This design comes from an exercise in tuning for small area, a short achievable clock period and few clock cycles per item on the open sky130 flow, not from production work.
At most, simulation tests tie the RTL to the original design; equivalence was not proved.
Not every run is shown, and edits may drop behaviour that the tests do not exercise.
The RTL of runs 2 to 4 and 6 was laid out without a check of its function.

### design/flow/config.mk
export PLATFORM = sky130hd
export DESIGN_NAME = prince_top
export DESIGN_NICKNAME = prince_top
export VERILOG_FILES = /design/flow/design.v
export SDC_FILE = /design/flow/constraint.sdc
export NUM_CORES = 4
export LEC_CHECK = 0
export CAP_MARGIN = 20
export CORE_MARGIN = 2
export CORE_UTILIZATION = 40
export SETUP_SLACK_MARGIN = 0.3
export SLEW_MARGIN = 20
### design/flow/constraint.sdc
create_clock -name core_clock -period 5.5 [get_ports {clk}]
set_input_delay 1.1000 -clock core_clock [delete_from_list [all_inputs] [get_ports {clk}]]
set_output_delay 1.1000 -clock core_clock [all_outputs]
set_load 0.01 [all_outputs]
### design/flow/design.v
`timescale 1ns / 1ps
module Sbox(
  input [3:0] in,
  output reg [3:0] out
);
  always @(*) begin
    case (in)
      4'h0: out = 4'hB;
      4'h1: out = 4'hF;
      4'h2: out = 4'h3;
      4'h3: out = 4'h2;
      4'h4: out = 4'hA;
      4'h5: out = 4'hC;
      4'h6: out = 4'h9;
      4'h7: out = 4'h1;
      4'h8: out = 4'h6;
      4'h9: out = 4'h7;
      4'hA: out = 4'h8;
      4'hB: out = 4'h0;
      4'hC: out = 4'hE;
      4'hD: out = 4'h5;
      4'hE: out = 4'hD;
      4'hF: out = 4'h4;
      default: out = 4'h0;
    endcase
  end
endmodule
`timescale 1ns / 1ps
module InvSbox(
  input [3:0] in,
  output reg [3:0] out
);
  always @(*) begin
    case (in)
      4'h0: out = 4'hB;
      4'h1: out = 4'h7;
      4'h2: out = 4'h3;
      4'h3: out = 4'h2;
      4'h4: out = 4'hF;
      4'h5: out = 4'hD;
      4'h6: out = 4'h8;
      4'h7: out = 4'h9;
      4'h8: out = 4'hA;
      4'h9: out = 4'h6;
      4'hA: out = 4'h4;
      4'hB: out = 4'h0;
      4'hC: out = 4'h5;
      4'hD: out = 4'hE;
      4'hE: out = 4'hC;
      4'hF: out = 4'h1;
      default: out = 4'h0;
    endcase
  end
endmodule
`timescale 1ns / 1ps
module MPrime(
  input [63:0] in,
  output [63:0] out
);
		assign out[63] = in[59] ^ in[55] ^ in[51];
        assign out[62] = in[62] ^ in[54] ^ in[50];
        assign out[61] = in[61] ^ in[57] ^ in[49];
        assign out[60] = in[60] ^ in[56] ^ in[52];
        assign out[59] = in[63] ^ in[59] ^ in[55];
        assign out[58] = in[58] ^ in[54] ^ in[50];
        assign out[57] = in[61] ^ in[53] ^ in[49];
        assign out[56] = in[60] ^ in[56] ^ in[48];
        assign out[55] = in[63] ^ in[59] ^ in[51];
        assign out[54] = in[62] ^ in[58] ^ in[54];
        assign out[53] = in[57] ^ in[53] ^ in[49];
        assign out[52] = in[60] ^ in[52] ^ in[48];
        assign out[51] = in[63] ^ in[55] ^ in[51];
        assign out[50] = in[62] ^ in[58] ^ in[50];
        assign out[49] = in[61] ^ in[57] ^ in[53];
        assign out[48] = in[56] ^ in[52] ^ in[48];
        assign out[47] = in[47] ^ in[43] ^ in[39];
        assign out[46] = in[42] ^ in[38] ^ in[34];
        assign out[45] = in[45] ^ in[37] ^ in[33];
        assign out[44] = in[44] ^ in[40] ^ in[32];
        assign out[43] = in[47] ^ in[43] ^ in[35];
        assign out[42] = in[46] ^ in[42] ^ in[38];
        assign out[41] = in[41] ^ in[37] ^ in[33];
        assign out[40] = in[44] ^ in[36] ^ in[32];
        assign out[39] = in[47] ^ in[39] ^ in[35];
        assign out[38] = in[46] ^ in[42] ^ in[34];
        assign out[37] = in[45] ^ in[41] ^ in[37];
        assign out[36] = in[40] ^ in[36] ^ in[32];
        assign out[35] = in[43] ^ in[39] ^ in[35];
        assign out[34] = in[46] ^ in[38] ^ in[34];
        assign out[33] = in[45] ^ in[41] ^ in[33];
        assign out[32] = in[44] ^ in[40] ^ in[36];
        assign out[31] = in[31] ^ in[27] ^ in[23];
        assign out[30] = in[26] ^ in[22] ^ in[18];
        assign out[29] = in[29] ^ in[21] ^ in[17];
        assign out[28] = in[28] ^ in[24] ^ in[16];
        assign out[27] = in[31] ^ in[27] ^ in[19];
        assign out[26] = in[30] ^ in[26] ^ in[22];
        assign out[25] = in[25] ^ in[21] ^ in[17];
        assign out[24] = in[28] ^ in[20] ^ in[16];
        assign out[23] = in[31] ^ in[23] ^ in[19];
        assign out[22] = in[30] ^ in[26] ^ in[18];
        assign out[21] = in[29] ^ in[25] ^ in[21];
        assign out[20] = in[24] ^ in[20] ^ in[16];
        assign out[19] = in[27] ^ in[23] ^ in[19];
        assign out[18] = in[30] ^ in[22] ^ in[18];
        assign out[17] = in[29] ^ in[25] ^ in[17];
        assign out[16] = in[28] ^ in[24] ^ in[20];
        assign out[15] = in[11] ^ in[7]  ^ in[3];
        assign out[14] = in[14] ^ in[6]  ^ in[2];
        assign out[13] = in[13] ^ in[9]  ^ in[1];
        assign out[12] = in[12] ^ in[8]  ^ in[4];
        assign out[11] = in[15] ^ in[11] ^ in[7];
        assign out[10] = in[10] ^ in[6]  ^ in[2];
        assign out[9]  = in[13] ^ in[5]  ^ in[1];
        assign out[8]  = in[12] ^ in[8]  ^ in[0];
        assign out[7]  = in[15] ^ in[11] ^ in[3];
        assign out[6]  = in[14] ^ in[10] ^ in[6];
        assign out[5]  = in[9]  ^ in[5]  ^ in[1];
        assign out[4]  = in[12] ^ in[4]  ^ in[0];
        assign out[3]  = in[15] ^ in[7]  ^ in[3];
        assign out[2]  = in[14] ^ in[10] ^ in[2];
        assign out[1]  = in[13] ^ in[9]  ^ in[5];
        assign out[0]  = in[8]  ^ in[4]  ^ in[0];
endmodule
`timescale 1ns / 1ps
module M(
  input [63:0] in,
  output [63:0] out
);
  wire [63:0] temp;
  assign out[63:60] = temp[63:60];
  assign out[59:56] = temp[43:40];
  assign out[55:52] = temp[23:20];
  assign out[51:48] = temp[3:0];
  assign out[47:44] = temp[47:44];
  assign out[43:40] = temp[27:24];
  assign out[39:36] = temp[7:4];
  assign out[35:32] = temp[51:48];
  assign out[31:28] = temp[31:28];
  assign out[27:24] = temp[11:8];
  assign out[23:20] = temp[55:52];
  assign out[19:16] = temp[35:32];
  assign out[15:12] = temp[15:12];
  assign out[11:8] = temp[59:56];
  assign out[7:4] = temp[39:36];
  assign out[3:0] = temp[19:16];
  MPrime mp1(.in(in), .out(temp));
endmodule
`timescale 1ns / 1ps
module Minv(
  input [63:0] in,
  output [63:0] out
);
  wire [63:0] temp;
  assign temp[63 : 60] = in[63 : 60];
  assign temp[59 : 56] = in[11 : 8];
  assign temp[55 : 52] = in[23 : 20];
  assign temp[51 : 48] = in[35 : 32];
  assign temp[47 : 44] = in[47 : 44];
  assign temp[43 : 40] = in[59 : 56];
  assign temp[39 : 36] = in[7 : 4];
  assign temp[35 : 32] = in[19 : 16];
  assign temp[31 : 28] = in[31 : 28];
  assign temp[27 : 24] = in[43 : 40];
  assign temp[23 : 20] = in[55 : 52];
  assign temp[19 : 16] = in[3 : 0];
  assign temp[15 : 12] = in[15 : 12];
  assign temp[11 : 8]  = in[27 : 24];
  assign temp[7 : 4]   = in[39 : 36];
  assign temp[3 : 0]   = in[51 : 48];
  MPrime mp1(.in(temp), .out(out));
endmodule
`timescale 1ns / 1ps
module PrinceCore(
  input clk,
  input rst,
  input [63:0] in,
  input start,
  input [63:0] key,
  output [63:0] out,
  output last
);
  wire [63:0] RC [12:0];
  wire [63:0] sb_out, M_out, MPr_out, isb_out, isbPr_out, im_out;
  reg [3:0] round;
  reg [63:0] temp, temp_next, isb_out_pre;
  assign RC[0] = 64'h0000000000000000;
  assign RC[1] = 64'h13198a2e03707344;
  assign RC[2] = 64'ha4093822299f31d0;
  assign RC[3] = 64'h082efa98ec4e6c89;
  assign RC[4] = 64'h452821e638d01377;
  assign RC[5] = 64'hbe5466cf34e90c6c;
  assign RC[6] = 64'hFFFFFFFFFFFFFFFF;
  assign RC[7] = 64'h7ef84f78fd955cb1;
  assign RC[8] = 64'h85840851f1ac43aa;
  assign RC[9] = 64'hc882d32f25323c54;
  assign RC[10] = 64'h64a51195e0e3610d;
  assign RC[11] = 64'hd3b5a399ca0c2399;
  assign RC[12] = 64'hc0ac29b7c97c50dd;
  Sbox s1(.in(temp_next[3:0]), .out(sb_out[3:0]));
  Sbox s2(.in(temp_next[7:4]), .out(sb_out[7:4]));
  Sbox s3(.in(temp_next[11:8]), .out(sb_out[11:8]));
  Sbox s4(.in(temp_next[15:12]), .out(sb_out[15:12]));
  Sbox s5(.in(temp_next[19:16]), .out(sb_out[19:16]));
  Sbox s6(.in(temp_next[23:20]), .out(sb_out[23:20]));
  Sbox s7(.in(temp_next[27:24]), .out(sb_out[27:24]));
  Sbox s8(.in(temp_next[31:28]), .out(sb_out[31:28]));
  Sbox s9(.in(temp_next[35:32]), .out(sb_out[35:32]));
  Sbox s10(.in(temp_next[39:36]), .out(sb_out[39:36]));
  Sbox s11(.in(temp_next[43:40]), .out(sb_out[43:40]));
  Sbox s12(.in(temp_next[47:44]), .out(sb_out[47:44]));
  Sbox s13(.in(temp_next[51:48]), .out(sb_out[51:48]));
  Sbox s14(.in(temp_next[55:52]), .out(sb_out[55:52]));
  Sbox s15(.in(temp_next[59:56]), .out(sb_out[59:56]));
  Sbox s16(.in(temp_next[63:60]), .out(sb_out[63:60]));
  M m1(.in(sb_out), .out(M_out));
  MPrime mp1(.in(sb_out), .out(MPr_out));
  InvSbox is1(.in(MPr_out[3:0]), .out(isbPr_out[3:0]));
  InvSbox is2(.in(MPr_out[7:4]), .out(isbPr_out[7:4]));
  InvSbox is3(.in(MPr_out[11:8]), .out(isbPr_out[11:8]));
  InvSbox is4(.in(MPr_out[15:12]), .out(isbPr_out[15:12]));
  InvSbox is5(.in(MPr_out[19:16]), .out(isbPr_out[19:16]));
  InvSbox is6(.in(MPr_out[23:20]), .out(isbPr_out[23:20]));
  InvSbox is7(.in(MPr_out[27:24]), .out(isbPr_out[27:24]));
  InvSbox is8(.in(MPr_out[31:28]), .out(isbPr_out[31:28]));
  InvSbox is9(.in(MPr_out[35:32]), .out(isbPr_out[35:32]));
  InvSbox is10(.in(MPr_out[39:36]), .out(isbPr_out[39:36]));
  InvSbox is11(.in(MPr_out[43:40]), .out(isbPr_out[43:40]));
  InvSbox is12(.in(MPr_out[47:44]), .out(isbPr_out[47:44]));
  InvSbox is13(.in(MPr_out[51:48]), .out(isbPr_out[51:48]));
  InvSbox is14(.in(MPr_out[55:52]), .out(isbPr_out[55:52]));
  InvSbox is15(.in(MPr_out[59:56]), .out(isbPr_out[59:56]));
  InvSbox is16(.in(MPr_out[63:60]), .out(isbPr_out[63:60]));
  Minv mi1(.in(temp), .out(im_out));
  InvSbox is17(.in(im_out[3:0]), .out(isb_out[3:0]));
  InvSbox is18(.in(im_out[7:4]), .out(isb_out[7:4]));
  InvSbox is19(.in(im_out[11:8]), .out(isb_out[11:8]));
  InvSbox is20(.in(im_out[15:12]), .out(isb_out[15:12]));
  InvSbox is21(.in(im_out[19:16]), .out(isb_out[19:16]));
  InvSbox is22(.in(im_out[23:20]), .out(isb_out[23:20]));
  InvSbox is23(.in(im_out[27:24]), .out(isb_out[27:24]));
  InvSbox is24(.in(im_out[31:28]), .out(isb_out[31:28]));
  InvSbox is25(.in(im_out[35:32]), .out(isb_out[35:32]));
  InvSbox is26(.in(im_out[39:36]), .out(isb_out[39:36]));
  InvSbox is27(.in(im_out[43:40]), .out(isb_out[43:40]));
  InvSbox is28(.in(im_out[47:44]), .out(isb_out[47:44]));
  InvSbox is30(.in(im_out[51:48]), .out(isb_out[51:48]));
  InvSbox is31(.in(im_out[55:52]), .out(isb_out[55:52]));
  InvSbox is32(.in(im_out[59:56]), .out(isb_out[59:56]));
  InvSbox is33(.in(im_out[63:60]), .out(isb_out[63:60]));
  always @(*) begin
    temp = 64'h0;
    if (round == 4'd0) temp = in ^ key ^ RC[0];
    else if (round <= 4'd5) temp = M_out ^ RC[round] ^ key;
    else if (round == 4'd6) temp = isbPr_out;
    else if (round == 4'd7) temp = temp_next ^ key ^ RC[round];
    else if (round > 4'd7) temp = isb_out_pre ^ key ^ RC[round];
  end
  always @(posedge clk) begin
      if(rst) round <= 'd0;
      else if(round == 4'd11) round <= 4'd0;
      else if(round != 4'd0 || start) round <= round + 1'b1;
  end
  always @(posedge clk) begin
      temp_next <= temp;
      isb_out_pre <= isb_out;
  end
  assign out = RC[12] ^ key ^ isb_out;
  assign last = (round == 4'd11);
endmodule
`timescale 1ns / 1ps
module Encrypt(
    input [63:0] data,
    input [127:0] key,
    input clk,
    input rst,
    input start,
    output [63:0] out,
    output last
    );
    wire [63:0] k0, k1, k0p;
    wire [63:0] corein, coreout;
    assign k0 = key[127:64];
    assign k1 = key[63:0];
    assign k0p = {k0[0], k0[63 : 2], (k0[1] ^ k0[63])};
    assign corein = data ^ k0;
    PrinceCore pc1(.clk(clk), .rst(rst), .start(start), .in(corein), .key(k1), .out(coreout), .last(last));
    assign out = coreout ^ k0p;
endmodule
`timescale 1ns / 1ps
module Decrypt(
    input [63:0] data,
    input [127:0] key,
    input clk,
    input rst,
    input start,
    output [63:0] out,
    output last
    );
    wire [63:0] k0, k1, k0p;
    wire [63:0] corein, coreout;
    wire [63:0] alpha;
    assign alpha = 64'hc0ac29b7c97c50dd;
    assign k0p = key[127:64];
    assign k1 = key[63:0] ^ alpha;
    assign k0 = {k0p[0], k0p[63 : 2], (k0p[1] ^ k0p[63])};
    assign corein = data ^ k0;
    PrinceCore pc1(.clk(clk), .rst(rst), .start(start), .in(corein), .key(k1), .out(coreout), .last(last));
    assign out = coreout ^ k0p;
endmodule
`timescale 1ns / 1ps
module prince_top(
  input [63:0] data,
  input [127:0] key,
  input en_de,
  input clk,
  input rst,
  input start,
  output reg [63:0] out,
  output reg done);
  wire [63:0] outEn, outDe;
  wire lastEn, lastDe;
  Encrypt e1(.data(data), .key(key), .clk(clk), .rst(rst), .start(start), .out(outEn), .last(lastEn));
  Decrypt d1(.data(data), .key(key), .clk(clk), .rst(rst), .start(start), .out(outDe), .last(lastDe));
  always @(posedge clk) begin
    if (rst) done <= 1'b0;
    else done <= lastEn;
    if (lastEn) out <= en_de ? outEn : outDe;
  end
endmodule
### design/flow/run.sh
#!/bin/bash
# synth_recipe.tcl (not shown) runs the flow's synth.tcl, then flattens the netlist and writes it again
# the make line also repeats each setting of config.mk as NAME=value (left out here)
make -C /OpenROAD-flow-scripts/flow DESIGN_CONFIG=/design/flow/config.mk WORK_HOME=/design/flow/orfs CLKGATE_MAP_FILE= SYNTH_SCRIPT=/design/flow/synth_recipe.tcl finish
==> run_1/ir_map.png <==
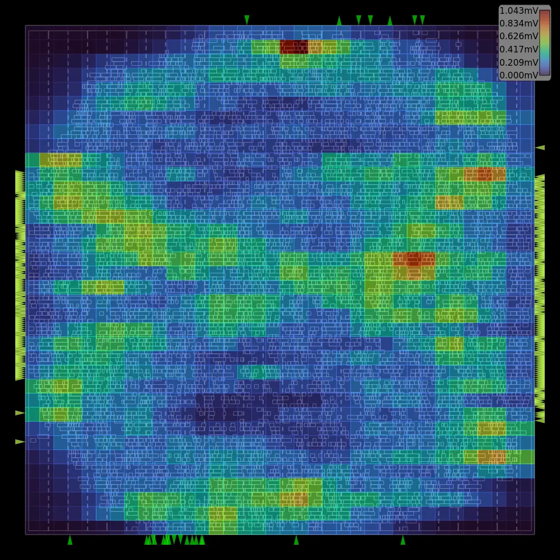

==> run_1/layers.png <==
Scale: 1 px per um.
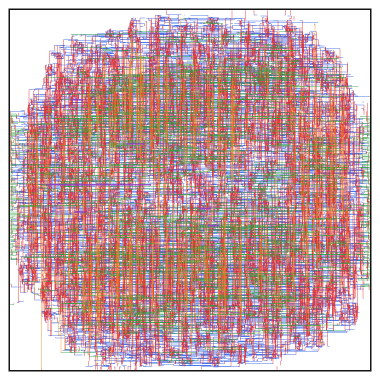
M3 -> green  # wire length 33.2 mm
M2 -> red  # wire length 106 mm
M5 -> purple  # wire length 161 um
M1 -> blue  # wire length 107 mm
M4 -> orange  # wire length 19100 um
DR WL/cell: 32.5 um
Routed Wire Length: 266 mm
Total GRT Usage: 0.394
via count: 49850

==> run_1/pinout.png <==
Scale: 1 px per um. Pins as bars across the die edge, other pins in gray.
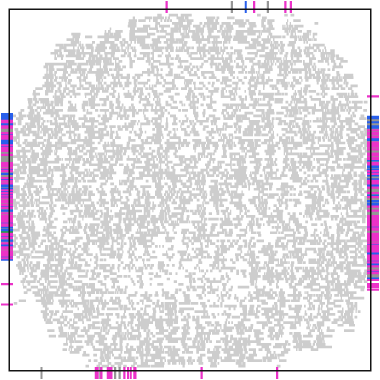
key -> magenta  # pins 128, direction input, edge 61 right, 50 left, 13 bottom, 4 top
data -> blue  # pins 64, direction input, edge 34 left, 29 right, 1 top
start -> green  # pins 1, direction input, edge left
all pins by edge = 126 right, 110 left, 18 bottom, 7 top
PortBufs: 260
Die Span Y: 360 um

==> results_dict.tcl, run 1 <==
set metrics [dict create \
    status "complete, no violations" \
    required_ns 5.92 \
    drc_errors 0 \
    nNonClkBuffers 1085 \
    crit_path_end_kind "flip-flop" \
    synth_area_um2 50700 \
    clock_area_frac 0.0352 \
    diodes 9 \
    dpl_cell_area_um2 60000 \
    fin_crit_ns 5.09 \
    ys_warn_count 4 \
    pin_count 261 \
    layout.nets 7081 \
    antenna_found_initial 16 \
    synth_edf_count 64 \
    cts.sinks 457 \
    critPathKind "reg2reg" \
    syn_avg_cell_area_um2 8.87 \
    skew_ns 0.0367 \
    nClkBuffers 95 \
    bufAreaShareNonClock 0.149 \
    synth_area_leaders "dfxtp_1 16%, xnor2_1 12%, ha_1 10%, xor2_1 5.9%, mux2i_1 4.1%" \
    max_freq_ghz 0.196 \
    ys_ff_latch 457 \
    cts_root_buf "clkbuf_16" \
    start_util 0.403 \
    overflow 0 \
    crit_path_max_fanout 4 \
    wl_met2_mm 106 \
    async_flop_share 0 \
    seq_share 0.156 \
    grt_pass1_wl_mm 361 \
    seq_cells 457 \
    die_area_um2 130000 \
    largest_class "multi-input combinational cells" \
    synth_fp_nets 6325 \
    stdcell_area_um2 63000 \
    first_pass_iters 6 \
    grt_max_degree 141 \
    reg2regPathDepth 24 \
    yosysTopAreaCellShare 0.155 \
    most-common-layout-cells "777 x buf_4, 693 x xnor2_1, 405 x ha_1" \
    final-setup-viol-count 0 \
    dp.cells 8032 \
    regArea_um2 9810 \
    clockBufferDepth 3 \
]
Testbench counts for the RTL of run 1, summed over its fixed seeds: cycles 28,808, items 2,400.
## run 1: what timing repair did
item | in CTS | in global routing
pin swaps | 1 | 19
setup buffers | 0 | 19
setup endpoints to repair | 21 | 64
gates resized for setup | 19 | 85
hold endpoints to repair | 0 | 0
cloned | 0 | 3
## run 1: worst max path at each step
stage	slack (ns)	from	to
finish	0.41	e1.pc1.round[0]$_SDFFE_PP0P_	out[61]$_DFFE_PP_
global route	0.21	d1.pc1.round[0]$_SDFFE_PP0P_	out[62]$_DFFE_PP_
floorplan	0.48	d1.pc1.round[0]$_SDFFE_PP0P_	out[10]$_DFFE_PP_
CTS	0.13	d1.pc1.round[1]$_SDFFE_PP0P_	out[1]$_DFFE_PP_
global placement	-0.12	key[61]	out[61]$_DFFE_PP_
detailed placement	-0.17	key[61]	out[59]$_DFFE_PP_
## run 1: logic make-up after synthesis
logic type / after synthesis / share of synthesized area
muxes: 262 / 0.0581
DFF: 457 / 0.193
buffers and inverters: 704 / 0.0624
adders and majority gates: 414 / 0.102
AOI/OAI and AO/OA: 1297 / 0.185
and+or+nand+nor: 1350 / 0.143
xor gates and xnor gates: 1232 / 0.257
## run 1: per-stage QoR
| stage | setup slack (ns) | hold slack, ns | setup TNS [ns] |
|---|---|---|---|
| floorplan | 0.477 | 0.475 | 0 |
| global placement | -0.116 | 0.506 | -0.355 |
| detailed placement | -0.166 | 0.522 | -0.494 |
| CTS | 0.130 | 0.575 | 0 |
| global route | 0.208 | 0.551 | 0 |
| finish | 0.409 | 0.540 | 0 |
## run 1: worst max-delay path, stage by stage (launching register included)
cell and delay [ns]:
dfxtp_2 0.34, inv_1 0.14, ha_2 0.25, or3b_4 0.43, a21oi_4 0.21, a311oi_2 0.06, buf_4 0.20, nor2_2 0.11
xnor2_1 0.09, a221oi_2 0.27, o21ai_1 0.12, a31oi_2 0.26, buf_4 0.20, inv_1 0.12, xnor2_2 0.19, buf_4 0.16
xnor2_1 0.15, ha_1 0.25, nand4_1 0.09, a22oi_1 0.08, or4_1 0.53, o31a_1 0.16, xor2_1 0.18, nand3b_1 0.10
o2111ai_1 0.13
## run 1: flip-flops by register name (all words and copies together), names as in the netlist, 64 cells and up
name                flops
e1.pc1.isb_out_pre     64
d1.pc1.temp_next       64
d1.pc1.isb_out_pre     64
e1.pc1.temp_next       64
out                    64
==> run 2: a larger rewrite; changed files in full <==
==> design/flow/design.v <==
module Sbox(
  input [3:0] in,
  output [3:0] out
);
  assign out[0] = (in == 4'h0) | (in == 4'h1) | (in == 4'h2) | (in == 4'h6) | (in == 4'h7) | (in == 4'h9) | (in == 4'hD) | (in == 4'hE);
  assign out[1] = (in == 4'h0) | (in == 4'h1) | (in == 4'h2) | (in == 4'h3) | (in == 4'h4) | (in == 4'h8) | (in == 4'h9) | (in == 4'hC);
  assign out[2] = (in == 4'h1) | (in == 4'h5) | (in == 4'h8) | (in == 4'h9) | (in == 4'hC) | (in == 4'hD) | (in == 4'hE) | (in == 4'hF);
  assign out[3] = (in == 4'h0) | (in == 4'h1) | (in == 4'h4) | (in == 4'h5) | (in == 4'h6) | (in == 4'hA) | (in == 4'hC) | (in == 4'hE);
endmodule
module InvSbox(
  input [3:0] in,
  output [3:0] out
);
  assign out[0] = (in == 4'h0) | (in == 4'h1) | (in == 4'h2) | (in == 4'h4) | (in == 4'h5) | (in == 4'h7) | (in == 4'hC) | (in == 4'hF);
  assign out[1] = (in == 4'h0) | (in == 4'h1) | (in == 4'h2) | (in == 4'h3) | (in == 4'h4) | (in == 4'h8) | (in == 4'h9) | (in == 4'hD);
  assign out[2] = (in == 4'h1) | (in == 4'h4) | (in == 4'h5) | (in == 4'h9) | (in == 4'hA) | (in == 4'hC) | (in == 4'hD) | (in == 4'hE);
  assign out[3] = (in == 4'h0) | (in == 4'h4) | (in == 4'h5) | (in == 4'h6) | (in == 4'h7) | (in == 4'h8) | (in == 4'hD) | (in == 4'hE);
endmodule
module MPrime(
  input [63:0] in,
  output [63:0] out
);
  assign out[63] = in[59] ^ in[55] ^ in[51];
  assign out[62] = in[62] ^ in[54] ^ in[50];
  assign out[61] = in[61] ^ in[57] ^ in[49];
  assign out[60] = in[60] ^ in[56] ^ in[52];
  assign out[59] = in[63] ^ in[59] ^ in[55];
  assign out[58] = in[58] ^ in[54] ^ in[50];
  assign out[57] = in[61] ^ in[53] ^ in[49];
  assign out[56] = in[60] ^ in[56] ^ in[48];
  assign out[55] = in[63] ^ in[59] ^ in[51];
  assign out[54] = in[62] ^ in[58] ^ in[54];
  assign out[53] = in[57] ^ in[53] ^ in[49];
  assign out[52] = in[60] ^ in[52] ^ in[48];
  assign out[51] = in[63] ^ in[55] ^ in[51];
  assign out[50] = in[62] ^ in[58] ^ in[50];
  assign out[49] = in[61] ^ in[57] ^ in[53];
  assign out[48] = in[56] ^ in[52] ^ in[48];
  assign out[47] = in[47] ^ in[43] ^ in[39];
  assign out[46] = in[42] ^ in[38] ^ in[34];
  assign out[45] = in[45] ^ in[37] ^ in[33];
  assign out[44] = in[44] ^ in[40] ^ in[32];
  assign out[43] = in[47] ^ in[43] ^ in[35];
  assign out[42] = in[46] ^ in[42] ^ in[38];
  assign out[41] = in[41] ^ in[37] ^ in[33];
  assign out[40] = in[44] ^ in[36] ^ in[32];
  assign out[39] = in[47] ^ in[39] ^ in[35];
  assign out[38] = in[46] ^ in[42] ^ in[34];
  assign out[37] = in[45] ^ in[41] ^ in[37];
  assign out[36] = in[40] ^ in[36] ^ in[32];
  assign out[35] = in[43] ^ in[39] ^ in[35];
  assign out[34] = in[46] ^ in[38] ^ in[34];
  assign out[33] = in[45] ^ in[41] ^ in[33];
  assign out[32] = in[44] ^ in[40] ^ in[36];
  assign out[31] = in[31] ^ in[27] ^ in[23];
  assign out[30] = in[26] ^ in[22] ^ in[18];
  assign out[29] = in[29] ^ in[21] ^ in[17];
  assign out[28] = in[28] ^ in[24] ^ in[16];
  assign out[27] = in[31] ^ in[27] ^ in[19];
  assign out[26] = in[30] ^ in[26] ^ in[22];
  assign out[25] = in[25] ^ in[21] ^ in[17];
  assign out[24] = in[28] ^ in[20] ^ in[16];
  assign out[23] = in[31] ^ in[23] ^ in[19];
  assign out[22] = in[30] ^ in[26] ^ in[18];
  assign out[21] = in[29] ^ in[25] ^ in[21];
  assign out[20] = in[24] ^ in[20] ^ in[16];
  assign out[19] = in[27] ^ in[23] ^ in[19];
  assign out[18] = in[30] ^ in[22] ^ in[18];
  assign out[17] = in[29] ^ in[25] ^ in[17];
  assign out[16] = in[28] ^ in[24] ^ in[20];
  assign out[15] = in[11] ^ in[7] ^ in[3];
  assign out[14] = in[14] ^ in[6] ^ in[2];
  assign out[13] = in[13] ^ in[9] ^ in[1];
  assign out[12] = in[12] ^ in[8] ^ in[4];
  assign out[11] = in[15] ^ in[11] ^ in[7];
  assign out[10] = in[10] ^ in[6] ^ in[2];
  assign out[9] = in[13] ^ in[5] ^ in[1];
  assign out[8] = in[12] ^ in[8] ^ in[0];
  assign out[7] = in[15] ^ in[11] ^ in[3];
  assign out[6] = in[14] ^ in[10] ^ in[6];
  assign out[5] = in[9] ^ in[5] ^ in[1];
  assign out[4] = in[12] ^ in[4] ^ in[0];
  assign out[3] = in[15] ^ in[7] ^ in[3];
  assign out[2] = in[14] ^ in[10] ^ in[2];
  assign out[1] = in[13] ^ in[9] ^ in[5];
  assign out[0] = in[8] ^ in[4] ^ in[0];
endmodule
module PrinceCore(
  input clk,
  input rst,
  input start,
  input en_de,
  input [63:0] data,
  input [127:0] key,
  output [63:0] out,
  output reg done
);
  reg [3:0] rnd;
  reg [63:0] st;
  reg idle, fwd, inv, last;    
  wire [3:0] rnd_n = rst ? 4'd0 : last ? 4'd0 : (!idle || start) ? rnd + 4'd1 : rnd;
  wire [63:0] k0 = key[127:64];
  wire [63:0] k1 = key[63:0];
  wire [63:0] k0p = {k0[0], k0[63:2], k0[1] ^ k0[63]};
  wire use_k0 = (idle & en_de) | (last & ~en_de);
  wire use_k0p = (idle & ~en_de) | (last & en_de);
  wire [63:0] wk = ({64{use_k0}} & k0) | ({64{use_k0p}} & k0p);
  wire [63:0] alpha = 64'hc0ac29b7c97c50dd;
  reg [63:0] rc;
  always @(*) begin
    rc = 64'h0;
    if (rnd == 4'd1) rc = 64'h13198a2e03707344;
    if (rnd == 4'd2) rc = 64'ha4093822299f31d0;
    if (rnd == 4'd3) rc = 64'h082efa98ec4e6c89;
    if (rnd == 4'd4) rc = 64'h452821e638d01377;
    if (rnd == 4'd5) rc = 64'hbe5466cf34e90c6c;
    if (rnd == 4'd6) rc = 64'h7ef84f78fd955cb1;
    if (rnd == 4'd7) rc = 64'h85840851f1ac43aa;
    if (rnd == 4'd8) rc = 64'hc882d32f25323c54;
    if (rnd == 4'd9) rc = 64'h64a51195e0e3610d;
    if (rnd == 4'd10) rc = 64'hd3b5a399ca0c2399;
    if (rnd == 4'd11) rc = 64'hc0ac29b7c97c50dd;
  end
  wire [63:0] kk = k1 ^ rc ^ ({64{~en_de}} & alpha) ^ wk;
  wire [63:0] s1, a, m, s2, b, x;
  genvar i;
  generate for (i = 0; i < 16; i = i + 1) begin : g
    Sbox s(.in(st[4*i+3:4*i]), .out(s1[4*i+3:4*i]));
    InvSbox si(.in(m[4*i+3:4*i]), .out(s2[4*i+3:4*i]));
  end endgenerate
  wire [63:0] st_sri = {st[63:60], st[11:8], st[23:20], st[35:32], st[47:44], st[59:56], st[7:4], st[19:16], st[31:28], st[43:40], st[55:52], st[3:0], st[15:12], st[27:24], st[39:36], st[51:48]};
  assign a = fwd ? s1 : st_sri;
  MPrime mp(.in(a), .out(m));
  wire [63:0] m_sr = {m[63:60], m[43:40], m[23:20], m[3:0], m[47:44], m[27:24], m[7:4], m[51:48], m[31:28], m[11:8], m[55:52], m[35:32], m[15:12], m[59:56], m[39:36], m[19:16]};
  assign b = inv ? s2 : m_sr;
  assign x = idle ? data : b;
  always @(posedge clk) begin
    rnd <= rnd_n;
    idle <= (rnd_n == 4'd0);
    fwd <= (rnd_n >= 4'd1) && (rnd_n <= 4'd6);
    inv <= (rnd_n >= 4'd6);
    last <= (rnd_n == 4'd11);
    if (rst) done <= 1'b0;
    else done <= last;
    st <= x ^ kk;
  end
  assign out = st;
endmodule
module prince_top(
  input [63:0] data,
  input [127:0] key,
  input en_de,
  input clk,
  input rst,
  input start,
  output [63:0] out,
  output done);
  PrinceCore core(.clk(clk), .rst(rst), .start(start), .en_de(en_de), .data(data), .key(key),
                  .out(out), .done(done));
endmodule
==> design/flow/config.mk <==
export PLATFORM = sky130hd
export DESIGN_NAME = prince_top
export DESIGN_NICKNAME = prince_top
export VERILOG_FILES = /design/flow/design.v
export SDC_FILE = /design/flow/constraint.sdc
export NUM_CORES = 4
export LEC_CHECK = 0
export CAP_MARGIN = 20
export CORE_MARGIN = 2
export CORE_UTILIZATION = 40
export SETUP_SLACK_MARGIN = 2.6
export SLEW_MARGIN = 20
==> run 2 against run 1 <==
Clock skew down 0.028 ns; sequential cell count fell by 384; routed wire length down 83%; largest cell class unchanged; critical endpoint is now core.st[41]$_DFF_P_.
==> results_dict.tcl, run 2 <==
set metrics [dict create \
    regArea_um2 1490 \
    grt_pass1_wl_mm 65.9 \
    final_common_cell "clkdlybuf4s50_1" \
    fp.dieH_um 170 \
    clockBufferDepth 2 \
    critPathCapture "core.st[41]$_DFF_P_" \
    slowest_stage "xnor3_2" \
    largest_reg_flops 64 \
    die_w_um 170 \
    synth_edf_count 0 \
    crit_path_max_fanout 10 \
    syn_avg_cell_area_um2 8.07 \
    whs_ns 0.669 \
    crit_path_end_kind "flip-flop" \
    first_pass_iters 6 \
    ys_warn_count 1 \
    ys_ff_latch 73 \
    synth_fp_nets 1565 \
    synth_area_leaders "xnor2_1 16%, dfxtp_1 13%, xor2_1 5.0%, a21oi_1 5.0%, a22oi_1 4.4%" \
    startpoint "core.st[37]$_DFF_P_" \
    diodes 0 \
    pin_count 261 \
    die_area_um2 28900 \
    overflow 0 \
    cp_cell_sequence "mux2i_1 -> or2_1 -> a41oi_2 -> xnor3_2 -> or3_1 -> o2111ai_1 -> o21ai_1 -> o21ai_1 -> xnor2_1" \
    max_freq_ghz 0.351 \
    required_ns 5.78 \
    largest-register "core.st" \
    cp_slowest_stage_delay_ns 0.58 \
    reg_top3 "core.st (64), core.rnd (4)" \
    start_util 0.408 \
    path_common_cell "o21ai_1" \
    drc_errors 0 \
    grt_pass1_vias 10514 \
    fin_crit_ns 2.85 \
    reg2reg_to "core.st[41]$_DFF_P_" \
    critPathKind "reg2reg" \
    async_flop_share 0 \
    yosysTopAreaCellShare 0.161 \
    layout.nets 1774 \
    status "complete, no violations" \
    port_buffers 260 \
    setup_slack_ns 2.65 \
    antenna_found_initial 0 \
    grt_max_degree 69 \
    cts_root_buf "clkbuf_16" \
    skew_ns 0.00824 \
    most-common-layout-cells "259 x clkdlybuf4s50_1, 191 x xnor2_1, 106 x a21oi_1" \
    fin_tns_setup_ns 0 \
    pre_cts_slack_ns 1.84 \
]
run 2: changes by cell type after synthesis, sizes merged, moves of 161 or more:
cell and change:
xnor2 -517, ha -409, dfxtp -320, xor2 -275
inv -264, nor2 -223, buf -208, mux2i -195
nand2 -194, o21ai -165, a21oi -161
run 2: final cells by class:
type                    instances  area share
well taps                     341      0.0291
flip-flops and latches         73       0.102
repair buffers                290       0.196
clock buffers                  10      0.0163
inverters                      37     0.00949
clock inverters                 6     0.00342
multi-input cells            1163       0.644
run 2: critical path: cells and delay by family, from the launching register on:
kind	cells	cell delay, ns
muxes	1	0.12
AOI/OAI and AO/OA	4	0.78
xor gates and xnor gates	2	0.75
and+or+nand+nor	2	0.63
DFF	1	0.49
run 2: metal layers:
layer	GRT usage	share of wire
met5	0	0
met3	0.0453	0.091
met1	0.439	0.44
met4	0.0832	0.022
met2	0.469	0.44
run 2: worst min-delay path by stage:
stage / start / end / depth (start not counted)
2_1_floorplan: core.rnd[1]$_DFF_P_ / core.rnd[1]$_DFF_P_ / 2
3_3_place_gp: core.rnd[0]$_DFF_P_ / core.rnd[0]$_DFF_P_ / 2
3_5_place_dp: core.rnd[0]$_DFF_P_ / core.rnd[0]$_DFF_P_ / 2
4_1_cts: core.rnd[0]$_DFF_P_ / core.rnd[0]$_DFF_P_ / 2
5_1_grt: core.rnd[0]$_DFF_P_ / core.rnd[0]$_DFF_P_ / 2
6_report: core.rnd[1]$_DFF_P_ / core.rnd[1]$_DFF_P_ / 2
run 2: timing repair:
action	in CTS	in global routing
hold buffers	0	0
buffers inserted	3	12
endpoints found under the setup margin	63	54
pin swaps	5	13
resized for setup	29	69
cloned	0	1
run 2: per-stage QoR:
stage          instance area, um^2   util  std cells
2_1_floorplan                11000      -       1365
3_3_place_gp                 13700  0.508       1888
3_5_place_dp                 13700  0.508       1888
4_1_cts                      14200  0.526       1907
5_1_grt                      14600  0.542       1920
6_report                     14600  0.542       1920
run 2: logic make-up after synthesis:
kind of cell,synth area share
compound gates,0.348
xor+xnor,0.322
fa+ha+maj,0.00647
buf+inv,0.0520
flops,0.133
mux,0.0185
simple gates,0.120
==> run_2/m2.png <==
Scale: 3 px per um. Cells faint in the background.
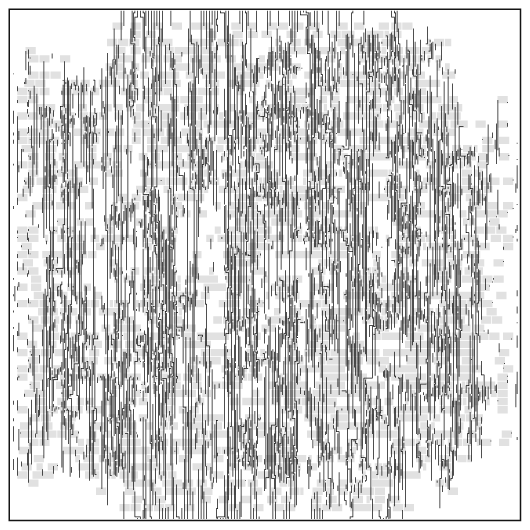
wire length on this layer = 20.1 mm
longest straight run = 68.0 um
main direction = vertical
M2 GR Usage: 0.469
via count: 11656
Routed Wire Length: 45.3 mm

==> run_2/layers.png <==
Scale: 3 px per um.
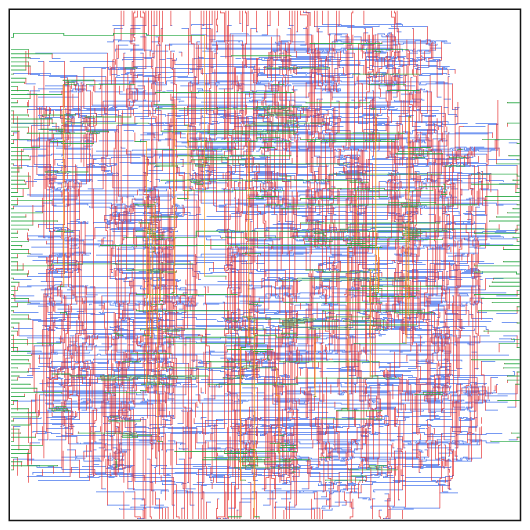
M3 -> green  # wire length 4130 um
M1 -> blue  # wire length 20.0 mm
M2 -> red  # wire length 20.1 mm
M4 -> orange  # wire length 992 um
DR WL/cell: 23.6 um
Total GRT Usage: 0.304

==> inputs of run 3 (changes only) <==
--- a/design/flow/config.mk
+++ b/design/flow/config.mk
@@ -8,5 +8,5 @@
 export CAP_MARGIN = 20
 export CORE_MARGIN = 2
 export CORE_UTILIZATION = 40
-export SETUP_SLACK_MARGIN = 2.6
+export SETUP_SLACK_MARGIN = 3.4
 export SLEW_MARGIN = 20
==> run 3 against run 2 <==
Clock skew grew 0.0079 ns; register-to-register slack is essentially flat; critical endpoint is now core.st[59]$_DFF_P_; still clean on timing, DRC and antenna; setup slack lost 0.0082 ns; largest cell class unchanged; via count grew 20%.
==> results_dict.tcl, run 3 <==
set metrics [dict create \
    fin_cells 2196 \
    yosysTopAreaCellShare 0.161 \
    skew_ns 0.0161 \
    cts.sinks 73 \
    ys_warn_count 1 \
    clockBufferDepth 2 \
    status "complete, no violations" \
    async_flop_share 0 \
    final-setup-viol-count 0 \
    required_ns 5.78 \
    synth_area_leaders "xnor2_1 16%, dfxtp_1 13%, xor2_1 5.0%, a21oi_1 5.0%, a22oi_1 4.4%" \
    largest-register "core.st" \
    antenna_found_initial 1 \
    fin_tns_setup_ns 0 \
    overflow 0 \
    layout.nets 2049 \
    fin_crit_ns 2.86 \
    hold_buffers 0 \
    dp.cells 1889 \
    critPathKind "reg2reg" \
    grt_pass1_vias 12665 \
    synth_top_family_by_area "compound AO/OA/AOI/OAI gates" \
    final_common_cell "buf_4" \
    crit_path_max_fanout 6 \
    max_freq_ghz 0.350 \
    startpoint "core.fwd$_DFF_P_" \
    crit_path_end_kind "flip-flop" \
    reg2reg_to "core.st[59]$_DFF_P_" \
    synth-simple-area-share 0.120 \
    cts_root_buf "clkbuf_16" \
    syn_avg_cell_area_um2 8.07 \
    synth_area_um2 11000 \
    vias 13951 \
    wl_per_cell_um 27.1 \
    reg_top3 "core.st (64), core.rnd (4)" \
    die_area_um2 28900 \
    groute.usage.overall 0.371 \
    synth_compound_gate_area_share 0.348 \
    port_buffers 260 \
    synth_edf_count 0 \
    grt_pass1_wl_mm 79.7 \
    wl_mm 59.5 \
    drc_errors 0 \
    synth_fp_nets 1565 \
    reg2regPathDepth 12 \
    finish.utilization 0.725 \
]
-- run 3: cell counts after synthesis --
No cell type changed its count.
-- run 3: critical path, cell delays in order (launching register included) --
cell	delay, ns
dfxtp_4	0.37
buf_12	0.15
buf_16	0.14
nor2b_1	0.13
a32o_2	0.27
a31oi_4	0.32
xnor2_4	0.20
buf_6	0.18
xnor2_4	0.11
a31oi_2	0.39
o22ai_4	0.15
a21oi_4	0.22
xnor2_1	0.13
-- run 3: cell families after synthesis --
group           Yosys count
compound gates          530
mux                      20
xor+xnor                326
flops                    73
simple gates            280
fa+ha+maj                 6
buf+inv                 130
-- run 3: through the flow --
| step | hold slack (ns) | instance area (um^2) | setup WS, ns |
|---|---|---|---|
| floorplan | 0.609 | 11900 | 3.13 |
| global placement | 0.649 | 14400 | 1.72 |
| detailed placement | 0.656 | 14400 | 1.71 |
| CTS | 0.718 | 18200 | 2.88 |
| global route | 0.823 | 19600 | 2.59 |
| finish | 0.770 | 19600 | 2.64 |
-- run 3: area by class of cell --
type	instances	share of cell area
antenna	1	0.000128
sequential	73	0.0872
inverter	37	0.00792
multi-input combinational	1166	0.585
clock buffer	10	0.0122
tap	341	0.0218
clock inverter	6	0.00370
timing repair inverter	1	0.000575
timing repair buffer	561	0.281
-- run 3: routing by layer --
layer  global-route usage  vias up  part of all wire
met5                    0        -                 0
met4                0.156        0             0.061
met3                0.101      263              0.12
met2                0.569     1034              0.43
met1                0.491     6657              0.39
li1                     -     5997                 -
-- run 3: how the worst min path moves through the flow --
stage                              startpoint                   to  slack (ns)  depth (start not counted)
after floorplan           core.rnd[1]$_DFF_P_  core.rnd[1]$_DFF_P_        0.61                          2
after global placement    core.rnd[1]$_DFF_P_  core.rnd[1]$_DFF_P_        0.65                          2
after detailed placement  core.rnd[1]$_DFF_P_  core.rnd[1]$_DFF_P_        0.66                          2
after CTS                 core.rnd[1]$_DFF_P_  core.rnd[1]$_DFF_P_        0.72                          2
after global routing      core.rnd[0]$_DFF_P_  core.rnd[0]$_DFF_P_        0.82                          2
final                     core.rnd[1]$_DFF_P_  core.rnd[1]$_DFF_P_        0.77                          2
-- run 3: timing repair --
item,in CTS,in global routing
setup endpoints to repair,135,114
pin swaps,165,114
cloned,12,1
setup buffers,194,83
resized for setup,614,181
==> run_3/pinout.png <==
Scale: 3 px per um. Pins as bars across the die edge, other pins in gray.
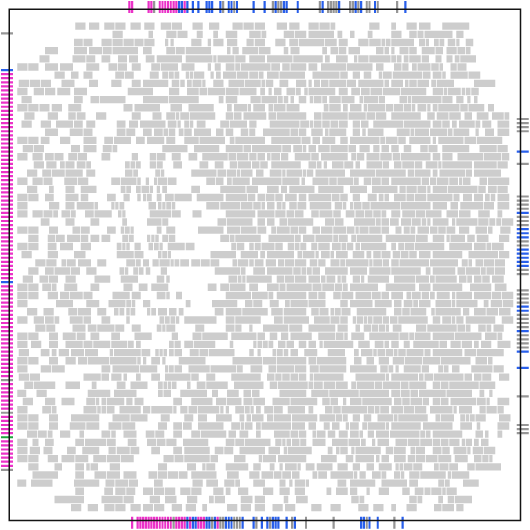
start -> green  # pins 1, direction input, edge left
data -> blue  # pins 64, direction input, edge 24 top, 23 bottom, 15 right, 2 left
key -> magenta  # pins 128, direction input, edge 93 left, 23 bottom, 12 top
die span in x: 170 um
Die Span Y: 170 um

==> run_3/port_trees.png <==
Scale: 3 px per um.
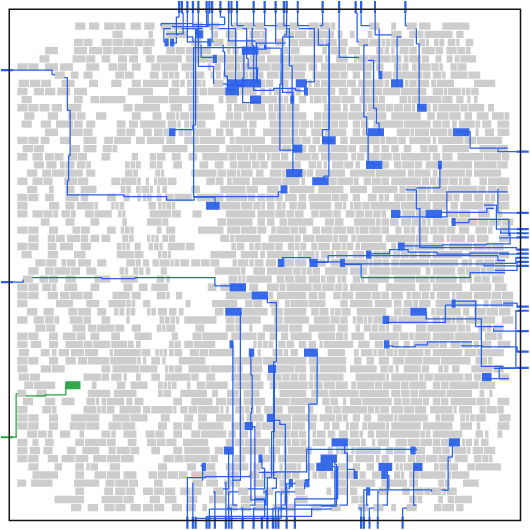
data -> blue  # direction input, end cells 64, buffers 64, wire 3030 um
start -> green  # direction input, end cells 1, buffers 1, wire 33.6 um
IO Count: 261

==> inputs of run 4 (changes only) <==
--- a/design/flow/config.mk
+++ b/design/flow/config.mk
@@ -8,5 +8,5 @@
 export CAP_MARGIN = 20
 export CORE_MARGIN = 2
 export CORE_UTILIZATION = 40
-export SETUP_SLACK_MARGIN = 3.4
+export SETUP_SLACK_MARGIN = 3.0
 export SLEW_MARGIN = 20
==> run 4 against run 3 <==
Largest cell class unchanged; still clean on timing, DRC and antenna; final cell count decreased by 5.4%; clock-buffer cell count decreased by 1; setup slack improved by 0.055 ns; sequential share of layout area increased by 0.45 points.
==> results_dict.tcl, run 4 <==
set metrics [dict create \
    synth_area_leaders "xnor2_1 16%, dfxtp_1 13%, xor2_1 5.0%, a21oi_1 5.0%, a22oi_1 4.4%" \
    cp_slowest_stage_delay_ns 0.42 \
    cts_root_buf "clkbuf_16" \
    grt_pass1_wl_mm 73.4 \
    cts.sinks 73 \
    ys_ff_latch 73 \
    cp_cell_sequence "clkinvlp_4 -> buf_12 -> buf_8 -> a32o_2 -> a31oi_4 -> xnor2_4 -> buf_12 -> xnor2_4 -> buf_6 -> and3_4 -> o22ai_4 -> a21oi_4 -> xnor2_1" \
    use_met3 0.0519 \
    syn_avg_cell_area_um2 8.07 \
    setup_slack_ns 2.70 \
    groute.usage.overall 0.341 \
    busiest_layer "met2" \
    pin_count 261 \
    reg_top3 "core.st (64), core.rnd (4)" \
    largest-register "core.st" \
    most-common-layout-cells "258 x clkdlybuf4s50_1, 175 x xnor2_1, 131 x buf_4" \
    final-setup-viol-count 0 \
    startpoint "core.fwd$_DFF_P_" \
    grt_pass1_vias 11703 \
    die_w_um 170 \
    crit_path_max_fanout 7 \
    required_ns 5.77 \
    slowest_stage "dfxtp_4" \
    yosysTopAreaCellShare 0.161 \
    status "complete, no violations" \
    synth_fp_nets 1565 \
    die_area_um2 28900 \
    wl_per_cell_um 25.5 \
    antenna_found_initial 0 \
    fin_crit_ns 2.80 \
    fp.dieH_um 170 \
    diodes 0 \
    reg2regPathDepth 13 \
    port_buffers 260 \
    drc_errors 0 \
    synth_edf_count 0 \
    critPathKind "reg2reg" \
    critPathBufInv 5 \
    synth_area_um2 11000 \
    crit_path_end_kind "flip-flop" \
    fin_tns_setup_ns 0 \
    overflow 0 \
    first_pass_iters 6 \
    critical_path.top_delay_family "compound AO/OA/AOI/OAI gates" \
    max_freq_ghz 0.357 \
]
[run 4: cell counts after synthesis]
Identical to the previous run, type by type.
[run 4: per-layer routing]
metal,vias up,share of wire
met3,178,0.11
met2,994,0.43
met5,-,0
met4,0,0.054
li1,5751,-
met1,6240,0.40
[run 4: metrics by stage]
| stage | hold WS (ns) | util | instances | instance area, um^2 |
|---|---|---|---|---|
| floorplan | 0.602 | - | 1365 | 11000 |
| global placement | 0.662 | 0.509 | 1892 | 13800 |
| detailed placement | 0.655 | 0.509 | 1892 | 13800 |
| CTS | 0.671 | 0.607 | 2021 | 16400 |
| global route | 0.693 | 0.650 | 2078 | 17600 |
| finish | 0.676 | 0.650 | 2078 | 17600 |
[run 4: worst min-delay path by stage]
stage	end	slack, ns	from	cells past startpoint
floorplan	core.rnd[1]$_DFF_P_	0.60	core.rnd[1]$_DFF_P_	2
global placement	core.rnd[0]$_DFF_P_	0.66	core.rnd[0]$_DFF_P_	2
detailed placement	core.rnd[0]$_DFF_P_	0.65	core.rnd[0]$_DFF_P_	2
CTS	core.rnd[0]$_DFF_P_	0.67	core.rnd[0]$_DFF_P_	2
global route	core.rnd[1]$_DFF_P_	0.69	core.rnd[1]$_DFF_P_	2
finish	core.rnd[1]$_DFF_P_	0.68	core.rnd[1]$_DFF_P_	2
[run 4: layout make-up]
cell class                 count  share of cell area
clock buffer                   9              0.0128
clock inverter                 7             0.00712
inverter                      37             0.00812
multi-input combinational   1166               0.604
sequential                    73              0.0917
tap                          341              0.0243
timing repair buffer         445               0.252
[run 4: what timing repair did]
action	4_1_cts	5_1_grt
setup endpoints to repair	121	85
hold buffers	0	0
cloned	10	0
resized for setup	288	154
buffers inserted	103	57
pin swaps	116	120
[run 4: cell families (layout without fill, tap and decap cells)]
kind of cell,Yosys count,in the layout,share of synthesized area
xor gates and xnor gates,326,328,0.322
adders and majority gates,6,6,0.00647
DFF,73,73,0.133
buffers and inverters,130,498,0.0520
AOI/OAI and AO/OA,530,531,0.348
and+or+nand+nor,280,280,0.120
muxes,20,21,0.0185
==> run_4/m2.png <==
Scale: 3 px per um. Cells faint in the background.
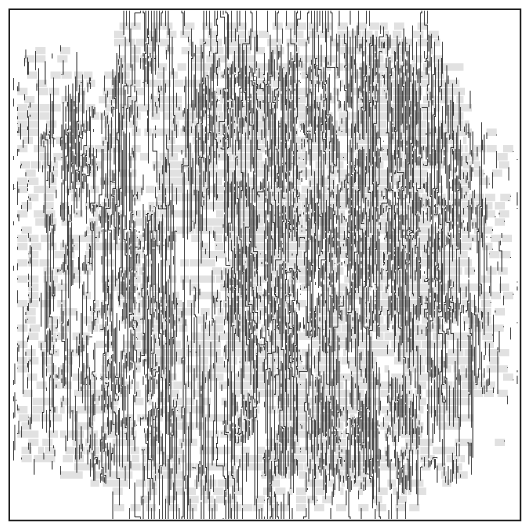
wire length on this layer = 23.0 mm
share of all routed wire = 43%
main direction = vertical
M2 GR Usage: 0.525
via count: 13163
Routed Wire Length: 53.1 mm

==> run_4/port_trees.png <==
Scale: 3 px per um.
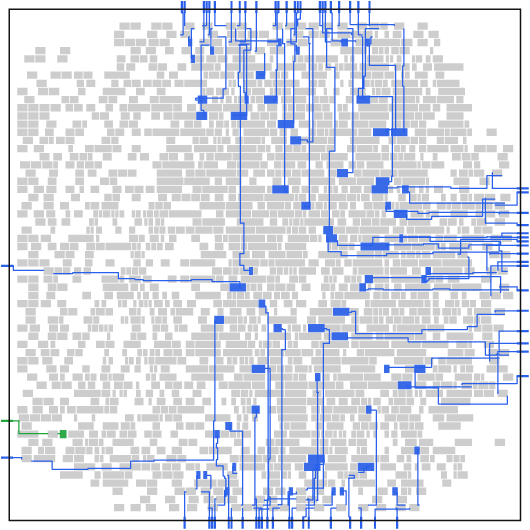
data -> blue  # direction input, end cells 64, buffers 64, wire 2920 um
start -> green  # direction input, end cells 1, buffers 1, wire 17.4 um

==> inputs of run 5 (changes only) <==
--- a/design/flow/design.v
+++ b/design/flow/design.v
@@ -98,12 +98,13 @@
   reg [3:0] rnd;
   reg [63:0] st;
   reg idle, fwd, inv, last;    
+  wire load = start & idle;
   wire [3:0] rnd_n = rst ? 4'd0 : last ? 4'd0 : (!idle || start) ? rnd + 4'd1 : rnd;
   wire [63:0] k0 = key[127:64];
   wire [63:0] k1 = key[63:0];
   wire [63:0] k0p = {k0[0], k0[63:2], k0[1] ^ k0[63]};
-  wire use_k0 = (idle & en_de) | (last & ~en_de);
-  wire use_k0p = (idle & ~en_de) | (last & en_de);
+  wire use_k0 = (load & en_de) | (last & ~en_de);
+  wire use_k0p = (load & ~en_de) | (last & en_de);
   wire [63:0] wk = ({64{use_k0}} & k0) | ({64{use_k0p}} & k0p);
   wire [63:0] alpha = 64'hc0ac29b7c97c50dd;
   reg [63:0] rc;
@@ -133,7 +134,7 @@
   MPrime mp(.in(a), .out(m));
   wire [63:0] m_sr = {m[63:60], m[43:40], m[23:20], m[3:0], m[47:44], m[27:24], m[7:4], m[51:48], m[31:28], m[11:8], m[55:52], m[35:32], m[15:12], m[59:56], m[39:36], m[19:16]};
   assign b = inv ? s2 : m_sr;
-  assign x = idle ? data : b;
+  assign x = load ? data : b;
   always @(posedge clk) begin
     rnd <= rnd_n;
     idle <= (rnd_n == 4'd0);
--- a/design/flow/config.mk
+++ b/design/flow/config.mk
@@ -8,5 +8,5 @@
 export CAP_MARGIN = 20
 export CORE_MARGIN = 2
 export CORE_UTILIZATION = 40
-export SETUP_SLACK_MARGIN = 3.0
+export SETUP_SLACK_MARGIN = 0.3
 export SLEW_MARGIN = 20
==> run 5 against run 4 <==
Clock skew rose by 0.0028 ns; final area fell by 20%; die area is 0.37% higher; register-to-register slack worse by 1.0 ns; first-iteration DRC count shrank 29%; global-route usage shrank 3.9 points; still clean on timing, DRC and antenna; worst hold slack got worse by 0.16 ns.
==> results_dict.tcl, run 5 <==
set metrics [dict create \
    crit_path_end_kind "flip-flop" \
    busiest_layer "met2" \
    synthTopCellsByCount "207 x xnor2_1, 126 x a21oi_1, 96 x nor2_1, 76 x o21ai_0, 73 x dfxtp_1" \
    ys_warn_count 1 \
    wl_mm 44.4 \
    rsz0062_at_grt "no" \
    async_flop_share 0 \
    r2r_slack_ns 1.65 \
    hold_buffers 0 \
    ys_ff_latch 73 \
    drive_above_1_share 0.0904 \
    numCtsBuffers 9 \
    first_pass_iters 7 \
    max_freq_ghz 0.260 \
    port_buffers 260 \
    antenna_left 0 \
    core_area_um2 27000 \
    fin_crit_ns 3.85 \
    reg2regPathDepth 10 \
    required_ns 5.72 \
    dp.final_hpwl_mm 35.3 \
    final_common_cell "clkdlybuf4s50_1" \
    synth_fa_ha_area_frac 0.00837 \
    wl_met1_mm 19.3 \
    use_met3 0.0698 \
    cp.arrival_ns 4.07 \
    finish.utilization 0.520 \
    start_util 0.409 \
    hold_depth 1 \
    fin_cells 1911 \
    largest-register "core.st" \
    clkSlewWorstSetupHoldPaths_ns 0.07 \
    grt_pass1_wl_mm 65.4 \
    dp.cells 1895 \
    most-common-layout-cells "259 x clkdlybuf4s50_1, 207 x xnor2_1, 126 x a21oi_1" \
    slew_headroom 0.302 \
    synth_xor_area_frac 0.313 \
    synth_top_family_by_area "compound AO/OA/AOI/OAI gates" \
    r2r-start "core.fwd$_DFF_P_" \
    yosys.cell_count.top_type "xnor2_1" \
    status "complete, no violations" \
    cts_resized 0 \
    whs_ns 0.519 \
    yosysUniqueCellTypes 102 \
    synth_mux_area_frac 0.0167 \
    vias 11595 \
    syn_avg_cell_area_um2 8.06 \
    dr.max_layer_used "met4" \
    met2_usage 0.447 \
    timing.hold.worst_endpoint "core.done$_SDFF_PP0_" \
    synth_compound_gate_area_share 0.352 \
    cts.sinks 73 \
    largest_reg_flops 64 \
    wl_met2_mm 18.9 \
    viasPerCell 6.07 \
    yosysTopAreaCell "xnor2_1" \
    synth_cells 1372 \
    reg2reg_to "core.st[62]$_DFF_P_" \
    met1_usage 0.429 \
    synth-simple-area-share 0.125 \
    skew_ns 0.0144 \
    cts_root_buf "clkbuf_16" \
    synth_edf_count 0 \
    diodes 0 \
    synth_area_leaders "xnor2_1 16%, dfxtp_1 13%, a21oi_1 5.7%, xor2_1 5.4%, a22oi_1 4.5%" \
    wl_per_cell_um 23.3 \
    grt_pass1_vias 10438 \
    fin_tns_setup_ns 0 \
    synth_area_um2 11100 \
    critPathKind "reg2reg" \
    final-setup-viol-count 0 \
    synth_fp_nets 1572 \
    reg_top3 "core.st (64), core.rnd (4)" \
    finalCritPeriodShare 0.699 \
    clockBufferDepth 2 \
    die_area_um2 29000 \
    finalHoldViolations 0 \
    tightest_slew_ns 1.04 \
    groute.usage.overall 0.302 \
    wl_met3_mm 4.80 \
    min_path_type "reg2reg" \
    cts_setup_buffers 0 \
    drv_cap 0 \
    pin_count 261 \
    hold_start "core.last$_DFF_P_" \
    rows 60 \
    area_delta_synth_final_pct 27.1 \
    insertion_delay_ns 0.35 \
    grt_max_degree 62 \
    drc_errors 0 \
    globalplace.congestion 0.986 \
    ys_seq_area_frac 0.132 \
    antenna_found_initial 0 \
    layout.nets 1765 \
    yosysTopAreaCellShare 0.164 \
    crit_path_max_fanout 61 \
    overflow 0 \
]
Testbench counts for the RTL of run 5, summed over its fixed seeds: cycles 28,808, items 2,400.
==> run 5: changes by cell type in the layout (fill, tap and decap cells not counted), moves of 15 or more <==
cell | previous run | this run
dfxtp_1 | 9 | 72
buf_6 | 34 | 0
o21ai_1 | 26 | 11
buf_4 | 131 | 14
nor2_1 | 74 | 95
xor2_1 | 51 | 68
xnor2_1 | 175 | 207
a21oi_1 | 92 | 126
xnor2_2 | 29 | 13
xnor2_4 | 28 | 3
dfxtp_4 | 28 | 1
dfxtp_2 | 36 | 0
==> run 5: area by class of cell <==
type | instances | area (um^2)
inverters | 33 | 124
multi-input cells | 1174 | 9020
well taps | 341 | 427
clock buffers | 10 | 239
repair buffers | 274 | 2700
flip-flops and latches | 73 | 1470
clock inverters | 6 | 72.6
fillers | 2634 | 13000
==> run 5: worst max path at each step <==
stage,from,end,slack (ns)
after global routing,core.fwd$_DFF_P_,core.st[8]$_DFF_P_,1.44
after global placement,start,core.st[13]$_DFF_P_,1.66
after floorplan,en_de,core.st[15]$_DFF_P_,2.82
after detailed placement,start,core.st[13]$_DFF_P_,1.63
final,core.fwd$_DFF_P_,core.st[62]$_DFF_P_,1.65
after CTS,core.fwd$_DFF_P_,core.st[62]$_DFF_P_,1.73
==> run 5: per-stage QoR <==
step                      setup WS (ns)  cell area, um^2
final                              1.65            14100
after global routing               1.44            14100
after CTS                          1.73            14100
after detailed placement           1.63            13700
after global placement             1.66            13700
after floorplan                    2.82            11100
==> run 5: worst max-delay path: stages (launching register included) <==
cell	delay [ns]
dfxtp_4	0.69
buf_4	0.70
a21boi_1	0.24
a22oi_1	0.14
xnor2_1	0.42
xor2_1	0.53
nand2b_1	0.13
mux2i_1	0.17
a21oi_1	0.09
o21ai_1	0.42
xnor2_1	0.15
==> run 5: cells by family (layout without fill, tap and decap cells) <==
logic type	after synthesis	count (layout)
compound gates	535	535
buf+inv	125	323
xor+xnor	328	328
flops	73	73
simple gates	286	286
mux	17	17
fa+ha+maj	8	8
==> run_5/port_trees.png <==
Scale: 3 px per um.
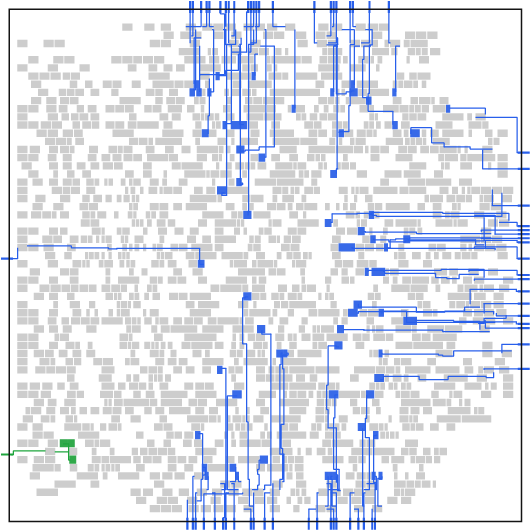
start -> green  # direction input, end cells 3, buffers 1, wire 24.8 um
data -> blue  # direction input, end cells 64, buffers 64, wire 2880 um

==> run_5/pinout.png <==
Scale: 3 px per um. Pins as bars across the die edge, other pins in gray.
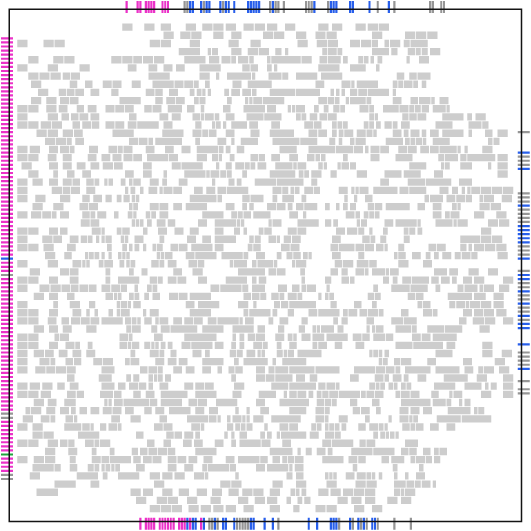
start -> green  # pins 1, direction input, edge left
key -> magenta  # pins 128, direction input, edge 102 left, 16 bottom, 10 top
data -> blue  # pins 64, direction input, edge 23 top, 22 bottom, 18 right, 1 left
all pins by edge = 109 left, 54 bottom, 51 top, 47 right
die span in x: 170 um
Die Span Y: 170 um

==> inputs of run 6 (changes only) <==
--- a/design/flow/design.v
+++ b/design/flow/design.v
@@ -95,52 +95,61 @@
   output [63:0] out,
   output reg done
 );
-  reg [3:0] rnd;
+  reg idle, h, fwd, last;
+  reg [2:0] m;
   reg [63:0] st;
-  reg idle, fwd, inv, last;    
-  wire load = start & idle;
-  wire [3:0] rnd_n = rst ? 4'd0 : last ? 4'd0 : (!idle || start) ? rnd + 4'd1 : rnd;
+  reg idle_n, h_n;
+  reg [2:0] m_n;
+  always @(*) begin
+    idle_n = idle; h_n = h; m_n = m;
+    if (rst) begin
+      idle_n = 1'b1; h_n = 1'b0; m_n = 3'd0;
+    end else if (idle) begin
+      if (start) begin idle_n = 1'b0; m_n = 3'd1; end
+    end else if (!h) begin
+      if (m == 3'd5) h_n = 1'b1;
+      else m_n = m + 3'd1;
+    end else begin
+      if (m == 3'd0) begin idle_n = 1'b1; h_n = 1'b0; end
+      else m_n = m - 3'd1;
+    end
+  end
   wire [63:0] k0 = key[127:64];
   wire [63:0] k1 = key[63:0];
   wire [63:0] k0p = {k0[0], k0[63:2], k0[1] ^ k0[63]};
-  wire use_k0 = (load & en_de) | (last & ~en_de);
-  wire use_k0p = (load & ~en_de) | (last & en_de);
+  wire use_k0 = (idle & en_de) | (last & ~en_de);
+  wire use_k0p = (idle & ~en_de) | (last & en_de);
   wire [63:0] wk = ({64{use_k0}} & k0) | ({64{use_k0p}} & k0p);
   wire [63:0] alpha = 64'hc0ac29b7c97c50dd;
-  reg [63:0] rc;
+  reg [63:0] rct;
   always @(*) begin
-    rc = 64'h0;
-    if (rnd == 4'd1) rc = 64'h13198a2e03707344;
-    if (rnd == 4'd2) rc = 64'ha4093822299f31d0;
-    if (rnd == 4'd3) rc = 64'h082efa98ec4e6c89;
-    if (rnd == 4'd4) rc = 64'h452821e638d01377;
-    if (rnd == 4'd5) rc = 64'hbe5466cf34e90c6c;
-    if (rnd == 4'd6) rc = 64'h7ef84f78fd955cb1;
-    if (rnd == 4'd7) rc = 64'h85840851f1ac43aa;
-    if (rnd == 4'd8) rc = 64'hc882d32f25323c54;
-    if (rnd == 4'd9) rc = 64'h64a51195e0e3610d;
-    if (rnd == 4'd10) rc = 64'hd3b5a399ca0c2399;
-    if (rnd == 4'd11) rc = 64'hc0ac29b7c97c50dd;
+    rct = 64'h0;
+    if (m == 3'd1) rct = 64'h13198a2e03707344;
+    if (m == 3'd2) rct = 64'ha4093822299f31d0;
+    if (m == 3'd3) rct = 64'h082efa98ec4e6c89;
+    if (m == 3'd4) rct = 64'h452821e638d01377;
+    if (m == 3'd5) rct = 64'hbe5466cf34e90c6c;
   end
-  wire [63:0] kk = k1 ^ rc ^ ({64{~en_de}} & alpha) ^ wk;
-  wire [63:0] s1, a, m, s2, b, x;
+  wire ax = ~(h ^ en_de);
+  wire [63:0] kk = k1 ^ rct ^ ({64{ax}} & alpha) ^ wk;
+  wire [63:0] s1, a, mo, s2, b, x;
   genvar i;
   generate for (i = 0; i < 16; i = i + 1) begin : g
     Sbox s(.in(st[4*i+3:4*i]), .out(s1[4*i+3:4*i]));
-    InvSbox si(.in(m[4*i+3:4*i]), .out(s2[4*i+3:4*i]));
+    InvSbox si(.in(mo[4*i+3:4*i]), .out(s2[4*i+3:4*i]));
   end endgenerate
   wire [63:0] st_sri = {st[63:60], st[11:8], st[23:20], st[35:32], st[47:44], st[59:56], st[7:4], st[19:16], st[31:28], st[43:40], st[55:52], st[3:0], st[15:12], st[27:24], st[39:36], st[51:48]};
   assign a = fwd ? s1 : st_sri;
-  MPrime mp(.in(a), .out(m));
-  wire [63:0] m_sr = {m[63:60], m[43:40], m[23:20], m[3:0], m[47:44], m[27:24], m[7:4], m[51:48], m[31:28], m[11:8], m[55:52], m[35:32], m[15:12], m[59:56], m[39:36], m[19:16]};
-  assign b = inv ? s2 : m_sr;
-  assign x = load ? data : b;
+  MPrime mp(.in(a), .out(mo));
+  wire [63:0] m_sr = {mo[63:60], mo[43:40], mo[23:20], mo[3:0], mo[47:44], mo[27:24], mo[7:4], mo[51:48], mo[31:28], mo[11:8], mo[55:52], mo[35:32], mo[15:12], mo[59:56], mo[39:36], mo[19:16]};
+  assign b = h ? s2 : m_sr;
+  assign x = idle ? data : b;
   always @(posedge clk) begin
-    rnd <= rnd_n;
-    idle <= (rnd_n == 4'd0);
-    fwd <= (rnd_n >= 4'd1) && (rnd_n <= 4'd6);
-    inv <= (rnd_n >= 4'd6);
-    last <= (rnd_n == 4'd11);
+    idle <= idle_n;
+    h <= h_n;
+    m <= m_n;
+    fwd <= !idle_n && (!h_n || m_n == 3'd5);
+    last <= !idle_n && h_n && m_n == 3'd0;
     if (rst) done <= 1'b0;
     else done <= last;
     st <= x ^ kk;
==> design/flow/flow/run.sh (new file) <==
#!/bin/bash
# The standard layout, with the smallest plain buffer (buf_1) as the port buffer instead of
# the delay buffer that buffer_ports picks on its own. Every port still gets its buffer.
export BUFFER_PORTS_ARGS="-buffer_cell sky130_fd_sc_hd__buf_1"
bash standard.sh > standard.log 2>&1
==> design/flow/standard.sh (new file) <==
#!/bin/bash
# synth_recipe.tcl (not shown) runs the flow's synth.tcl, then flattens the netlist and writes it again
# the make line also repeats each setting of config.mk as NAME=value (left out here)
make -C /OpenROAD-flow-scripts/flow DESIGN_CONFIG=/design/flow/config.mk WORK_HOME=/design/flow/orfs CLKGATE_MAP_FILE= SYNTH_SCRIPT=/design/flow/synth_recipe.tcl "${@:-finish}"
--- a/design/flow/config.mk
+++ b/design/flow/config.mk
@@ -8,5 +8,5 @@
 export CAP_MARGIN = 20
 export CORE_MARGIN = 2
 export CORE_UTILIZATION = 40
-export SETUP_SLACK_MARGIN = 0.3
+export SETUP_SLACK_MARGIN = 2.6
 export SLEW_MARGIN = 20
removed: design/flow/run.sh
==> run 6 against run 5 <==
Still clean; critical path depth decreased by 2; routed wire length decreased by 3.3%; largest cell class unchanged.
==> results_dict.tcl, run 6 <==
set metrics [dict create \
    antenna_found_initial 0 \
    synth_top_flop_cell "dfxtp_1" \
    synthTopCellsByCount "229 x xnor2_1, 92 x o21ai_0, 88 x a21oi_1, 86 x a22oi_1" \
    globalplace.congestion 0.964 \
    rows 58 \
    skew_ns 0.0144 \
    drv_cap 0 \
    ys_ff_latch 72 \
    required_ns 5.77 \
    die_area_um2 26900 \
    cts_tree "yes" \
    synth_fp_nets 1458 \
    htree_levels 3 \
    clkSlewWorstSetupHoldPaths_ns 0.07 \
    drt-initial-drc-count 1013 \
    grt_pass1_vias 9953 \
    drive_above_1_share 0.142 \
    critPathBufInv 1 \
    dp.final_hpwl_mm 33.8 \
    final_common_cell "buf_1" \
    cts_root_buf "clkbuf_16" \
    port_buffers 260 \
    r2r-start "core.fwd$_DFF_P_" \
    ys_seq_area_frac 0.141 \
    fin_tns_setup_ns 0 \
    area_delta_synth_final_pct 22.6 \
    overflow 0 \
    setup_slack_ns 2.59 \
    diodes 0 \
    multi_input_area_um2 8900 \
    finalHoldViolations 0 \
    wl_per_cell_um 23.5 \
    layout.nets 1694 \
    largest_reg_flops 64 \
    fin_cells 1827 \
    min_path_type "reg2reg" \
    status "complete, no violations" \
    pin_count 261 \
    path_common_cell "xor2_2" \
    yosysTopAreaCell "xnor2_1" \
    wl_mm 43.0 \
    clockBufferDepth 2 \
    synth_area_leaders "xnor2_1 20%, dfxtp_1 14%, a22oi_1 6.3%, xor2_1 6.2%, o21ai_0 4.5%" \
    cp_cell_sequence "bufbuf_16 -> o21ai_1 -> xor2_2 -> xor2_2 -> a21oi_1 -> a21o_1 -> a222oi_1 -> xnor2_1" \
    rsz0062_at_grt "yes" \
    synth_area_um2 10200 \
    maxSlewViolCount 0 \
    finalCritPeriodShare 0.529 \
    yosysUniqueCellTypes 101 \
    critPathLaunchType "flip-flop" \
    async_flop_share 0 \
    viasPerCell 5.99 \
    vias 10946 \
    antenna_left 0 \
    regArea_um2 1470 \
    reg_top3 "core.st (64), core.m (3)" \
    most-common-layout-cells "260 x buf_1, 204 x xnor2_1, 91 x o21ai_0" \
    critical_path.top_delay_family "compound AO/OA/AOI/OAI gates" \
    crit_path_max_fanout 44 \
    slew_headroom 0.471 \
    groute.usage.overall 0.309 \
    cts.sinks 72 \
    numCtsBuffers 9 \
    fin_crit_ns 2.91 \
    critPathKind "reg2reg" \
    tightest_slew_ns 0.786 \
    core_area_um2 25200 \
    fillers 2496 \
    insertion_delay_ns 0.36 \
    ys_warn_count 1 \
    slowest_stage "o21ai_1" \
    cp_slowest_stage_delay_ns 0.57 \
    largest-register "core.st" \
    dp.cells 1788 \
    pre_cts_slack_ns 2.10 \
    hold_start "core.last$_DFF_P_" \
    yosys.cell_count.top_type "xnor2_1" \
    max_freq_ghz 0.343 \
    grt_max_degree 60 \
    drc_errors 0 \
    first_pass_iters 5 \
    cp.arrival_ns 3.18 \
    synth_cells 1256 \
    final-setup-viol-count 0 \
    startpoint "core.fwd$_DFF_P_" \
    crit_path_end_kind "flip-flop" \
    syn_avg_cell_area_um2 8.15 \
    synth_edf_count 0 \
    grt_pass1_wl_mm 61.6 \
    yosysTopAreaCellShare 0.196 \
    start_util 0.406 \
]
## run 6: routing by layer
| layer | GRT usage | vias to the layer above | part of all wire |
|---|---|---|---|
| li1 | - | 5051 | - |
| met1 | 0.422 | 5251 | 0.41 |
| met5 | 0 | - | 0 |
| met2 | 0.487 | 589 | 0.45 |
| met3 | 0.0672 | 55 | 0.11 |
| met4 | 0.0961 | 0 | 0.027 |
## run 6: cell type report
| class | instances | area share |
|---|---|---|
| inverters | 36 | 0.0108 |
| flip-flops and latches | 72 | 0.117 |
| repair buffers | 295 | 0.105 |
| well taps | 330 | 0.0329 |
| clock inverters | 7 | 0.00579 |
| clock buffers | 9 | 0.0180 |
| multi-input cells | 1078 | 0.710 |
## run 6: what timing repair did
action                     CTS  global route
cloned                       1             0
setup endpoints to repair   64            56
setup buffers                0            22
pin swaps                    0             9
hold buffers                 0             0
resized for setup           26            82
## run 6: final timing paths
kind	depth (start not counted)	endpoint	slack [ns]
min	1	core.done$_SDFF_PP0_	0.52
max reg2reg	8	core.st[50]$_DFF_P_	2.59
min reg2reg	1	core.done$_SDFF_PP0_	0.52
max	8	core.st[50]$_DFF_P_	2.59
## run 6: cell families after synthesis
group	share of synthesized area
simple gates	0.106
mux	0.0179
fa+ha+maj	0.0124
compound gates	0.335
flops	0.141
xor+xnor	0.341
buf+inv	0.0462
## run 6: stage by stage
| step | hold slack, ns | instance area [um^2] | utilization |
|---|---|---|---|
| 5_1_grt | 0.531 | 12500 | 0.498 |
| 2_1_floorplan | 0.454 | 10200 | - |
| 3_3_place_gp | 0.494 | 11400 | 0.453 |
| 3_5_place_dp | 0.478 | 11400 | 0.453 |
| 4_1_cts | 0.505 | 11900 | 0.471 |
| 6_report | 0.521 | 12500 | 0.498 |
==> run_6/port_trees.png <==
Scale: 3 px per um.
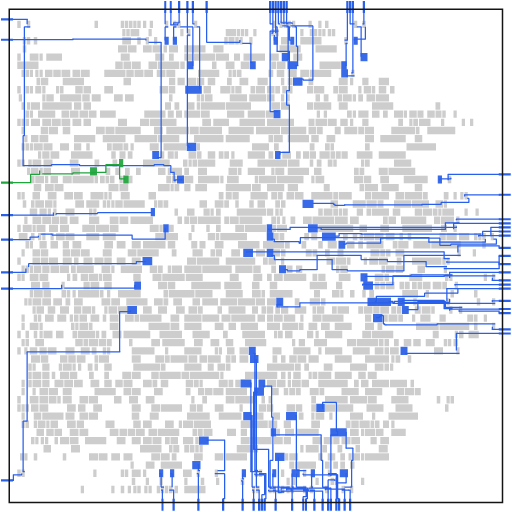
data -> blue  # direction input, end cells 64, buffers 64, wire 2670 um
start -> green  # direction input, end cells 3, buffers 1, wire 50.4 um

==> run_6/pinout.png <==
Scale: 3 px per um. Pins as bars across the die edge, other pins in gray.
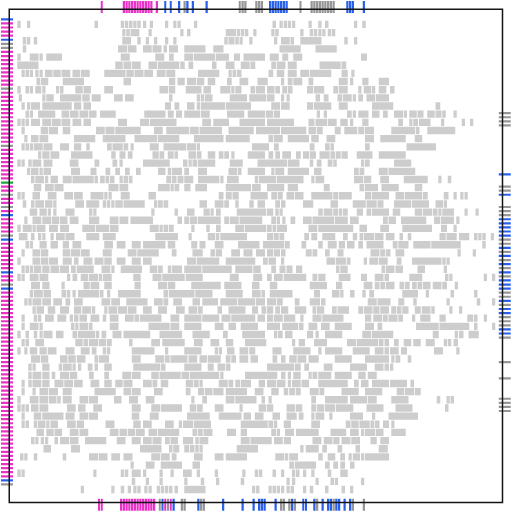
data -> blue  # pins 64, direction input, edge 21 bottom, 19 right, 17 top, 7 left
start -> green  # pins 1, direction input, edge left
key -> magenta  # pins 128, direction input, edge 98 left, 17 bottom, 13 top
die span in x: 164 um
Die Span Y: 164 um

==> run 7: a larger rewrite; changed files in full <==
==> design/flow/design.v <==
module Sbox(
  input [3:0] in,
  output [3:0] out
);
  assign out[0] = (in == 4'h0) | (in == 4'h1) | (in == 4'h2) | (in == 4'h6) | (in == 4'h7) | (in == 4'h9) | (in == 4'hD) | (in == 4'hE);
  assign out[1] = (in == 4'h0) | (in == 4'h1) | (in == 4'h2) | (in == 4'h3) | (in == 4'h4) | (in == 4'h8) | (in == 4'h9) | (in == 4'hC);
  assign out[2] = (in == 4'h1) | (in == 4'h5) | (in == 4'h8) | (in == 4'h9) | (in == 4'hC) | (in == 4'hD) | (in == 4'hE) | (in == 4'hF);
  assign out[3] = (in == 4'h0) | (in == 4'h1) | (in == 4'h4) | (in == 4'h5) | (in == 4'h6) | (in == 4'hA) | (in == 4'hC) | (in == 4'hE);
endmodule
module InvSbox(
  input [3:0] in,
  output [3:0] out
);
  assign out[0] = (in == 4'h0) | (in == 4'h1) | (in == 4'h2) | (in == 4'h4) | (in == 4'h5) | (in == 4'h7) | (in == 4'hC) | (in == 4'hF);
  assign out[1] = (in == 4'h0) | (in == 4'h1) | (in == 4'h2) | (in == 4'h3) | (in == 4'h4) | (in == 4'h8) | (in == 4'h9) | (in == 4'hD);
  assign out[2] = (in == 4'h1) | (in == 4'h4) | (in == 4'h5) | (in == 4'h9) | (in == 4'hA) | (in == 4'hC) | (in == 4'hD) | (in == 4'hE);
  assign out[3] = (in == 4'h0) | (in == 4'h4) | (in == 4'h5) | (in == 4'h6) | (in == 4'h7) | (in == 4'h8) | (in == 4'hD) | (in == 4'hE);
endmodule
module MPrime(
  input [63:0] in,
  output [63:0] out
);
  wire p0 = in[63] ^ in[59] ^ in[55] ^ in[51];
  assign out[63] = p0 ^ in[63];
  assign out[59] = p0 ^ in[51];
  assign out[55] = p0 ^ in[55];
  assign out[51] = p0 ^ in[59];
  wire p1 = in[62] ^ in[58] ^ in[54] ^ in[50];
  assign out[62] = p1 ^ in[58];
  assign out[58] = p1 ^ in[62];
  assign out[54] = p1 ^ in[50];
  assign out[50] = p1 ^ in[54];
  wire p2 = in[61] ^ in[57] ^ in[53] ^ in[49];
  assign out[61] = p2 ^ in[53];
  assign out[57] = p2 ^ in[57];
  assign out[53] = p2 ^ in[61];
  assign out[49] = p2 ^ in[49];
  wire p3 = in[60] ^ in[56] ^ in[52] ^ in[48];
  assign out[60] = p3 ^ in[48];
  assign out[56] = p3 ^ in[52];
  assign out[52] = p3 ^ in[56];
  assign out[48] = p3 ^ in[60];
  wire p4 = in[47] ^ in[43] ^ in[39] ^ in[35];
  assign out[47] = p4 ^ in[35];
  assign out[43] = p4 ^ in[39];
  assign out[39] = p4 ^ in[43];
  assign out[35] = p4 ^ in[47];
  wire p5 = in[46] ^ in[42] ^ in[38] ^ in[34];
  assign out[46] = p5 ^ in[46];
  assign out[42] = p5 ^ in[34];
  assign out[38] = p5 ^ in[38];
  assign out[34] = p5 ^ in[42];
  wire p6 = in[45] ^ in[41] ^ in[37] ^ in[33];
  assign out[45] = p6 ^ in[41];
  assign out[41] = p6 ^ in[45];
  assign out[37] = p6 ^ in[33];
  assign out[33] = p6 ^ in[37];
  wire p7 = in[44] ^ in[40] ^ in[36] ^ in[32];
  assign out[44] = p7 ^ in[36];
  assign out[40] = p7 ^ in[40];
  assign out[36] = p7 ^ in[44];
  assign out[32] = p7 ^ in[32];
  wire p8 = in[31] ^ in[27] ^ in[23] ^ in[19];
  assign out[31] = p8 ^ in[19];
  assign out[27] = p8 ^ in[23];
  assign out[23] = p8 ^ in[27];
  assign out[19] = p8 ^ in[31];
  wire p9 = in[30] ^ in[26] ^ in[22] ^ in[18];
  assign out[30] = p9 ^ in[30];
  assign out[26] = p9 ^ in[18];
  assign out[22] = p9 ^ in[22];
  assign out[18] = p9 ^ in[26];
  wire p10 = in[29] ^ in[25] ^ in[21] ^ in[17];
  assign out[29] = p10 ^ in[25];
  assign out[25] = p10 ^ in[29];
  assign out[21] = p10 ^ in[17];
  assign out[17] = p10 ^ in[21];
  wire p11 = in[28] ^ in[24] ^ in[20] ^ in[16];
  assign out[28] = p11 ^ in[20];
  assign out[24] = p11 ^ in[24];
  assign out[20] = p11 ^ in[28];
  assign out[16] = p11 ^ in[16];
  wire p12 = in[15] ^ in[11] ^ in[7] ^ in[3];
  assign out[15] = p12 ^ in[15];
  assign out[11] = p12 ^ in[3];
  assign out[7] = p12 ^ in[7];
  assign out[3] = p12 ^ in[11];
  wire p13 = in[14] ^ in[10] ^ in[6] ^ in[2];
  assign out[14] = p13 ^ in[10];
  assign out[10] = p13 ^ in[14];
  assign out[6] = p13 ^ in[2];
  assign out[2] = p13 ^ in[6];
  wire p14 = in[13] ^ in[9] ^ in[5] ^ in[1];
  assign out[13] = p14 ^ in[5];
  assign out[9] = p14 ^ in[9];
  assign out[5] = p14 ^ in[13];
  assign out[1] = p14 ^ in[1];
  wire p15 = in[12] ^ in[8] ^ in[4] ^ in[0];
  assign out[12] = p15 ^ in[0];
  assign out[8] = p15 ^ in[4];
  assign out[4] = p15 ^ in[8];
  assign out[0] = p15 ^ in[12];
endmodule
module PrinceCore(
  input clk,
  input rst,
  input start,
  input en_de,
  input [63:0] data,
  input [127:0] key,
  output [63:0] out,
  output reg done
);
  reg idle, h, fwd, last;
  reg [2:0] m;
  reg [63:0] st;
  reg idle_n, h_n;
  reg [2:0] m_n;
  always @(*) begin
    idle_n = idle; h_n = h; m_n = m;
    if (rst) begin
      idle_n = 1'b1; h_n = 1'b0; m_n = 3'd0;
    end else if (idle) begin
      if (start) begin idle_n = 1'b0; m_n = 3'd1; end
    end else if (!h) begin
      if (m == 3'd5) h_n = 1'b1;
      else m_n = m + 3'd1;
    end else begin
      if (m == 3'd0) begin idle_n = 1'b1; h_n = 1'b0; end
      else m_n = m - 3'd1;
    end
  end
  wire [63:0] k0 = key[127:64];
  wire [63:0] k1 = key[63:0];
  wire [63:0] k0p = {k0[0], k0[63:2], k0[1] ^ k0[63]};
  wire use_k0 = (idle & en_de) | (last & ~en_de);
  wire use_k0p = (idle & ~en_de) | (last & en_de);
  wire [63:0] wk = ({64{use_k0}} & k0) | ({64{use_k0p}} & k0p);
  wire [63:0] alpha = 64'hc0ac29b7c97c50dd;
  reg [63:0] rct;
  always @(*) begin
    rct = 64'h0;
    if (m == 3'd1) rct = 64'h13198a2e03707344;
    if (m == 3'd2) rct = 64'ha4093822299f31d0;
    if (m == 3'd3) rct = 64'h082efa98ec4e6c89;
    if (m == 3'd4) rct = 64'h452821e638d01377;
    if (m == 3'd5) rct = 64'hbe5466cf34e90c6c;
  end
  wire ax = ~(h ^ en_de);
  wire [63:0] kk = k1 ^ rct ^ ({64{ax}} & alpha) ^ wk;
  wire [63:0] s1, a, mo, s2, b, x;
  genvar i;
  generate for (i = 0; i < 16; i = i + 1) begin : g
    Sbox s(.in(st[4*i+3:4*i]), .out(s1[4*i+3:4*i]));
    InvSbox si(.in(mo[4*i+3:4*i]), .out(s2[4*i+3:4*i]));
  end endgenerate
  wire [63:0] st_sri = {st[63:60], st[11:8], st[23:20], st[35:32], st[47:44], st[59:56], st[7:4], st[19:16], st[31:28], st[43:40], st[55:52], st[3:0], st[15:12], st[27:24], st[39:36], st[51:48]};
  assign a = fwd ? s1 : st_sri;
  MPrime mp(.in(a), .out(mo));
  wire [63:0] m_sr = {mo[63:60], mo[43:40], mo[23:20], mo[3:0], mo[47:44], mo[27:24], mo[7:4], mo[51:48], mo[31:28], mo[11:8], mo[55:52], mo[35:32], mo[15:12], mo[59:56], mo[39:36], mo[19:16]};
  assign b = h ? s2 : m_sr;
  assign x = idle ? data : b;
  always @(posedge clk) begin
    idle <= idle_n;
    h <= h_n;
    m <= m_n;
    fwd <= !idle_n && (!h_n || m_n == 3'd5);
    last <= !idle_n && h_n && m_n == 3'd0;
    if (rst) done <= 1'b0;
    else done <= last;
    st <= x ^ kk;
  end
  assign out = st;
endmodule
module prince_top(
  input [63:0] data,
  input [127:0] key,
  input en_de,
  input clk,
  input rst,
  input start,
  output [63:0] out,
  output done);
  PrinceCore core(.clk(clk), .rst(rst), .start(start), .en_de(en_de), .data(data), .key(key),
                  .out(out), .done(done));
endmodule
==> design/flow/config.mk <==
export PLATFORM = sky130hd
export DESIGN_NAME = prince_top
export DESIGN_NICKNAME = prince_top
export VERILOG_FILES = /design/flow/design.v
export SDC_FILE = /design/flow/constraint.sdc
export NUM_CORES = 4
export LEC_CHECK = 0
export CAP_MARGIN = 20
export CORE_MARGIN = 2
export CORE_UTILIZATION = 40
export SETUP_SLACK_MARGIN = 3.0
export SLEW_MARGIN = 20
==> run 7 against run 6 <==
Synthesized cell count increased by 0.16%; core utilization increased by 11 points; critical path depth increased by 1; clock-buffer cell count increased by 1; clock skew decreased by 0.0023 ns; worst hold slack improved by 0.11 ns; routed wire length increased by 15%; critical endpoint is now core.st[19]$_DFF_P_; highest routed layer unchanged.
==> results_dict.tcl, run 7 <==
set metrics [dict create \
    grt_pass1_vias 10544 \
    largest_reg_flops 64 \
    required_ns 5.75 \
    slew_headroom 0.273 \
    tightest_slew_ns 1.09 \
    diodes 0 \
    htree_levels 3 \
    ys_seq_area_frac 0.143 \
    yosysTopAreaCellShare 0.196 \
    synth_cells 1258 \
    crit_path_max_fanout 7 \
    finalCritPeriodShare 0.495 \
    yosysTopAreaCell "xnor2_1" \
    cp_cell_sequence "a22oi_1 -> o21ai_0 -> a22oi_2 -> buf_4 -> xnor3_2 -> xor2_1 -> o22ai_1 -> a222oi_1 -> xnor2_1" \
    maxSlewViolCount 0 \
    cts.sinks 72 \
    area_delta_synth_final_pct 50.3 \
    async_flop_share 0 \
    clockBufferDepth 2 \
    viasPerCell 6.16 \
    drc_errors 0 \
    drv_cap 0 \
    cp_slowest_stage_delay_ns 0.46 \
    antenna_left 0 \
    ys_warn_count 1 \
    wl_per_cell_um 24.8 \
    finish.utilization 0.608 \
    globalplace.congestion 0.956 \
    port_buffers 260 \
    die_w_um 163 \
    syn_avg_cell_area_um2 8.03 \
    synth_top_flop_cell "dfxtp_1" \
    clkSlewWorstSetupHoldPaths_ns 0.07 \
    pre_cts_slack_ns 1.82 \
    critPathLaunchType "flip-flop" \
    drt-initial-drc-count 1252 \
    skew_ns 0.0121 \
    r2r_slack_ns 2.78 \
    finalHoldViolations 0 \
    numCtsBuffers 9 \
    crit_path_end_kind "flip-flop" \
    core_area_um2 25000 \
    final_common_cell "buf_1" \
    grt_pass1_wl_mm 65.1 \
    most-common-layout-cells "259 x buf_1, 186 x xnor2_1, 145 x buf_4" \
    yosys.cell_count.top_type "xnor2_1" \
    first_pass_iters 7 \
    hold_buffers 0 \
    groute.usage.overall 0.329 \
    start_util 0.405 \
    drive_above_1_share 0.321 \
    overflow 0 \
    fin_tns_setup_ns 0 \
    dp.final_hpwl_mm 32.7 \
    rows 58 \
    critPathBufInv 1 \
    cts_root_buf "clkbuf_16" \
    status "complete, no violations" \
    rsz0062_at_grt "yes" \
    largest-register "core.st" \
    dpl_cell_area_um2 11300 \
    final-setup-viol-count 0 \
    antenna_found_initial 0 \
    critical_path.top_delay_family "compound AO/OA/AOI/OAI gates" \
    cp.arrival_ns 2.97 \
    synth_edf_count 0 \
    stdcell_area_um2 15200 \
    fin_crit_ns 2.72 \
    synth_area_um2 10100 \
    max_freq_ghz 0.368 \
    min_path_type "reg2reg" \
    slowest_stage "dfxtp_1" \
    critPathKind "reg2reg" \
    setup_slack_ns 2.78 \
    synthTopCellsByCount "226 x xnor2_1, 88 x a22oi_1, 85 x a21oi_1, 85 x o21ai_0, 77 x xor2_1" \
]
Testbench counts for the RTL of run 7, summed over its fixed seeds: cycles 28,808, items 2,400.
## run 7: cell types whose count changed in the layout (fill, tap and decap cells not counted), moves of 15 or more
cell / change
o21ai_0: -24
buf_4: +116
a21oi_1: -16
dfxtp_1: -30
xnor2_1: -18
buf_6: +24
dfxtp_2: +16
a22oi_2: +15
xor2_4: +19
## run 7: cell families after synthesis
group                    after synthesis  share of synthesized area
AND/OR/NAND/NOR                      221                      0.105
buffers and inverters                116                     0.0508
XOR/XNOR                             340                      0.340
AO/OA/AOI/OAI                        486                      0.336
adder cells (fa/ha/maj)                9                     0.0107
multiplexers                          14                     0.0145
flip-flops                            72                      0.143
## run 7: metal layers
metal,wire length (um),global-route usage,vias up
li1,-,-,5379
met1,18900,0.441,5770
met2,22400,0.536,891
met3,5580,0.0535,187
met4,2440,0.113,0
met5,0,0,-
## run 7: cell type report
type / instances / area [um^2]
Fill cell: 2199 / 9790
Inverter: 42 / 174
Clock inverter: 6 / 66.3
Sequential cell: 72 / 1540
Tap cell: 330 / 413
Timing Repair Buffer: 448 / 2760
Multi-Input combinational cell: 1077 / 9970
Clock buffer: 10 / 250
## run 7: final timing paths
check / start / to / cells after the start
hold / removal: core.last$_DFF_P_ / core.done$_SDFF_PP0_ / 1
setup reg to reg: core.st[24]$_DFF_P_ / core.st[19]$_DFF_P_ / 9
hold reg to reg: core.last$_DFF_P_ / core.done$_SDFF_PP0_ / 1
setup / recovery: core.st[24]$_DFF_P_ / core.st[19]$_DFF_P_ / 9
## run 7: what timing repair did
action,4_1_cts,5_1_grt
pin swaps,50,115
buffers inserted,66,106
gates resized for setup,189,215
gates cloned,7,9
endpoints found under the setup margin,67,66
## run 7: through the flow
stage	std cells
2_1_floorplan	1258
3_3_place_gp	1781
3_5_place_dp	1781
4_1_cts	1870
5_1_grt	1985
6_report	1985
==> run_7/m2.png <==
Scale: 3 px per um. Cells faint in the background.
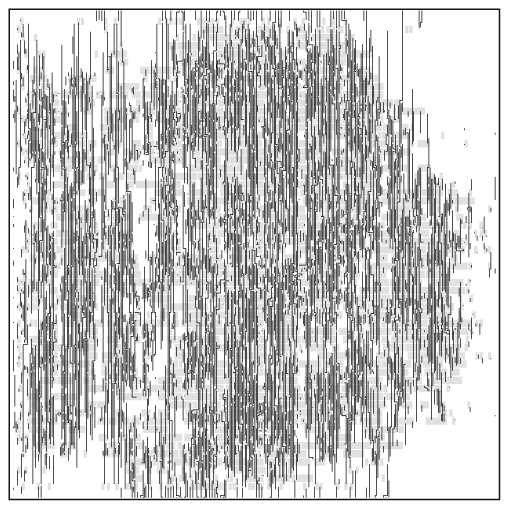
longest straight run = 70.7 um
nets with wire on the layer = 1585
main direction = vertical
share of all routed wire = 45%
Routed Wire Length: 49.3 mm
M2 GR Usage: 0.536
via count: 12227

==> run_7/port_trees.png <==
Scale: 4 px per um.
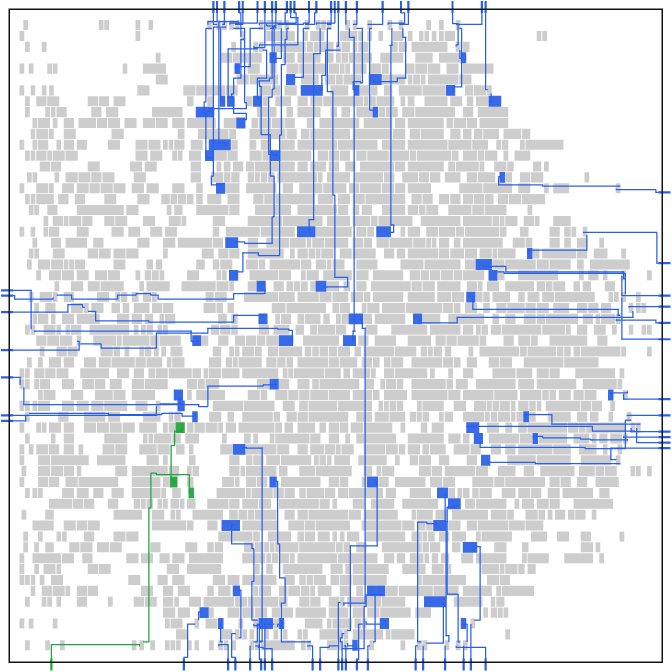
start -> green  # direction input, end cells 3, buffers 1, wire 103 um
data -> blue  # direction input, end cells 65, buffers 64, wire 2680 um

==> inputs of run 8 (changes only) <==
--- a/design/flow/config.mk
+++ b/design/flow/config.mk
@@ -8,5 +8,5 @@
 export CAP_MARGIN = 20
 export CORE_MARGIN = 2
 export CORE_UTILIZATION = 40
-export SETUP_SLACK_MARGIN = 3.0
+export SETUP_SLACK_MARGIN = 2.75
 export SLEW_MARGIN = 20
==> run 8 against run 7 <==
Still clean on timing, DRC and antenna; synthesized cell count unchanged; via count decreased by 9.5%; final area fell by 17%; clock-buffer cell count rose by 3; sequential share of layout area rose by 1.6 points; critical endpoint is now core.st[12]$_DFF_P_.
==> results_dict.tcl, run 8 <==
set metrics [dict create \
    required_ns 5.79 \
    fin_cells 1841 \
    cts_root_buf "clkbuf_16" \
    synth_cells 1258 \
    antenna_found_initial 0 \
    syn_avg_cell_area_um2 8.03 \
    port_buffers 260 \
    hold_depth 1 \
    grt_max_degree 64 \
    synth-simple-area-share 0.105 \
    ys_warn_count 1 \
    dp.final_hpwl_mm 32.2 \
    most-common-layout-cells "259 x buf_1, 201 x xnor2_1, 82 x a21oi_1" \
    min_path_type "reg2reg" \
    drc_errors 0 \
    ys_seq_area_frac 0.143 \
    tightest_slew_ns 1.20 \
    fillers 2492 \
    synth_xor_area_frac 0.340 \
    fin_crit_ns 2.74 \
    final-setup-viol-count 0 \
    synth_area_um2 10100 \
    layout.nets 1710 \
    regArea_um2 1480 \
    largest_reg_flops 64 \
    synth_top_family_by_area "XOR/XNOR gates" \
    critPathLaunchType "flip-flop" \
    finalCritPeriodShare 0.497 \
    critPathBufInv 1 \
    yosysTopAreaCell "xnor2_1" \
    pre_cts_slack_ns 1.83 \
    maxSlewViolCount 0 \
    viasPerCell 6.01 \
    status "complete, no violations" \
    synth_area_leaders "xnor2_1 20%, dfxtp_1 14%, xor2_1 6.7%, a22oi_1 6.5%, a21oi_1 4.2%" \
    synth_top_flop_cell "dfxtp_1" \
    drt-initial-drc-count 1276 \
    crit_path_end_kind "flip-flop" \
    synthTopCellsByCount "226 x xnor2_1, 88 x a22oi_1, 85 x a21oi_1, 85 x o21ai_0, 77 x xor2_1" \
    fin_tns_setup_ns 0 \
    clockBufferDepth 2 \
    synth_mux_area_frac 0.0145 \
    yosys.cell_count.top_type "xnor2_1" \
    critical_path.top_delay_family "compound AO/OA/AOI/OAI gates" \
    insertion_delay_ns 0.36 \
]
## run 8: cell type report
class	count	share of cell area
Clock buffer	13	0.0199
Tap cell	330	0.0328
Clock inverter	1	0.000397
Sequential cell	72	0.117
Timing Repair Buffer	313	0.117
Multi-Input combinational cell	1070	0.700
Inverter	42	0.0131
## run 8: routing by layer
layer / wire length, um / vias up / track usage
met3: 4470 / 74 / 0.0568
li1: - / 5099 / -
met5: 0 / - / 0
met4: 971 / 0 / 0.0901
met2: 19500 / 684 / 0.497
met1: 17700 / 5203 / 0.419
## run 8: per-stage QoR
step | cell area, um^2
after global routing | 12600
final | 12600
after global placement | 11300
after CTS | 12000
after floorplan | 10100
after detailed placement | 11300
## run 8: cell families (layout without fill, tap and decap cells)
group / after synthesis / in the layout
AOI/OAI and AO/OA: 486 / 486
xor gates and xnor gates: 340 / 340
and+or+nand+nor: 221 / 221
buffers and inverters: 116 / 369
DFF: 72 / 72
muxes: 14 / 14
adders and majority gates: 9 / 9
## run 8: worst max path at each step
| stage | startpoint | end | depth (start not counted) |
|---|---|---|---|
| floorplan | en_de | core.st[24]$_DFF_P_ | 7 |
| global placement | core.fwd$_DFF_P_ | core.st[12]$_DFF_P_ | 8 |
| detailed placement | core.fwd$_DFF_P_ | core.st[12]$_DFF_P_ | 8 |
| CTS | core.fwd$_DFF_P_ | core.st[63]$_DFF_P_ | 8 |
| global route | core.fwd$_DFF_P_ | core.st[35]$_DFF_P_ | 10 |
| finish | core.fwd$_DFF_P_ | core.st[12]$_DFF_P_ | 9 |
## run 8: repair_timing
item,CTS,global route
pin swaps,8,23
setup buffers,14,28
resized for setup,67,82
hold buffers,0,0
gates cloned,1,0
setup endpoints to repair,65,60
==> run_8/pinout.png <==
Scale: 3 px per um. Pins as bars across the die edge, other pins in gray.
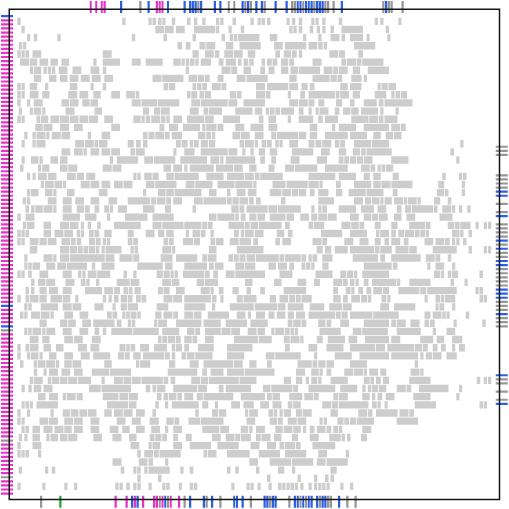
key -> magenta  # pins 128, direction input, edge 112 left, 9 bottom, 7 top
start -> green  # pins 1, direction input, edge bottom
data -> blue  # pins 64, direction input, edge 26 top, 22 bottom, 13 right, 3 left
all pins by edge = 118 left, 51 top, 48 bottom, 44 right
Die Span Y: 163 um
die span in x: 163 um

==> run_8/layers.png <==
Scale: 3 px per um.
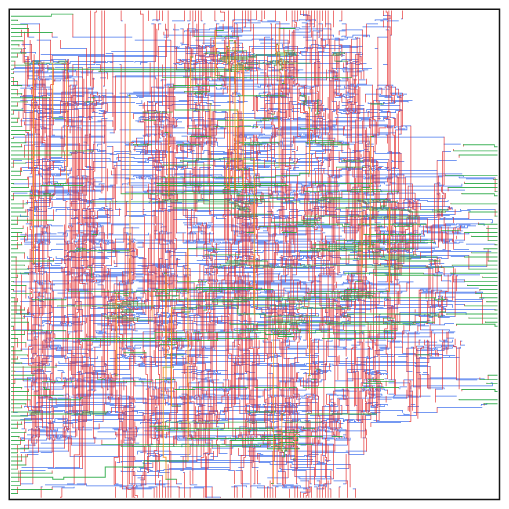
M4 -> orange  # wire length 971 um
M3 -> green  # wire length 4470 um
M2 -> red  # wire length 19500 um
M1 -> blue  # wire length 17700 um
via count: 11060
Total GRT Usage: 0.308
DR WL/cell: 23.2 um
Routed Wire Length: 42.6 mm

==> inputs of run 9 (changes only) <==
--- a/design/flow/config.mk
+++ b/design/flow/config.mk
@@ -8,5 +8,7 @@
 export CAP_MARGIN = 20
 export CORE_MARGIN = 2
 export CORE_UTILIZATION = 40
-export SETUP_SLACK_MARGIN = 2.75
+export CTS_BUF_LIST = sky130_fd_sc_hd__clkbuf_4 sky130_fd_sc_hd__clkbuf_8
+export CTS_CLUSTER_SIZE = 24
+export SETUP_SLACK_MARGIN = 2.6
 export SLEW_MARGIN = 20
==> run 9 against run 8 <==
Critical path type unchanged; routed wire length fell by 1.9%; setup slack lost 0.12 ns; synthesized area unchanged; die area did not move; sequential cell count unchanged; largest cell class unchanged.
==> results_dict.tcl, run 9 <==
set metrics [dict create \
    status "complete, no violations" \
    rows 58 \
    fp.dieH_um 163 \
    most-common-layout-cells "259 x buf_1, 209 x xnor2_1, 85 x o21ai_0, 85 x a21oi_1, 81 x a22oi_1" \
    r2r_slack_ns 2.64 \
    pre_cts_slack_ns 1.84 \
    tightest_slew_ns 1.23 \
    dpl_cell_area_um2 11200 \
    min_path_type "reg2reg" \
    max_freq_ghz 0.350 \
    fin_cells 1814 \
    cts_root_buf "clkbuf_8" \
    cts_tree "yes" \
    synthTopCellsByCount "226 x xnor2_1, 88 x a22oi_1, 85 x a21oi_1, 85 x o21ai_0, 77 x xor2_1" \
    drv_cap 0 \
    antenna_left 0 \
    ys_warn_count 1 \
    synth_top_flop_cell "dfxtp_1" \
    antenna_found_initial 0 \
    pin_count 261 \
    slowest_stage "dfxtp_1" \
    required_ns 5.79 \
    core_area_um2 25000 \
    clockBufferDepth 2 \
    setup_slack_ns 2.64 \
    skew_ns 0.0273 \
    slew_headroom 0.182 \
    cts.sinks 72 \
    finalHoldViolations 0 \
    syn_avg_cell_area_um2 8.03 \
    port_buffers 260 \
    yosysUniqueCellTypes 94 \
    die_area_um2 26500 \
    final-setup-viol-count 0 \
    numCtsBuffers 9 \
    reg_top3 "core.st (64), core.m (3)" \
    critPathLaunchType "flip-flop" \
    cp_cell_sequence "inv_1 -> o21ai_0 -> a22oi_2 -> xnor2_1 -> xor2_2 -> inv_1 -> a22oi_2 -> mux2i_1 -> or4_1" \
    die_w_um 163 \
    synth_edf_count 0 \
    fillers 2575 \
    dp.cells 1784 \
    ys_seq_area_frac 0.143 \
    drive_above_1_share 0.117 \
    diodes 0 \
    overflow 0 \
    yosys.cell_count.top_type "xnor2_1" \
    critPathKind "reg2reg" \
    synth_area_leaders "xnor2_1 20%, dfxtp_1 14%, xor2_1 6.7%, a22oi_1 6.5%, a21oi_1 4.2%" \
    first_pass_iters 6 \
    clkSlewWorstSetupHoldPaths_ns 0.11 \
    cp_slowest_stage_delay_ns 0.54 \
    largest-register "core.st" \
]
-- run 9: final timing paths --
path,startpoint,endpoint,cells past startpoint
max,core.st[29]$_DFF_P_,core.st[24]$_DFF_P_,9
min,core.last$_DFF_P_,core.done$_SDFF_PP0_,1
max reg2reg,core.st[29]$_DFF_P_,core.st[24]$_DFF_P_,9
min reg2reg,core.last$_DFF_P_,core.done$_SDFF_PP0_,1
-- run 9: final cells by class --
cell class	instances	area, um^2	share of cell area
Clock buffer	9	124	0.0102
Timing Repair Buffer	283	1210	0.100
Tap cell	330	413	0.0342
Clock inverter	7	70.1	0.00580
Inverter	42	163	0.0135
Sequential cell	72	1470	0.121
Multi-Input combinational cell	1071	8640	0.715
-- run 9: worst max-delay path, delay by kind of cell, from the launching register on --
kind	cells	cell delay, ns
muxes	1	0.09
AOI/OAI and AO/OA	3	0.65
xor gates and xnor gates	2	0.67
and+or+nand+nor	1	0.51
buffers and inverters	2	0.28
DFF	1	0.54
-- run 9: metal layers --
layer	part of all wire	global-route usage
met5	0	0
met4	0.021	0.0732
met3	0.096	0.0517
met2	0.45	0.479
met1	0.43	0.422
-- run 9: timing repair --
item                                    CTS  global route
resized for setup                        42            55
endpoints found under the setup margin   64            58
pin swaps                                 3             3
setup buffers                             5             7
gates cloned                              0             2
hold buffers                              0             0
-- run 9: metrics by stage --
step | hold slack [ns] | utilization
CTS | 0.510 | 0.468
floorplan | 0.454 | -
global placement | 0.481 | 0.450
finish | 0.551 | 0.484
detailed placement | 0.491 | 0.450
global route | 0.562 | 0.484
-- run 9: logic make-up (layout without fill, tap and decap cells) --
| kind of cell | count (synthesis) | count (layout) | share of synthesized area |
|---|---|---|---|
| fa+ha+maj | 9 | 9 | 0.0107 |
| flops | 72 | 72 | 0.143 |
| compound gates | 486 | 486 | 0.336 |
| simple gates | 221 | 221 | 0.105 |
| mux | 14 | 15 | 0.0145 |
| buf+inv | 116 | 341 | 0.0508 |
| xor+xnor | 340 | 340 | 0.340 |
==> run_9/m2.png <==
Scale: 3 px per um. Cells faint in the background.
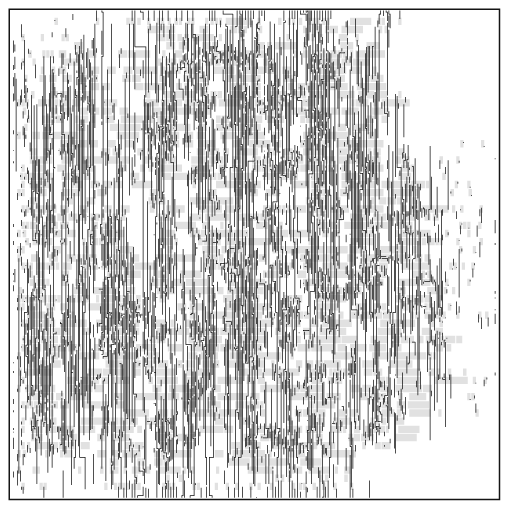
wire length on this layer = 19000 um
nets with wire on the layer = 1363
share of all routed wire = 45%
M2 GR Usage: 0.479
via count: 10808

==> run_9/pinout.png <==
Scale: 3 px per um. Pins as bars across the die edge, other pins in gray.
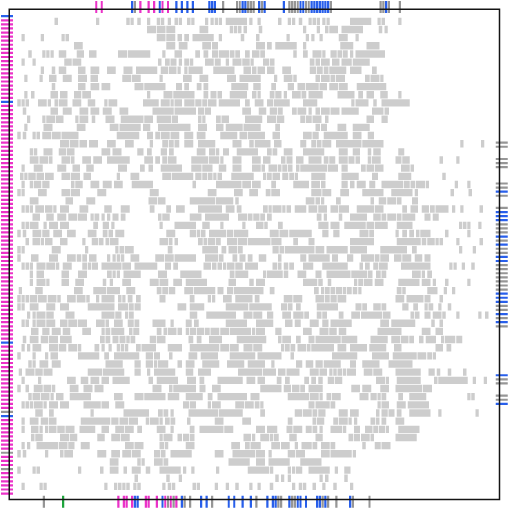
data -> blue  # pins 64, direction input, edge 24 top, 21 bottom, 15 right, 4 left
key -> magenta  # pins 128, direction input, edge 111 left, 10 bottom, 7 top
start -> green  # pins 1, direction input, edge bottom
all pins by edge = 118 left, 50 top, 48 bottom, 45 right

==> inputs of run 10 (changes only) <==
==> design/flow/config.mk (replaced) <==
export PLATFORM = sky130hd
export DESIGN_NAME = prince_top
export DESIGN_NICKNAME = prince_top
export VERILOG_FILES = /design/flow/design.v
export SDC_FILE = /design/flow/constraint.sdc
export NUM_CORES = 4
export LEC_CHECK = 0
export CAP_MARGIN = 20
export CORE_MARGIN = 2
export CORE_UTILIZATION = 60
export SETUP_SLACK_MARGIN = 2.6
export SLEW_MARGIN = 20
==> run 10 against run 9 <==
Non-clock buffer count rose by 12; worst hold slack worse by 0.024 ns; clock-buffer cell count rose by 2; still clean; sequential share of layout area barely moved; critical path type unchanged.
==> results_dict.tcl, run 10 <==
set metrics [dict create \
    crit_path_max_fanout 11 \
    globalplace.congestion 0.988 \
    path_common_cell "xnor2_1" \
    die_area_um2 17900 \
    synth_edf_count 0 \
    setup_slack_ns 2.61 \
    fillers 1386 \
    async_flop_share 0 \
    fp.dieH_um 134 \
    ys_warn_count 1 \
    reg2reg_to "core.st[9]$_DFF_P_" \
    reg2regPathDepth 9 \
    required_ns 5.73 \
    cp_slowest_stage_delay_ns 0.46 \
    timing.hold.worst_endpoint "core.done$_SDFF_PP0_" \
    fin_crit_ns 2.89 \
    cts_root_buf "clkbuf_16" \
    htree_levels 3 \
    core_area_um2 16500 \
    critPathKind "reg2reg" \
    dr.max_layer_used "met4" \
    skew_ns 0.00768 \
    cp_cell_sequence "buf_4 -> a21boi_0 -> a22oi_1 -> xnor2_2 -> xnor2_1 -> o21ai_0 -> a221oi_1 -> o22ai_1 -> xnor2_1" \
    pin_count 261 \
    slowest_stage "a22oi_1" \
    tightest_slew_ns 0.986 \
    r2r-start "core.fwd$_DFF_P_" \
    synth_fp_nets 1460 \
    drt-initial-drc-count 1450 \
    most-common-layout-cells "259 x buf_1, 212 x xnor2_1, 85 x o21ai_0" \
    min_path_type "reg2reg" \
    final_common_cell "buf_1" \
    viasPerCell 6.53 \
    rsz0062_at_grt "yes" \
    final-setup-viol-count 0 \
    grt_pass1_wl_mm 55.8 \
    slew_headroom 0.340 \
    area_delta_synth_final_pct 18.7 \
    wl_met3_mm 4.43 \
    ys_ff_latch 72 \
    port_buffers 260 \
    synth_area_leaders "xnor2_1 20%, dfxtp_1 14%, xor2_1 6.7%, a22oi_1 6.5%, a21oi_1 4.2%" \
    syn_avg_cell_area_um2 8.03 \
    reg_top3 "core.st (64), core.m (3)" \
    cp.arrival_ns 3.12 \
    critPathLaunchType "flip-flop" \
    cts.sinks 72 \
    synth_top_flop_cell "dfxtp_1" \
    insertion_delay_ns 0.35 \
    regArea_um2 1460 \
    largest-register "core.st" \
    ys_seq_area_frac 0.143 \
    antenna_found_initial 0 \
    yosysTopAreaCell "xnor2_1" \
    status "complete, no violations" \
    yosys.cell_count.top_type "xnor2_1" \
    maxSlewViolCount 0 \
    layout.nets 1693 \
    diodes 0 \
    synth_cells 1258 \
    first_pass_iters 7 \
    pre_cts_slack_ns 1.98 \
    die_w_um 134 \
    cts_tree "yes" \
    grt_max_degree 56 \
    largest_reg_flops 64 \
    finalHoldViolations 0 \
    clkSlewWorstSetupHoldPaths_ns 0.06 \
    wl_met1_mm 15.3 \
]
run 10: cell counts after synthesis:
No cell type changed its count.
run 10: critical path: cells and delay by family (launching register included):
family | cells | cell delay [ns]
compound gates | 5 | 1.27
flops | 1 | 0.42
buf+inv | 1 | 0.23
xor+xnor | 3 | 0.83
run 10: cells by family after synthesis:
logic type                 Yosys count  share of synthesized area
AOI/OAI and AO/OA                  486                      0.336
xor gates and xnor gates           340                      0.340
and+or+nand+nor                    221                      0.105
buffers and inverters              116                     0.0508
DFF                                 72                      0.143
muxes                               14                     0.0145
adders and majority gates            9                     0.0107
run 10: layout make-up:
cell class	instances	area share
Clock buffer	11	0.0211
Clock inverter	4	0.00167
Inverter	42	0.0136
Multi-Input combinational cell	1071	0.711
Sequential cell	72	0.122
Tap cell	220	0.0230
Timing Repair Buffer	295	0.107
run 10: worst max-delay path by stage:
stage | start | endpoint | slack (ns) | cells past startpoint
2_1_floorplan | en_de | core.st[24]$_DFF_P_ | 2.69 | 7
3_3_place_gp | en_de | core.st[24]$_DFF_P_ | 2.09 | 7
3_5_place_dp | core.fwd$_DFF_P_ | core.st[49]$_DFF_P_ | 1.98 | 10
4_1_cts | core.fwd$_DFF_P_ | core.st[49]$_DFF_P_ | 2.58 | 10
5_1_grt | core.fwd$_DFF_P_ | core.st[17]$_DFF_P_ | 2.51 | 10
6_report | core.fwd$_DFF_P_ | core.st[9]$_DFF_P_ | 2.61 | 9
run 10: metrics by stage:
| stage | cell area (um^2) | hold WS, ns | std cells | util |
|---|---|---|---|---|
| 2_1_floorplan | 10100 | 0.454 | 1258 | - |
| 5_1_grt | 12000 | 0.530 | 1715 | 0.726 |
| 6_report | 12000 | 0.527 | 1715 | 0.726 |
| 4_1_cts | 11600 | 0.520 | 1693 | 0.701 |
| 3_3_place_gp | 11100 | 0.507 | 1674 | 0.671 |
| 3_5_place_dp | 11100 | 0.501 | 1674 | 0.671 |
run 10: routing by layer:
metal,vias to the layer above,global-route usage
li1,5057,-
met1,5235,0.568
met2,802,0.643
met5,-,0
met4,0,0.168
met3,104,0.0556
run 10: repair_timing:
item / CTS / global route
hold buffers: 0 / 0
cloned: 0 / 2
pin swaps: 2 / 8
resized for setup: 30 / 46
setup endpoints to repair: 64 / 52
setup buffers: 4 / 20
==> run_10/m2.png <==
Scale: 4 px per um. Cells faint in the background.
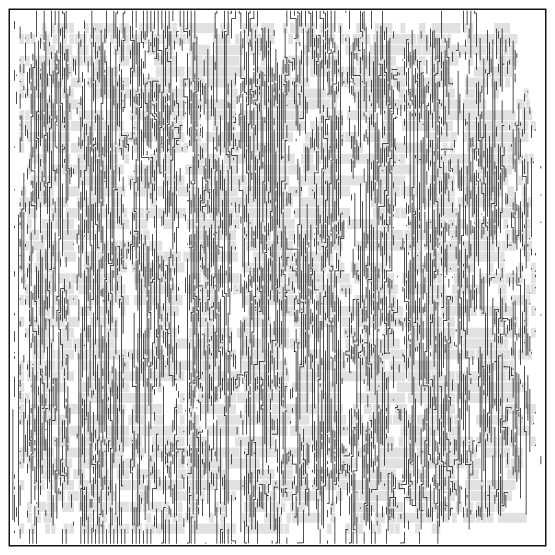
wire length on this layer = 17300 um
main direction = vertical
nets with wire on the layer = 1437
share of all routed wire = 45%
via count: 11198
M2 GR Usage: 0.643
Routed Wire Length: 38.7 mm

==> run_10/layers.png <==
Scale: 4 px per um.
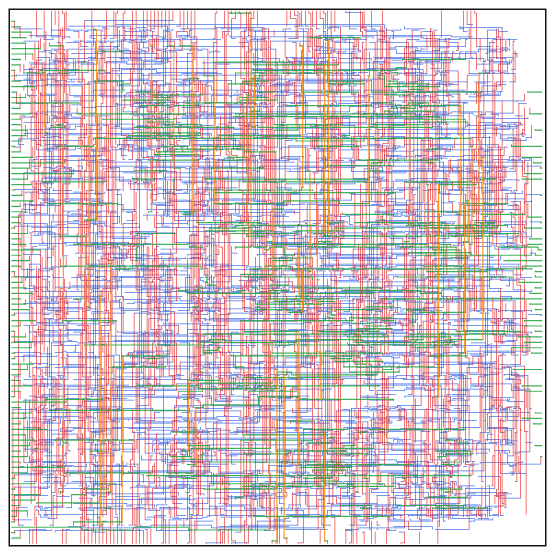
M4 -> orange  # wire length 1690 um
M2 -> red  # wire length 17300 um
M1 -> blue  # wire length 15300 um
M3 -> green  # wire length 4430 um
DR WL/cell: 22.5 um
Total GRT Usage: 0.410

==> inputs of run 11 (changes only) <==
--- a/design/flow/config.mk
+++ b/design/flow/config.mk
@@ -7,6 +7,7 @@
 export LEC_CHECK = 0
 export CAP_MARGIN = 20
 export CORE_MARGIN = 2
-export CORE_UTILIZATION = 60
+export CORE_UTILIZATION = 40
+export GPL_TIMING_DRIVEN = 1
 export SETUP_SLACK_MARGIN = 2.6
 export SLEW_MARGIN = 20
==> run 11 against run 10 <==
Still clean on timing, DRC and antenna; register-to-register slack better by 0.05 ns; sequential share of layout area down 0.19 points; via count down 2.8%; final cell count grew 6.1%; global-route usage decreased by 11 points; final area grew 2.0%; synthesized area did not move; critical path type unchanged; critical endpoint is now core.st[24]$_DFF_P_.
==> results_dict.tcl, run 11 <==
set metrics [dict create \
    first_pass_iters 6 \
    finalHoldViolations 0 \
    clkSlewWorstSetupHoldPaths_ns 0.07 \
    insertion_delay_ns 0.36 \
    fin_tns_setup_ns 0 \
    cp_cell_sequence "mux2i_1 -> or2_1 -> a41oi_4 -> xnor2_2 -> xor2_2 -> xnor2_1 -> a22oi_2 -> mux2i_1 -> or4_1" \
    fin_cells 1820 \
    rsz0062_at_grt "yes" \
    viasPerCell 5.98 \
    yosysTopAreaCell "xnor2_1" \
    globalplace.congestion 0.934 \
    slew_headroom 0.211 \
    status "complete, no violations" \
    synth_edf_count 0 \
    skew_ns 0.0168 \
    reg_top3 "core.st (64), core.m (3)" \
    fp.dieH_um 163 \
    dp.final_hpwl_mm 32.3 \
    htree_levels 3 \
    tightest_slew_ns 1.18 \
    final_common_cell "buf_1" \
    diodes 0 \
    drt-initial-drc-count 1239 \
    overflow 0 \
    core_area_um2 25000 \
    finalCritPeriodShare 0.517 \
    largest_reg_flops 64 \
    layout.nets 1687 \
    synth_compound_gate_area_share 0.336 \
    final-setup-viol-count 0 \
    required_ns 5.74 \
    start_util 0.405 \
    pin_count 261 \
    yosysUniqueCellTypes 94 \
    rows 58 \
    maxSlewViolCount 0 \
    synth_area_leaders "xnor2_1 20%, dfxtp_1 14%, xor2_1 6.7%, a22oi_1 6.5%, a21oi_1 4.2%" \
    pre_cts_slack_ns 1.84 \
    ys_warn_count 1 \
    synth_top_family_by_area "XOR/XNOR gates" \
    synthTopCellsByCount "226 x xnor2_1, 88 x a22oi_1, 85 x a21oi_1, 85 x o21ai_0, 77 x xor2_1" \
    clockBufferDepth 2 \
    slowest_stage "or4_1" \
    grt_pass1_wl_mm 60.1 \
    ys_seq_area_frac 0.143 \
    dpl_cell_area_um2 11200 \
    cts_tree "yes" \
    crit_path_end_kind "flip-flop" \
    critPathLaunchType "flip-flop" \
    syn_avg_cell_area_um2 8.03 \
    largest-register "core.st" \
    fillers 2567 \
    die_w_um 163 \
    reg2regPathDepth 9 \
    async_flop_share 0 \
    most-common-layout-cells "259 x buf_1, 209 x xnor2_1, 85 x o21ai_0" \
    antenna_found_initial 0 \
    drv_cap 0 \
    port_buffers 260 \
    yosysTopAreaCellShare 0.196 \
    finish.utilization 0.490 \
    cts.sinks 72 \
    synth_fa_ha_area_frac 0.0107 \
    crit_path_max_fanout 9 \
    synth_area_um2 10100 \
    synth_fp_nets 1460 \
    whs_ns 0.544 \
    hold_depth 1 \
    cp.arrival_ns 3.08 \
    min_path_type "reg2reg" \
    max_freq_ghz 0.352 \
    stdcell_area_um2 12200 \
    synth_cells 1258 \
    grt_max_degree 64 \
    cts_root_buf "clkbuf_16" \
    cp_slowest_stage_delay_ns 0.52 \
    grt_pass1_vias 9592 \
    drive_above_1_share 0.121 \
    setup_slack_ns 2.66 \
    critPathKind "reg2reg" \
    path_common_cell "mux2i_1" \
    synth-simple-area-share 0.105 \
    antenna_left 0 \
    synth_mux_area_frac 0.0145 \
    synth_xor_area_frac 0.340 \
    dp.cells 1784 \
    fin_crit_ns 2.84 \
    numCtsBuffers 9 \
    area_delta_synth_final_pct 21.1 \
    yosys.cell_count.top_type "xnor2_1" \
    synth_top_flop_cell "dfxtp_1" \
    drc_errors 0 \
]
==> run 11: changes by cell type in the layout (fill, tap and decap cells not counted), sizes merged <==
cell / change
buf: -7
bufinv: +1
clkbuf: -1
clkinv: -1
clkinvlp: +1
inv: +2
mux2: +1
o21ai: -1
==> run 11: kinds of logic (layout without fill, tap and decap cells) <==
group / count (synthesis) / count (layout)
AOI/OAI and AO/OA: 486 / 486
buffers and inverters: 116 / 347
xor gates and xnor gates: 340 / 340
muxes: 14 / 15
and+or+nand+nor: 221 / 221
adders and majority gates: 9 / 9
DFF: 72 / 72
==> run 11: what timing repair did <==
item / CTS / global route
setup endpoints to repair: 64 / 58
pin swaps: 3 / 7
setup buffers: 7 / 11
cloned: 1 / 1
gates resized for setup: 42 / 56
hold buffers: 0 / 0
==> run 11: metal layers <==
metal  vias to the layer above  part of all wire  wire (um)  global-route usage
met5                         -                 0          0                   0
met4                         0             0.027       1110              0.0825
met3                        61              0.10       4270              0.0540
met2                       643              0.45      18800               0.480
met1                      5131              0.42      17600               0.423
li1                       5055                 -          -                   -
==> run 11: path summary, 6_finish.rpt <==
kind / from / end / slack [ns]
worst max-delay path: core.st[17]$_DFF_P_ / core.st[24]$_DFF_P_ / 2.66
worst min-delay path: core.last$_DFF_P_ / core.done$_SDFF_PP0_ / 0.54
worst max register to register: core.st[17]$_DFF_P_ / core.st[24]$_DFF_P_ / 2.66
worst min register to register: core.last$_DFF_P_ / core.done$_SDFF_PP0_ / 0.54
==> run 11: area by class of cell <==
cell class | instances | area, um^2 | area share
well taps | 330 | 413 | 0.0338
multi-input cells | 1071 | 8630 | 0.706
flip-flops and latches | 72 | 1470 | 0.120
clock buffers | 9 | 225 | 0.0184
repair buffers | 289 | 1260 | 0.103
inverters | 42 | 163 | 0.0133
clock inverters | 7 | 70.1 | 0.00573
==> run 11: critical path: cells and delay by family, from the launching register on <==
family	cells	cell delay [ns]
and+or+nand+nor	2	0.77
xor gates and xnor gates	3	0.68
AOI/OAI and AO/OA	2	0.56
DFF	1	0.50
muxes	2	0.21
==> run_11/m2.png <==
Scale: 3 px per um. Cells faint in the background.
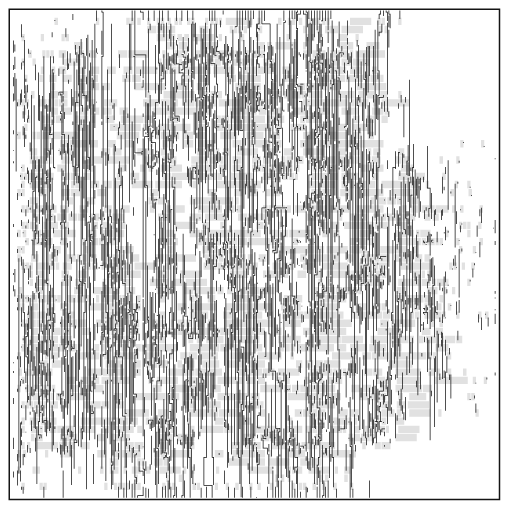
nets with wire on the layer = 1369
share of all routed wire = 45%
longest straight run = 71.6 um
via count: 10890
Routed Wire Length: 41.8 mm
M2 GR Usage: 0.480

==> run_11/layers.png <==
Scale: 3 px per um.
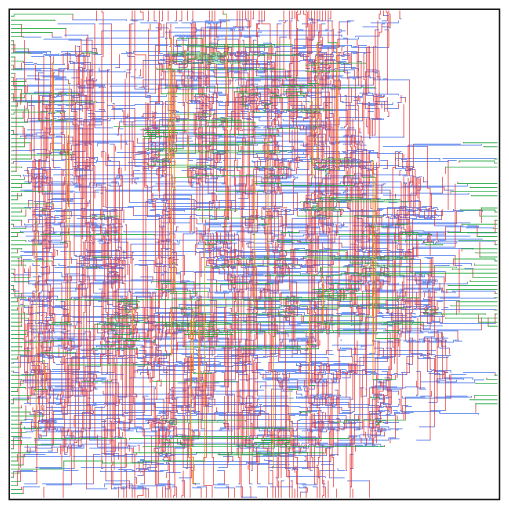
M4 -> orange  # wire length 1110 um
M2 -> red  # wire length 18800 um
M1 -> blue  # wire length 17600 um
M3 -> green  # wire length 4270 um
Total GRT Usage: 0.303
DR WL/cell: 23.0 um


==> notes/layouts.md <==
Pictures saved along the way, in no particular order.

Metal 2.
Plate I
Scale: 3 px per um. Cells faint in the background.
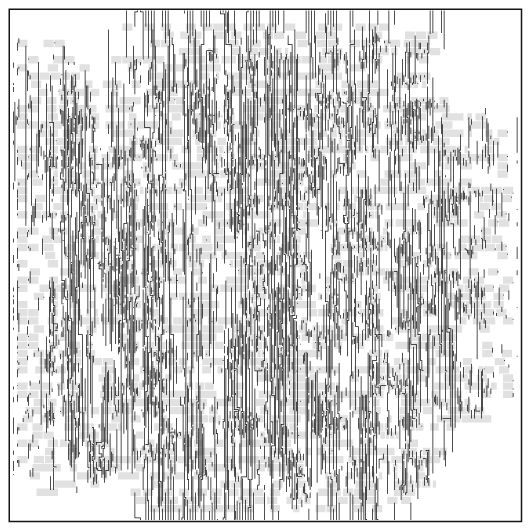
Plate II
Scale: 1 px per um. Cells faint in the background.
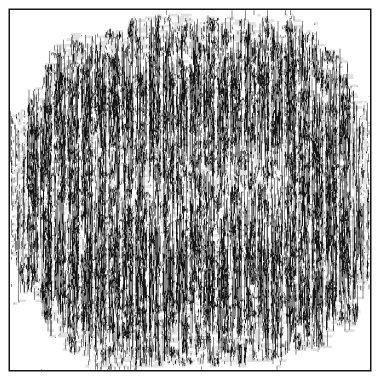
Plate III
Scale: 3 px per um. Cells faint in the background.
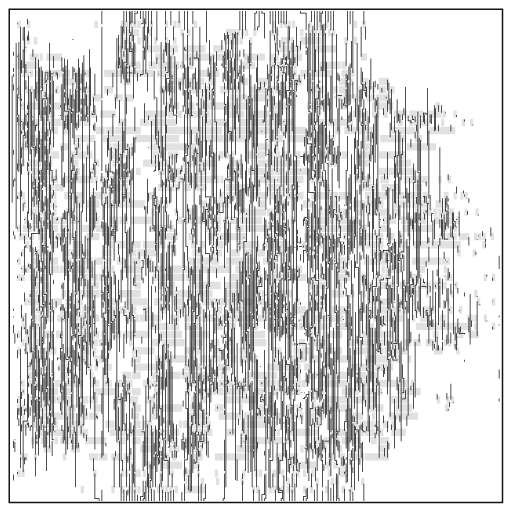
Run 1 is Plate II.
Run 5 is Plate I.
Run 6 is Plate III.
The one with the largest die is Plate II.

Key to Plate II:
main direction = vertical
wire length on this layer = 106 mm
longest straight run = 146 um


==> screenshots <==
Signal wires by layer.
Scale: 3 px per um.
(a)
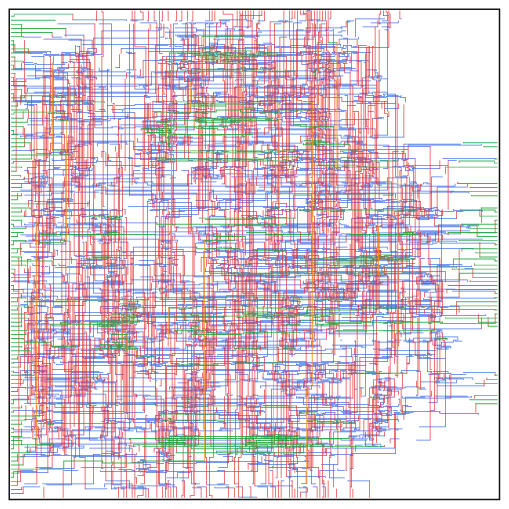
(b)
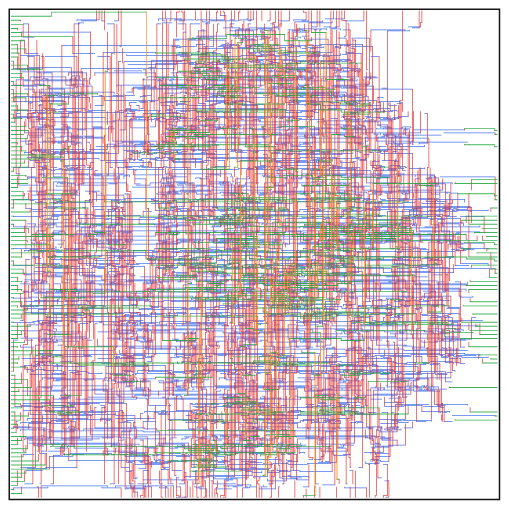
(c)
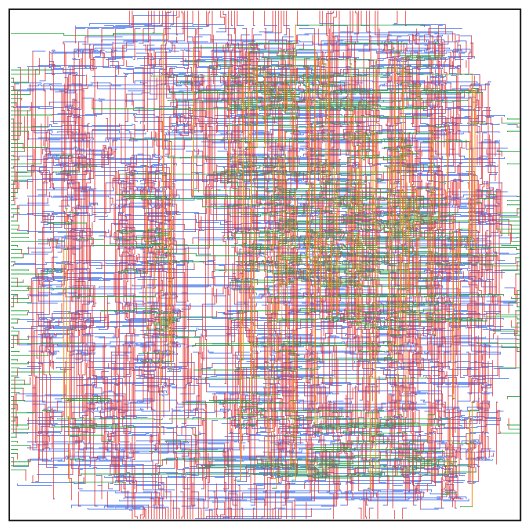
(d)
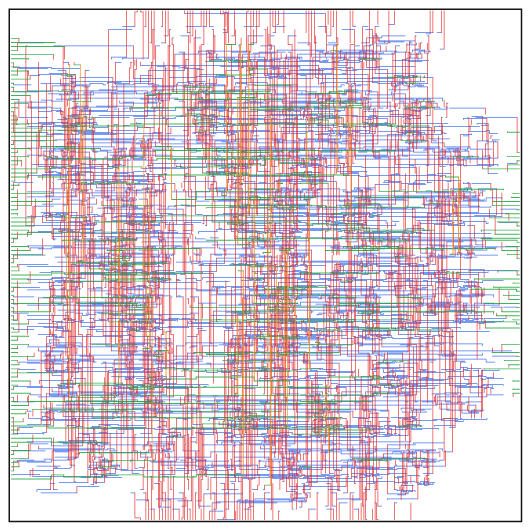
(e)
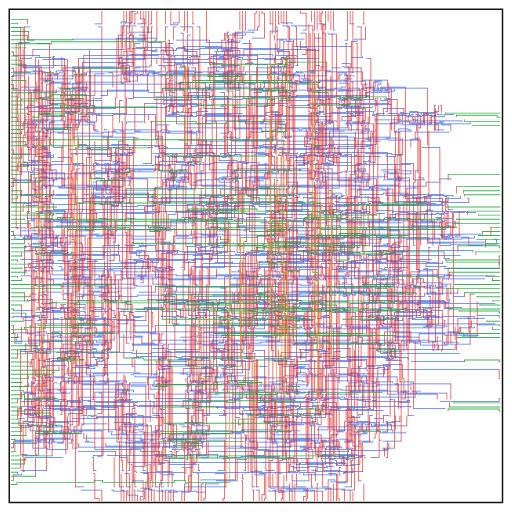
Run 6 is (e).
Run 3 is (c).
Run 5 is (d).
Run 9 is (a).
Run 7 is (b).
Of these, most wire: (c)

[what the ideal ports hide]
No port has a modelled driver above. Below, the same layouts with a new extraction and two added sets of constraints.
Step 1, drivers: a clkbuf_16 drives clk and a buf_2 each remaining input, both assumed.
Step 2 times the ports against the registers' clock, not the clock port: input delays grow and output delays shrink by t, the midpoint of the rising clock arrivals with the driver on.
Slacks: no drivers / after step 1 / after step 2; pairs: no drivers / after step 1.
run | t (ns) | setup WS [ns] | worst setup path at the end | worst slew at a driven data input, ns
run 1 | 0.752 | 0.409 / 0.409 / -0.256 | input to register | 0.23
run 2 | 0.399 | 2.652 / 2.652 / 2.332 | input to register | 0.05
run 3 | 0.413 | 2.644 / 2.644 / 2.469 | input to register | 0.09
run 4 | 0.403 | 2.699 / 2.699 / 2.503 | input to register | 0.06
run 5 | 0.396 | 1.653 / 1.653 / 1.590 | input to register | 0.07
run 6 | 0.398 | 2.589 / 2.589 / 2.329 | input to register | 0.06
run 7 | 0.409 | 2.779 / 2.779 / 2.534 | input to register | 0.05
run 8 | 0.401 | 2.765 / 2.765 / 2.442 | input to register | 0.06
run 9 | 0.436 | 2.643 / 2.643 / 2.365 | input to register | 0.06
run 10 | 0.397 | 2.609 / 2.609 / 2.294 | input to register | 0.05
run 11 | 0.406 | 2.657 / 2.657 / 2.373 | input to register | 0.07
Met with ideal ports but missed after step 2: setup timing in run 1. For run 1, which loses most, drivers alone change the setup slack by 0.000 ns; drivers and shift together by -0.665 ns.
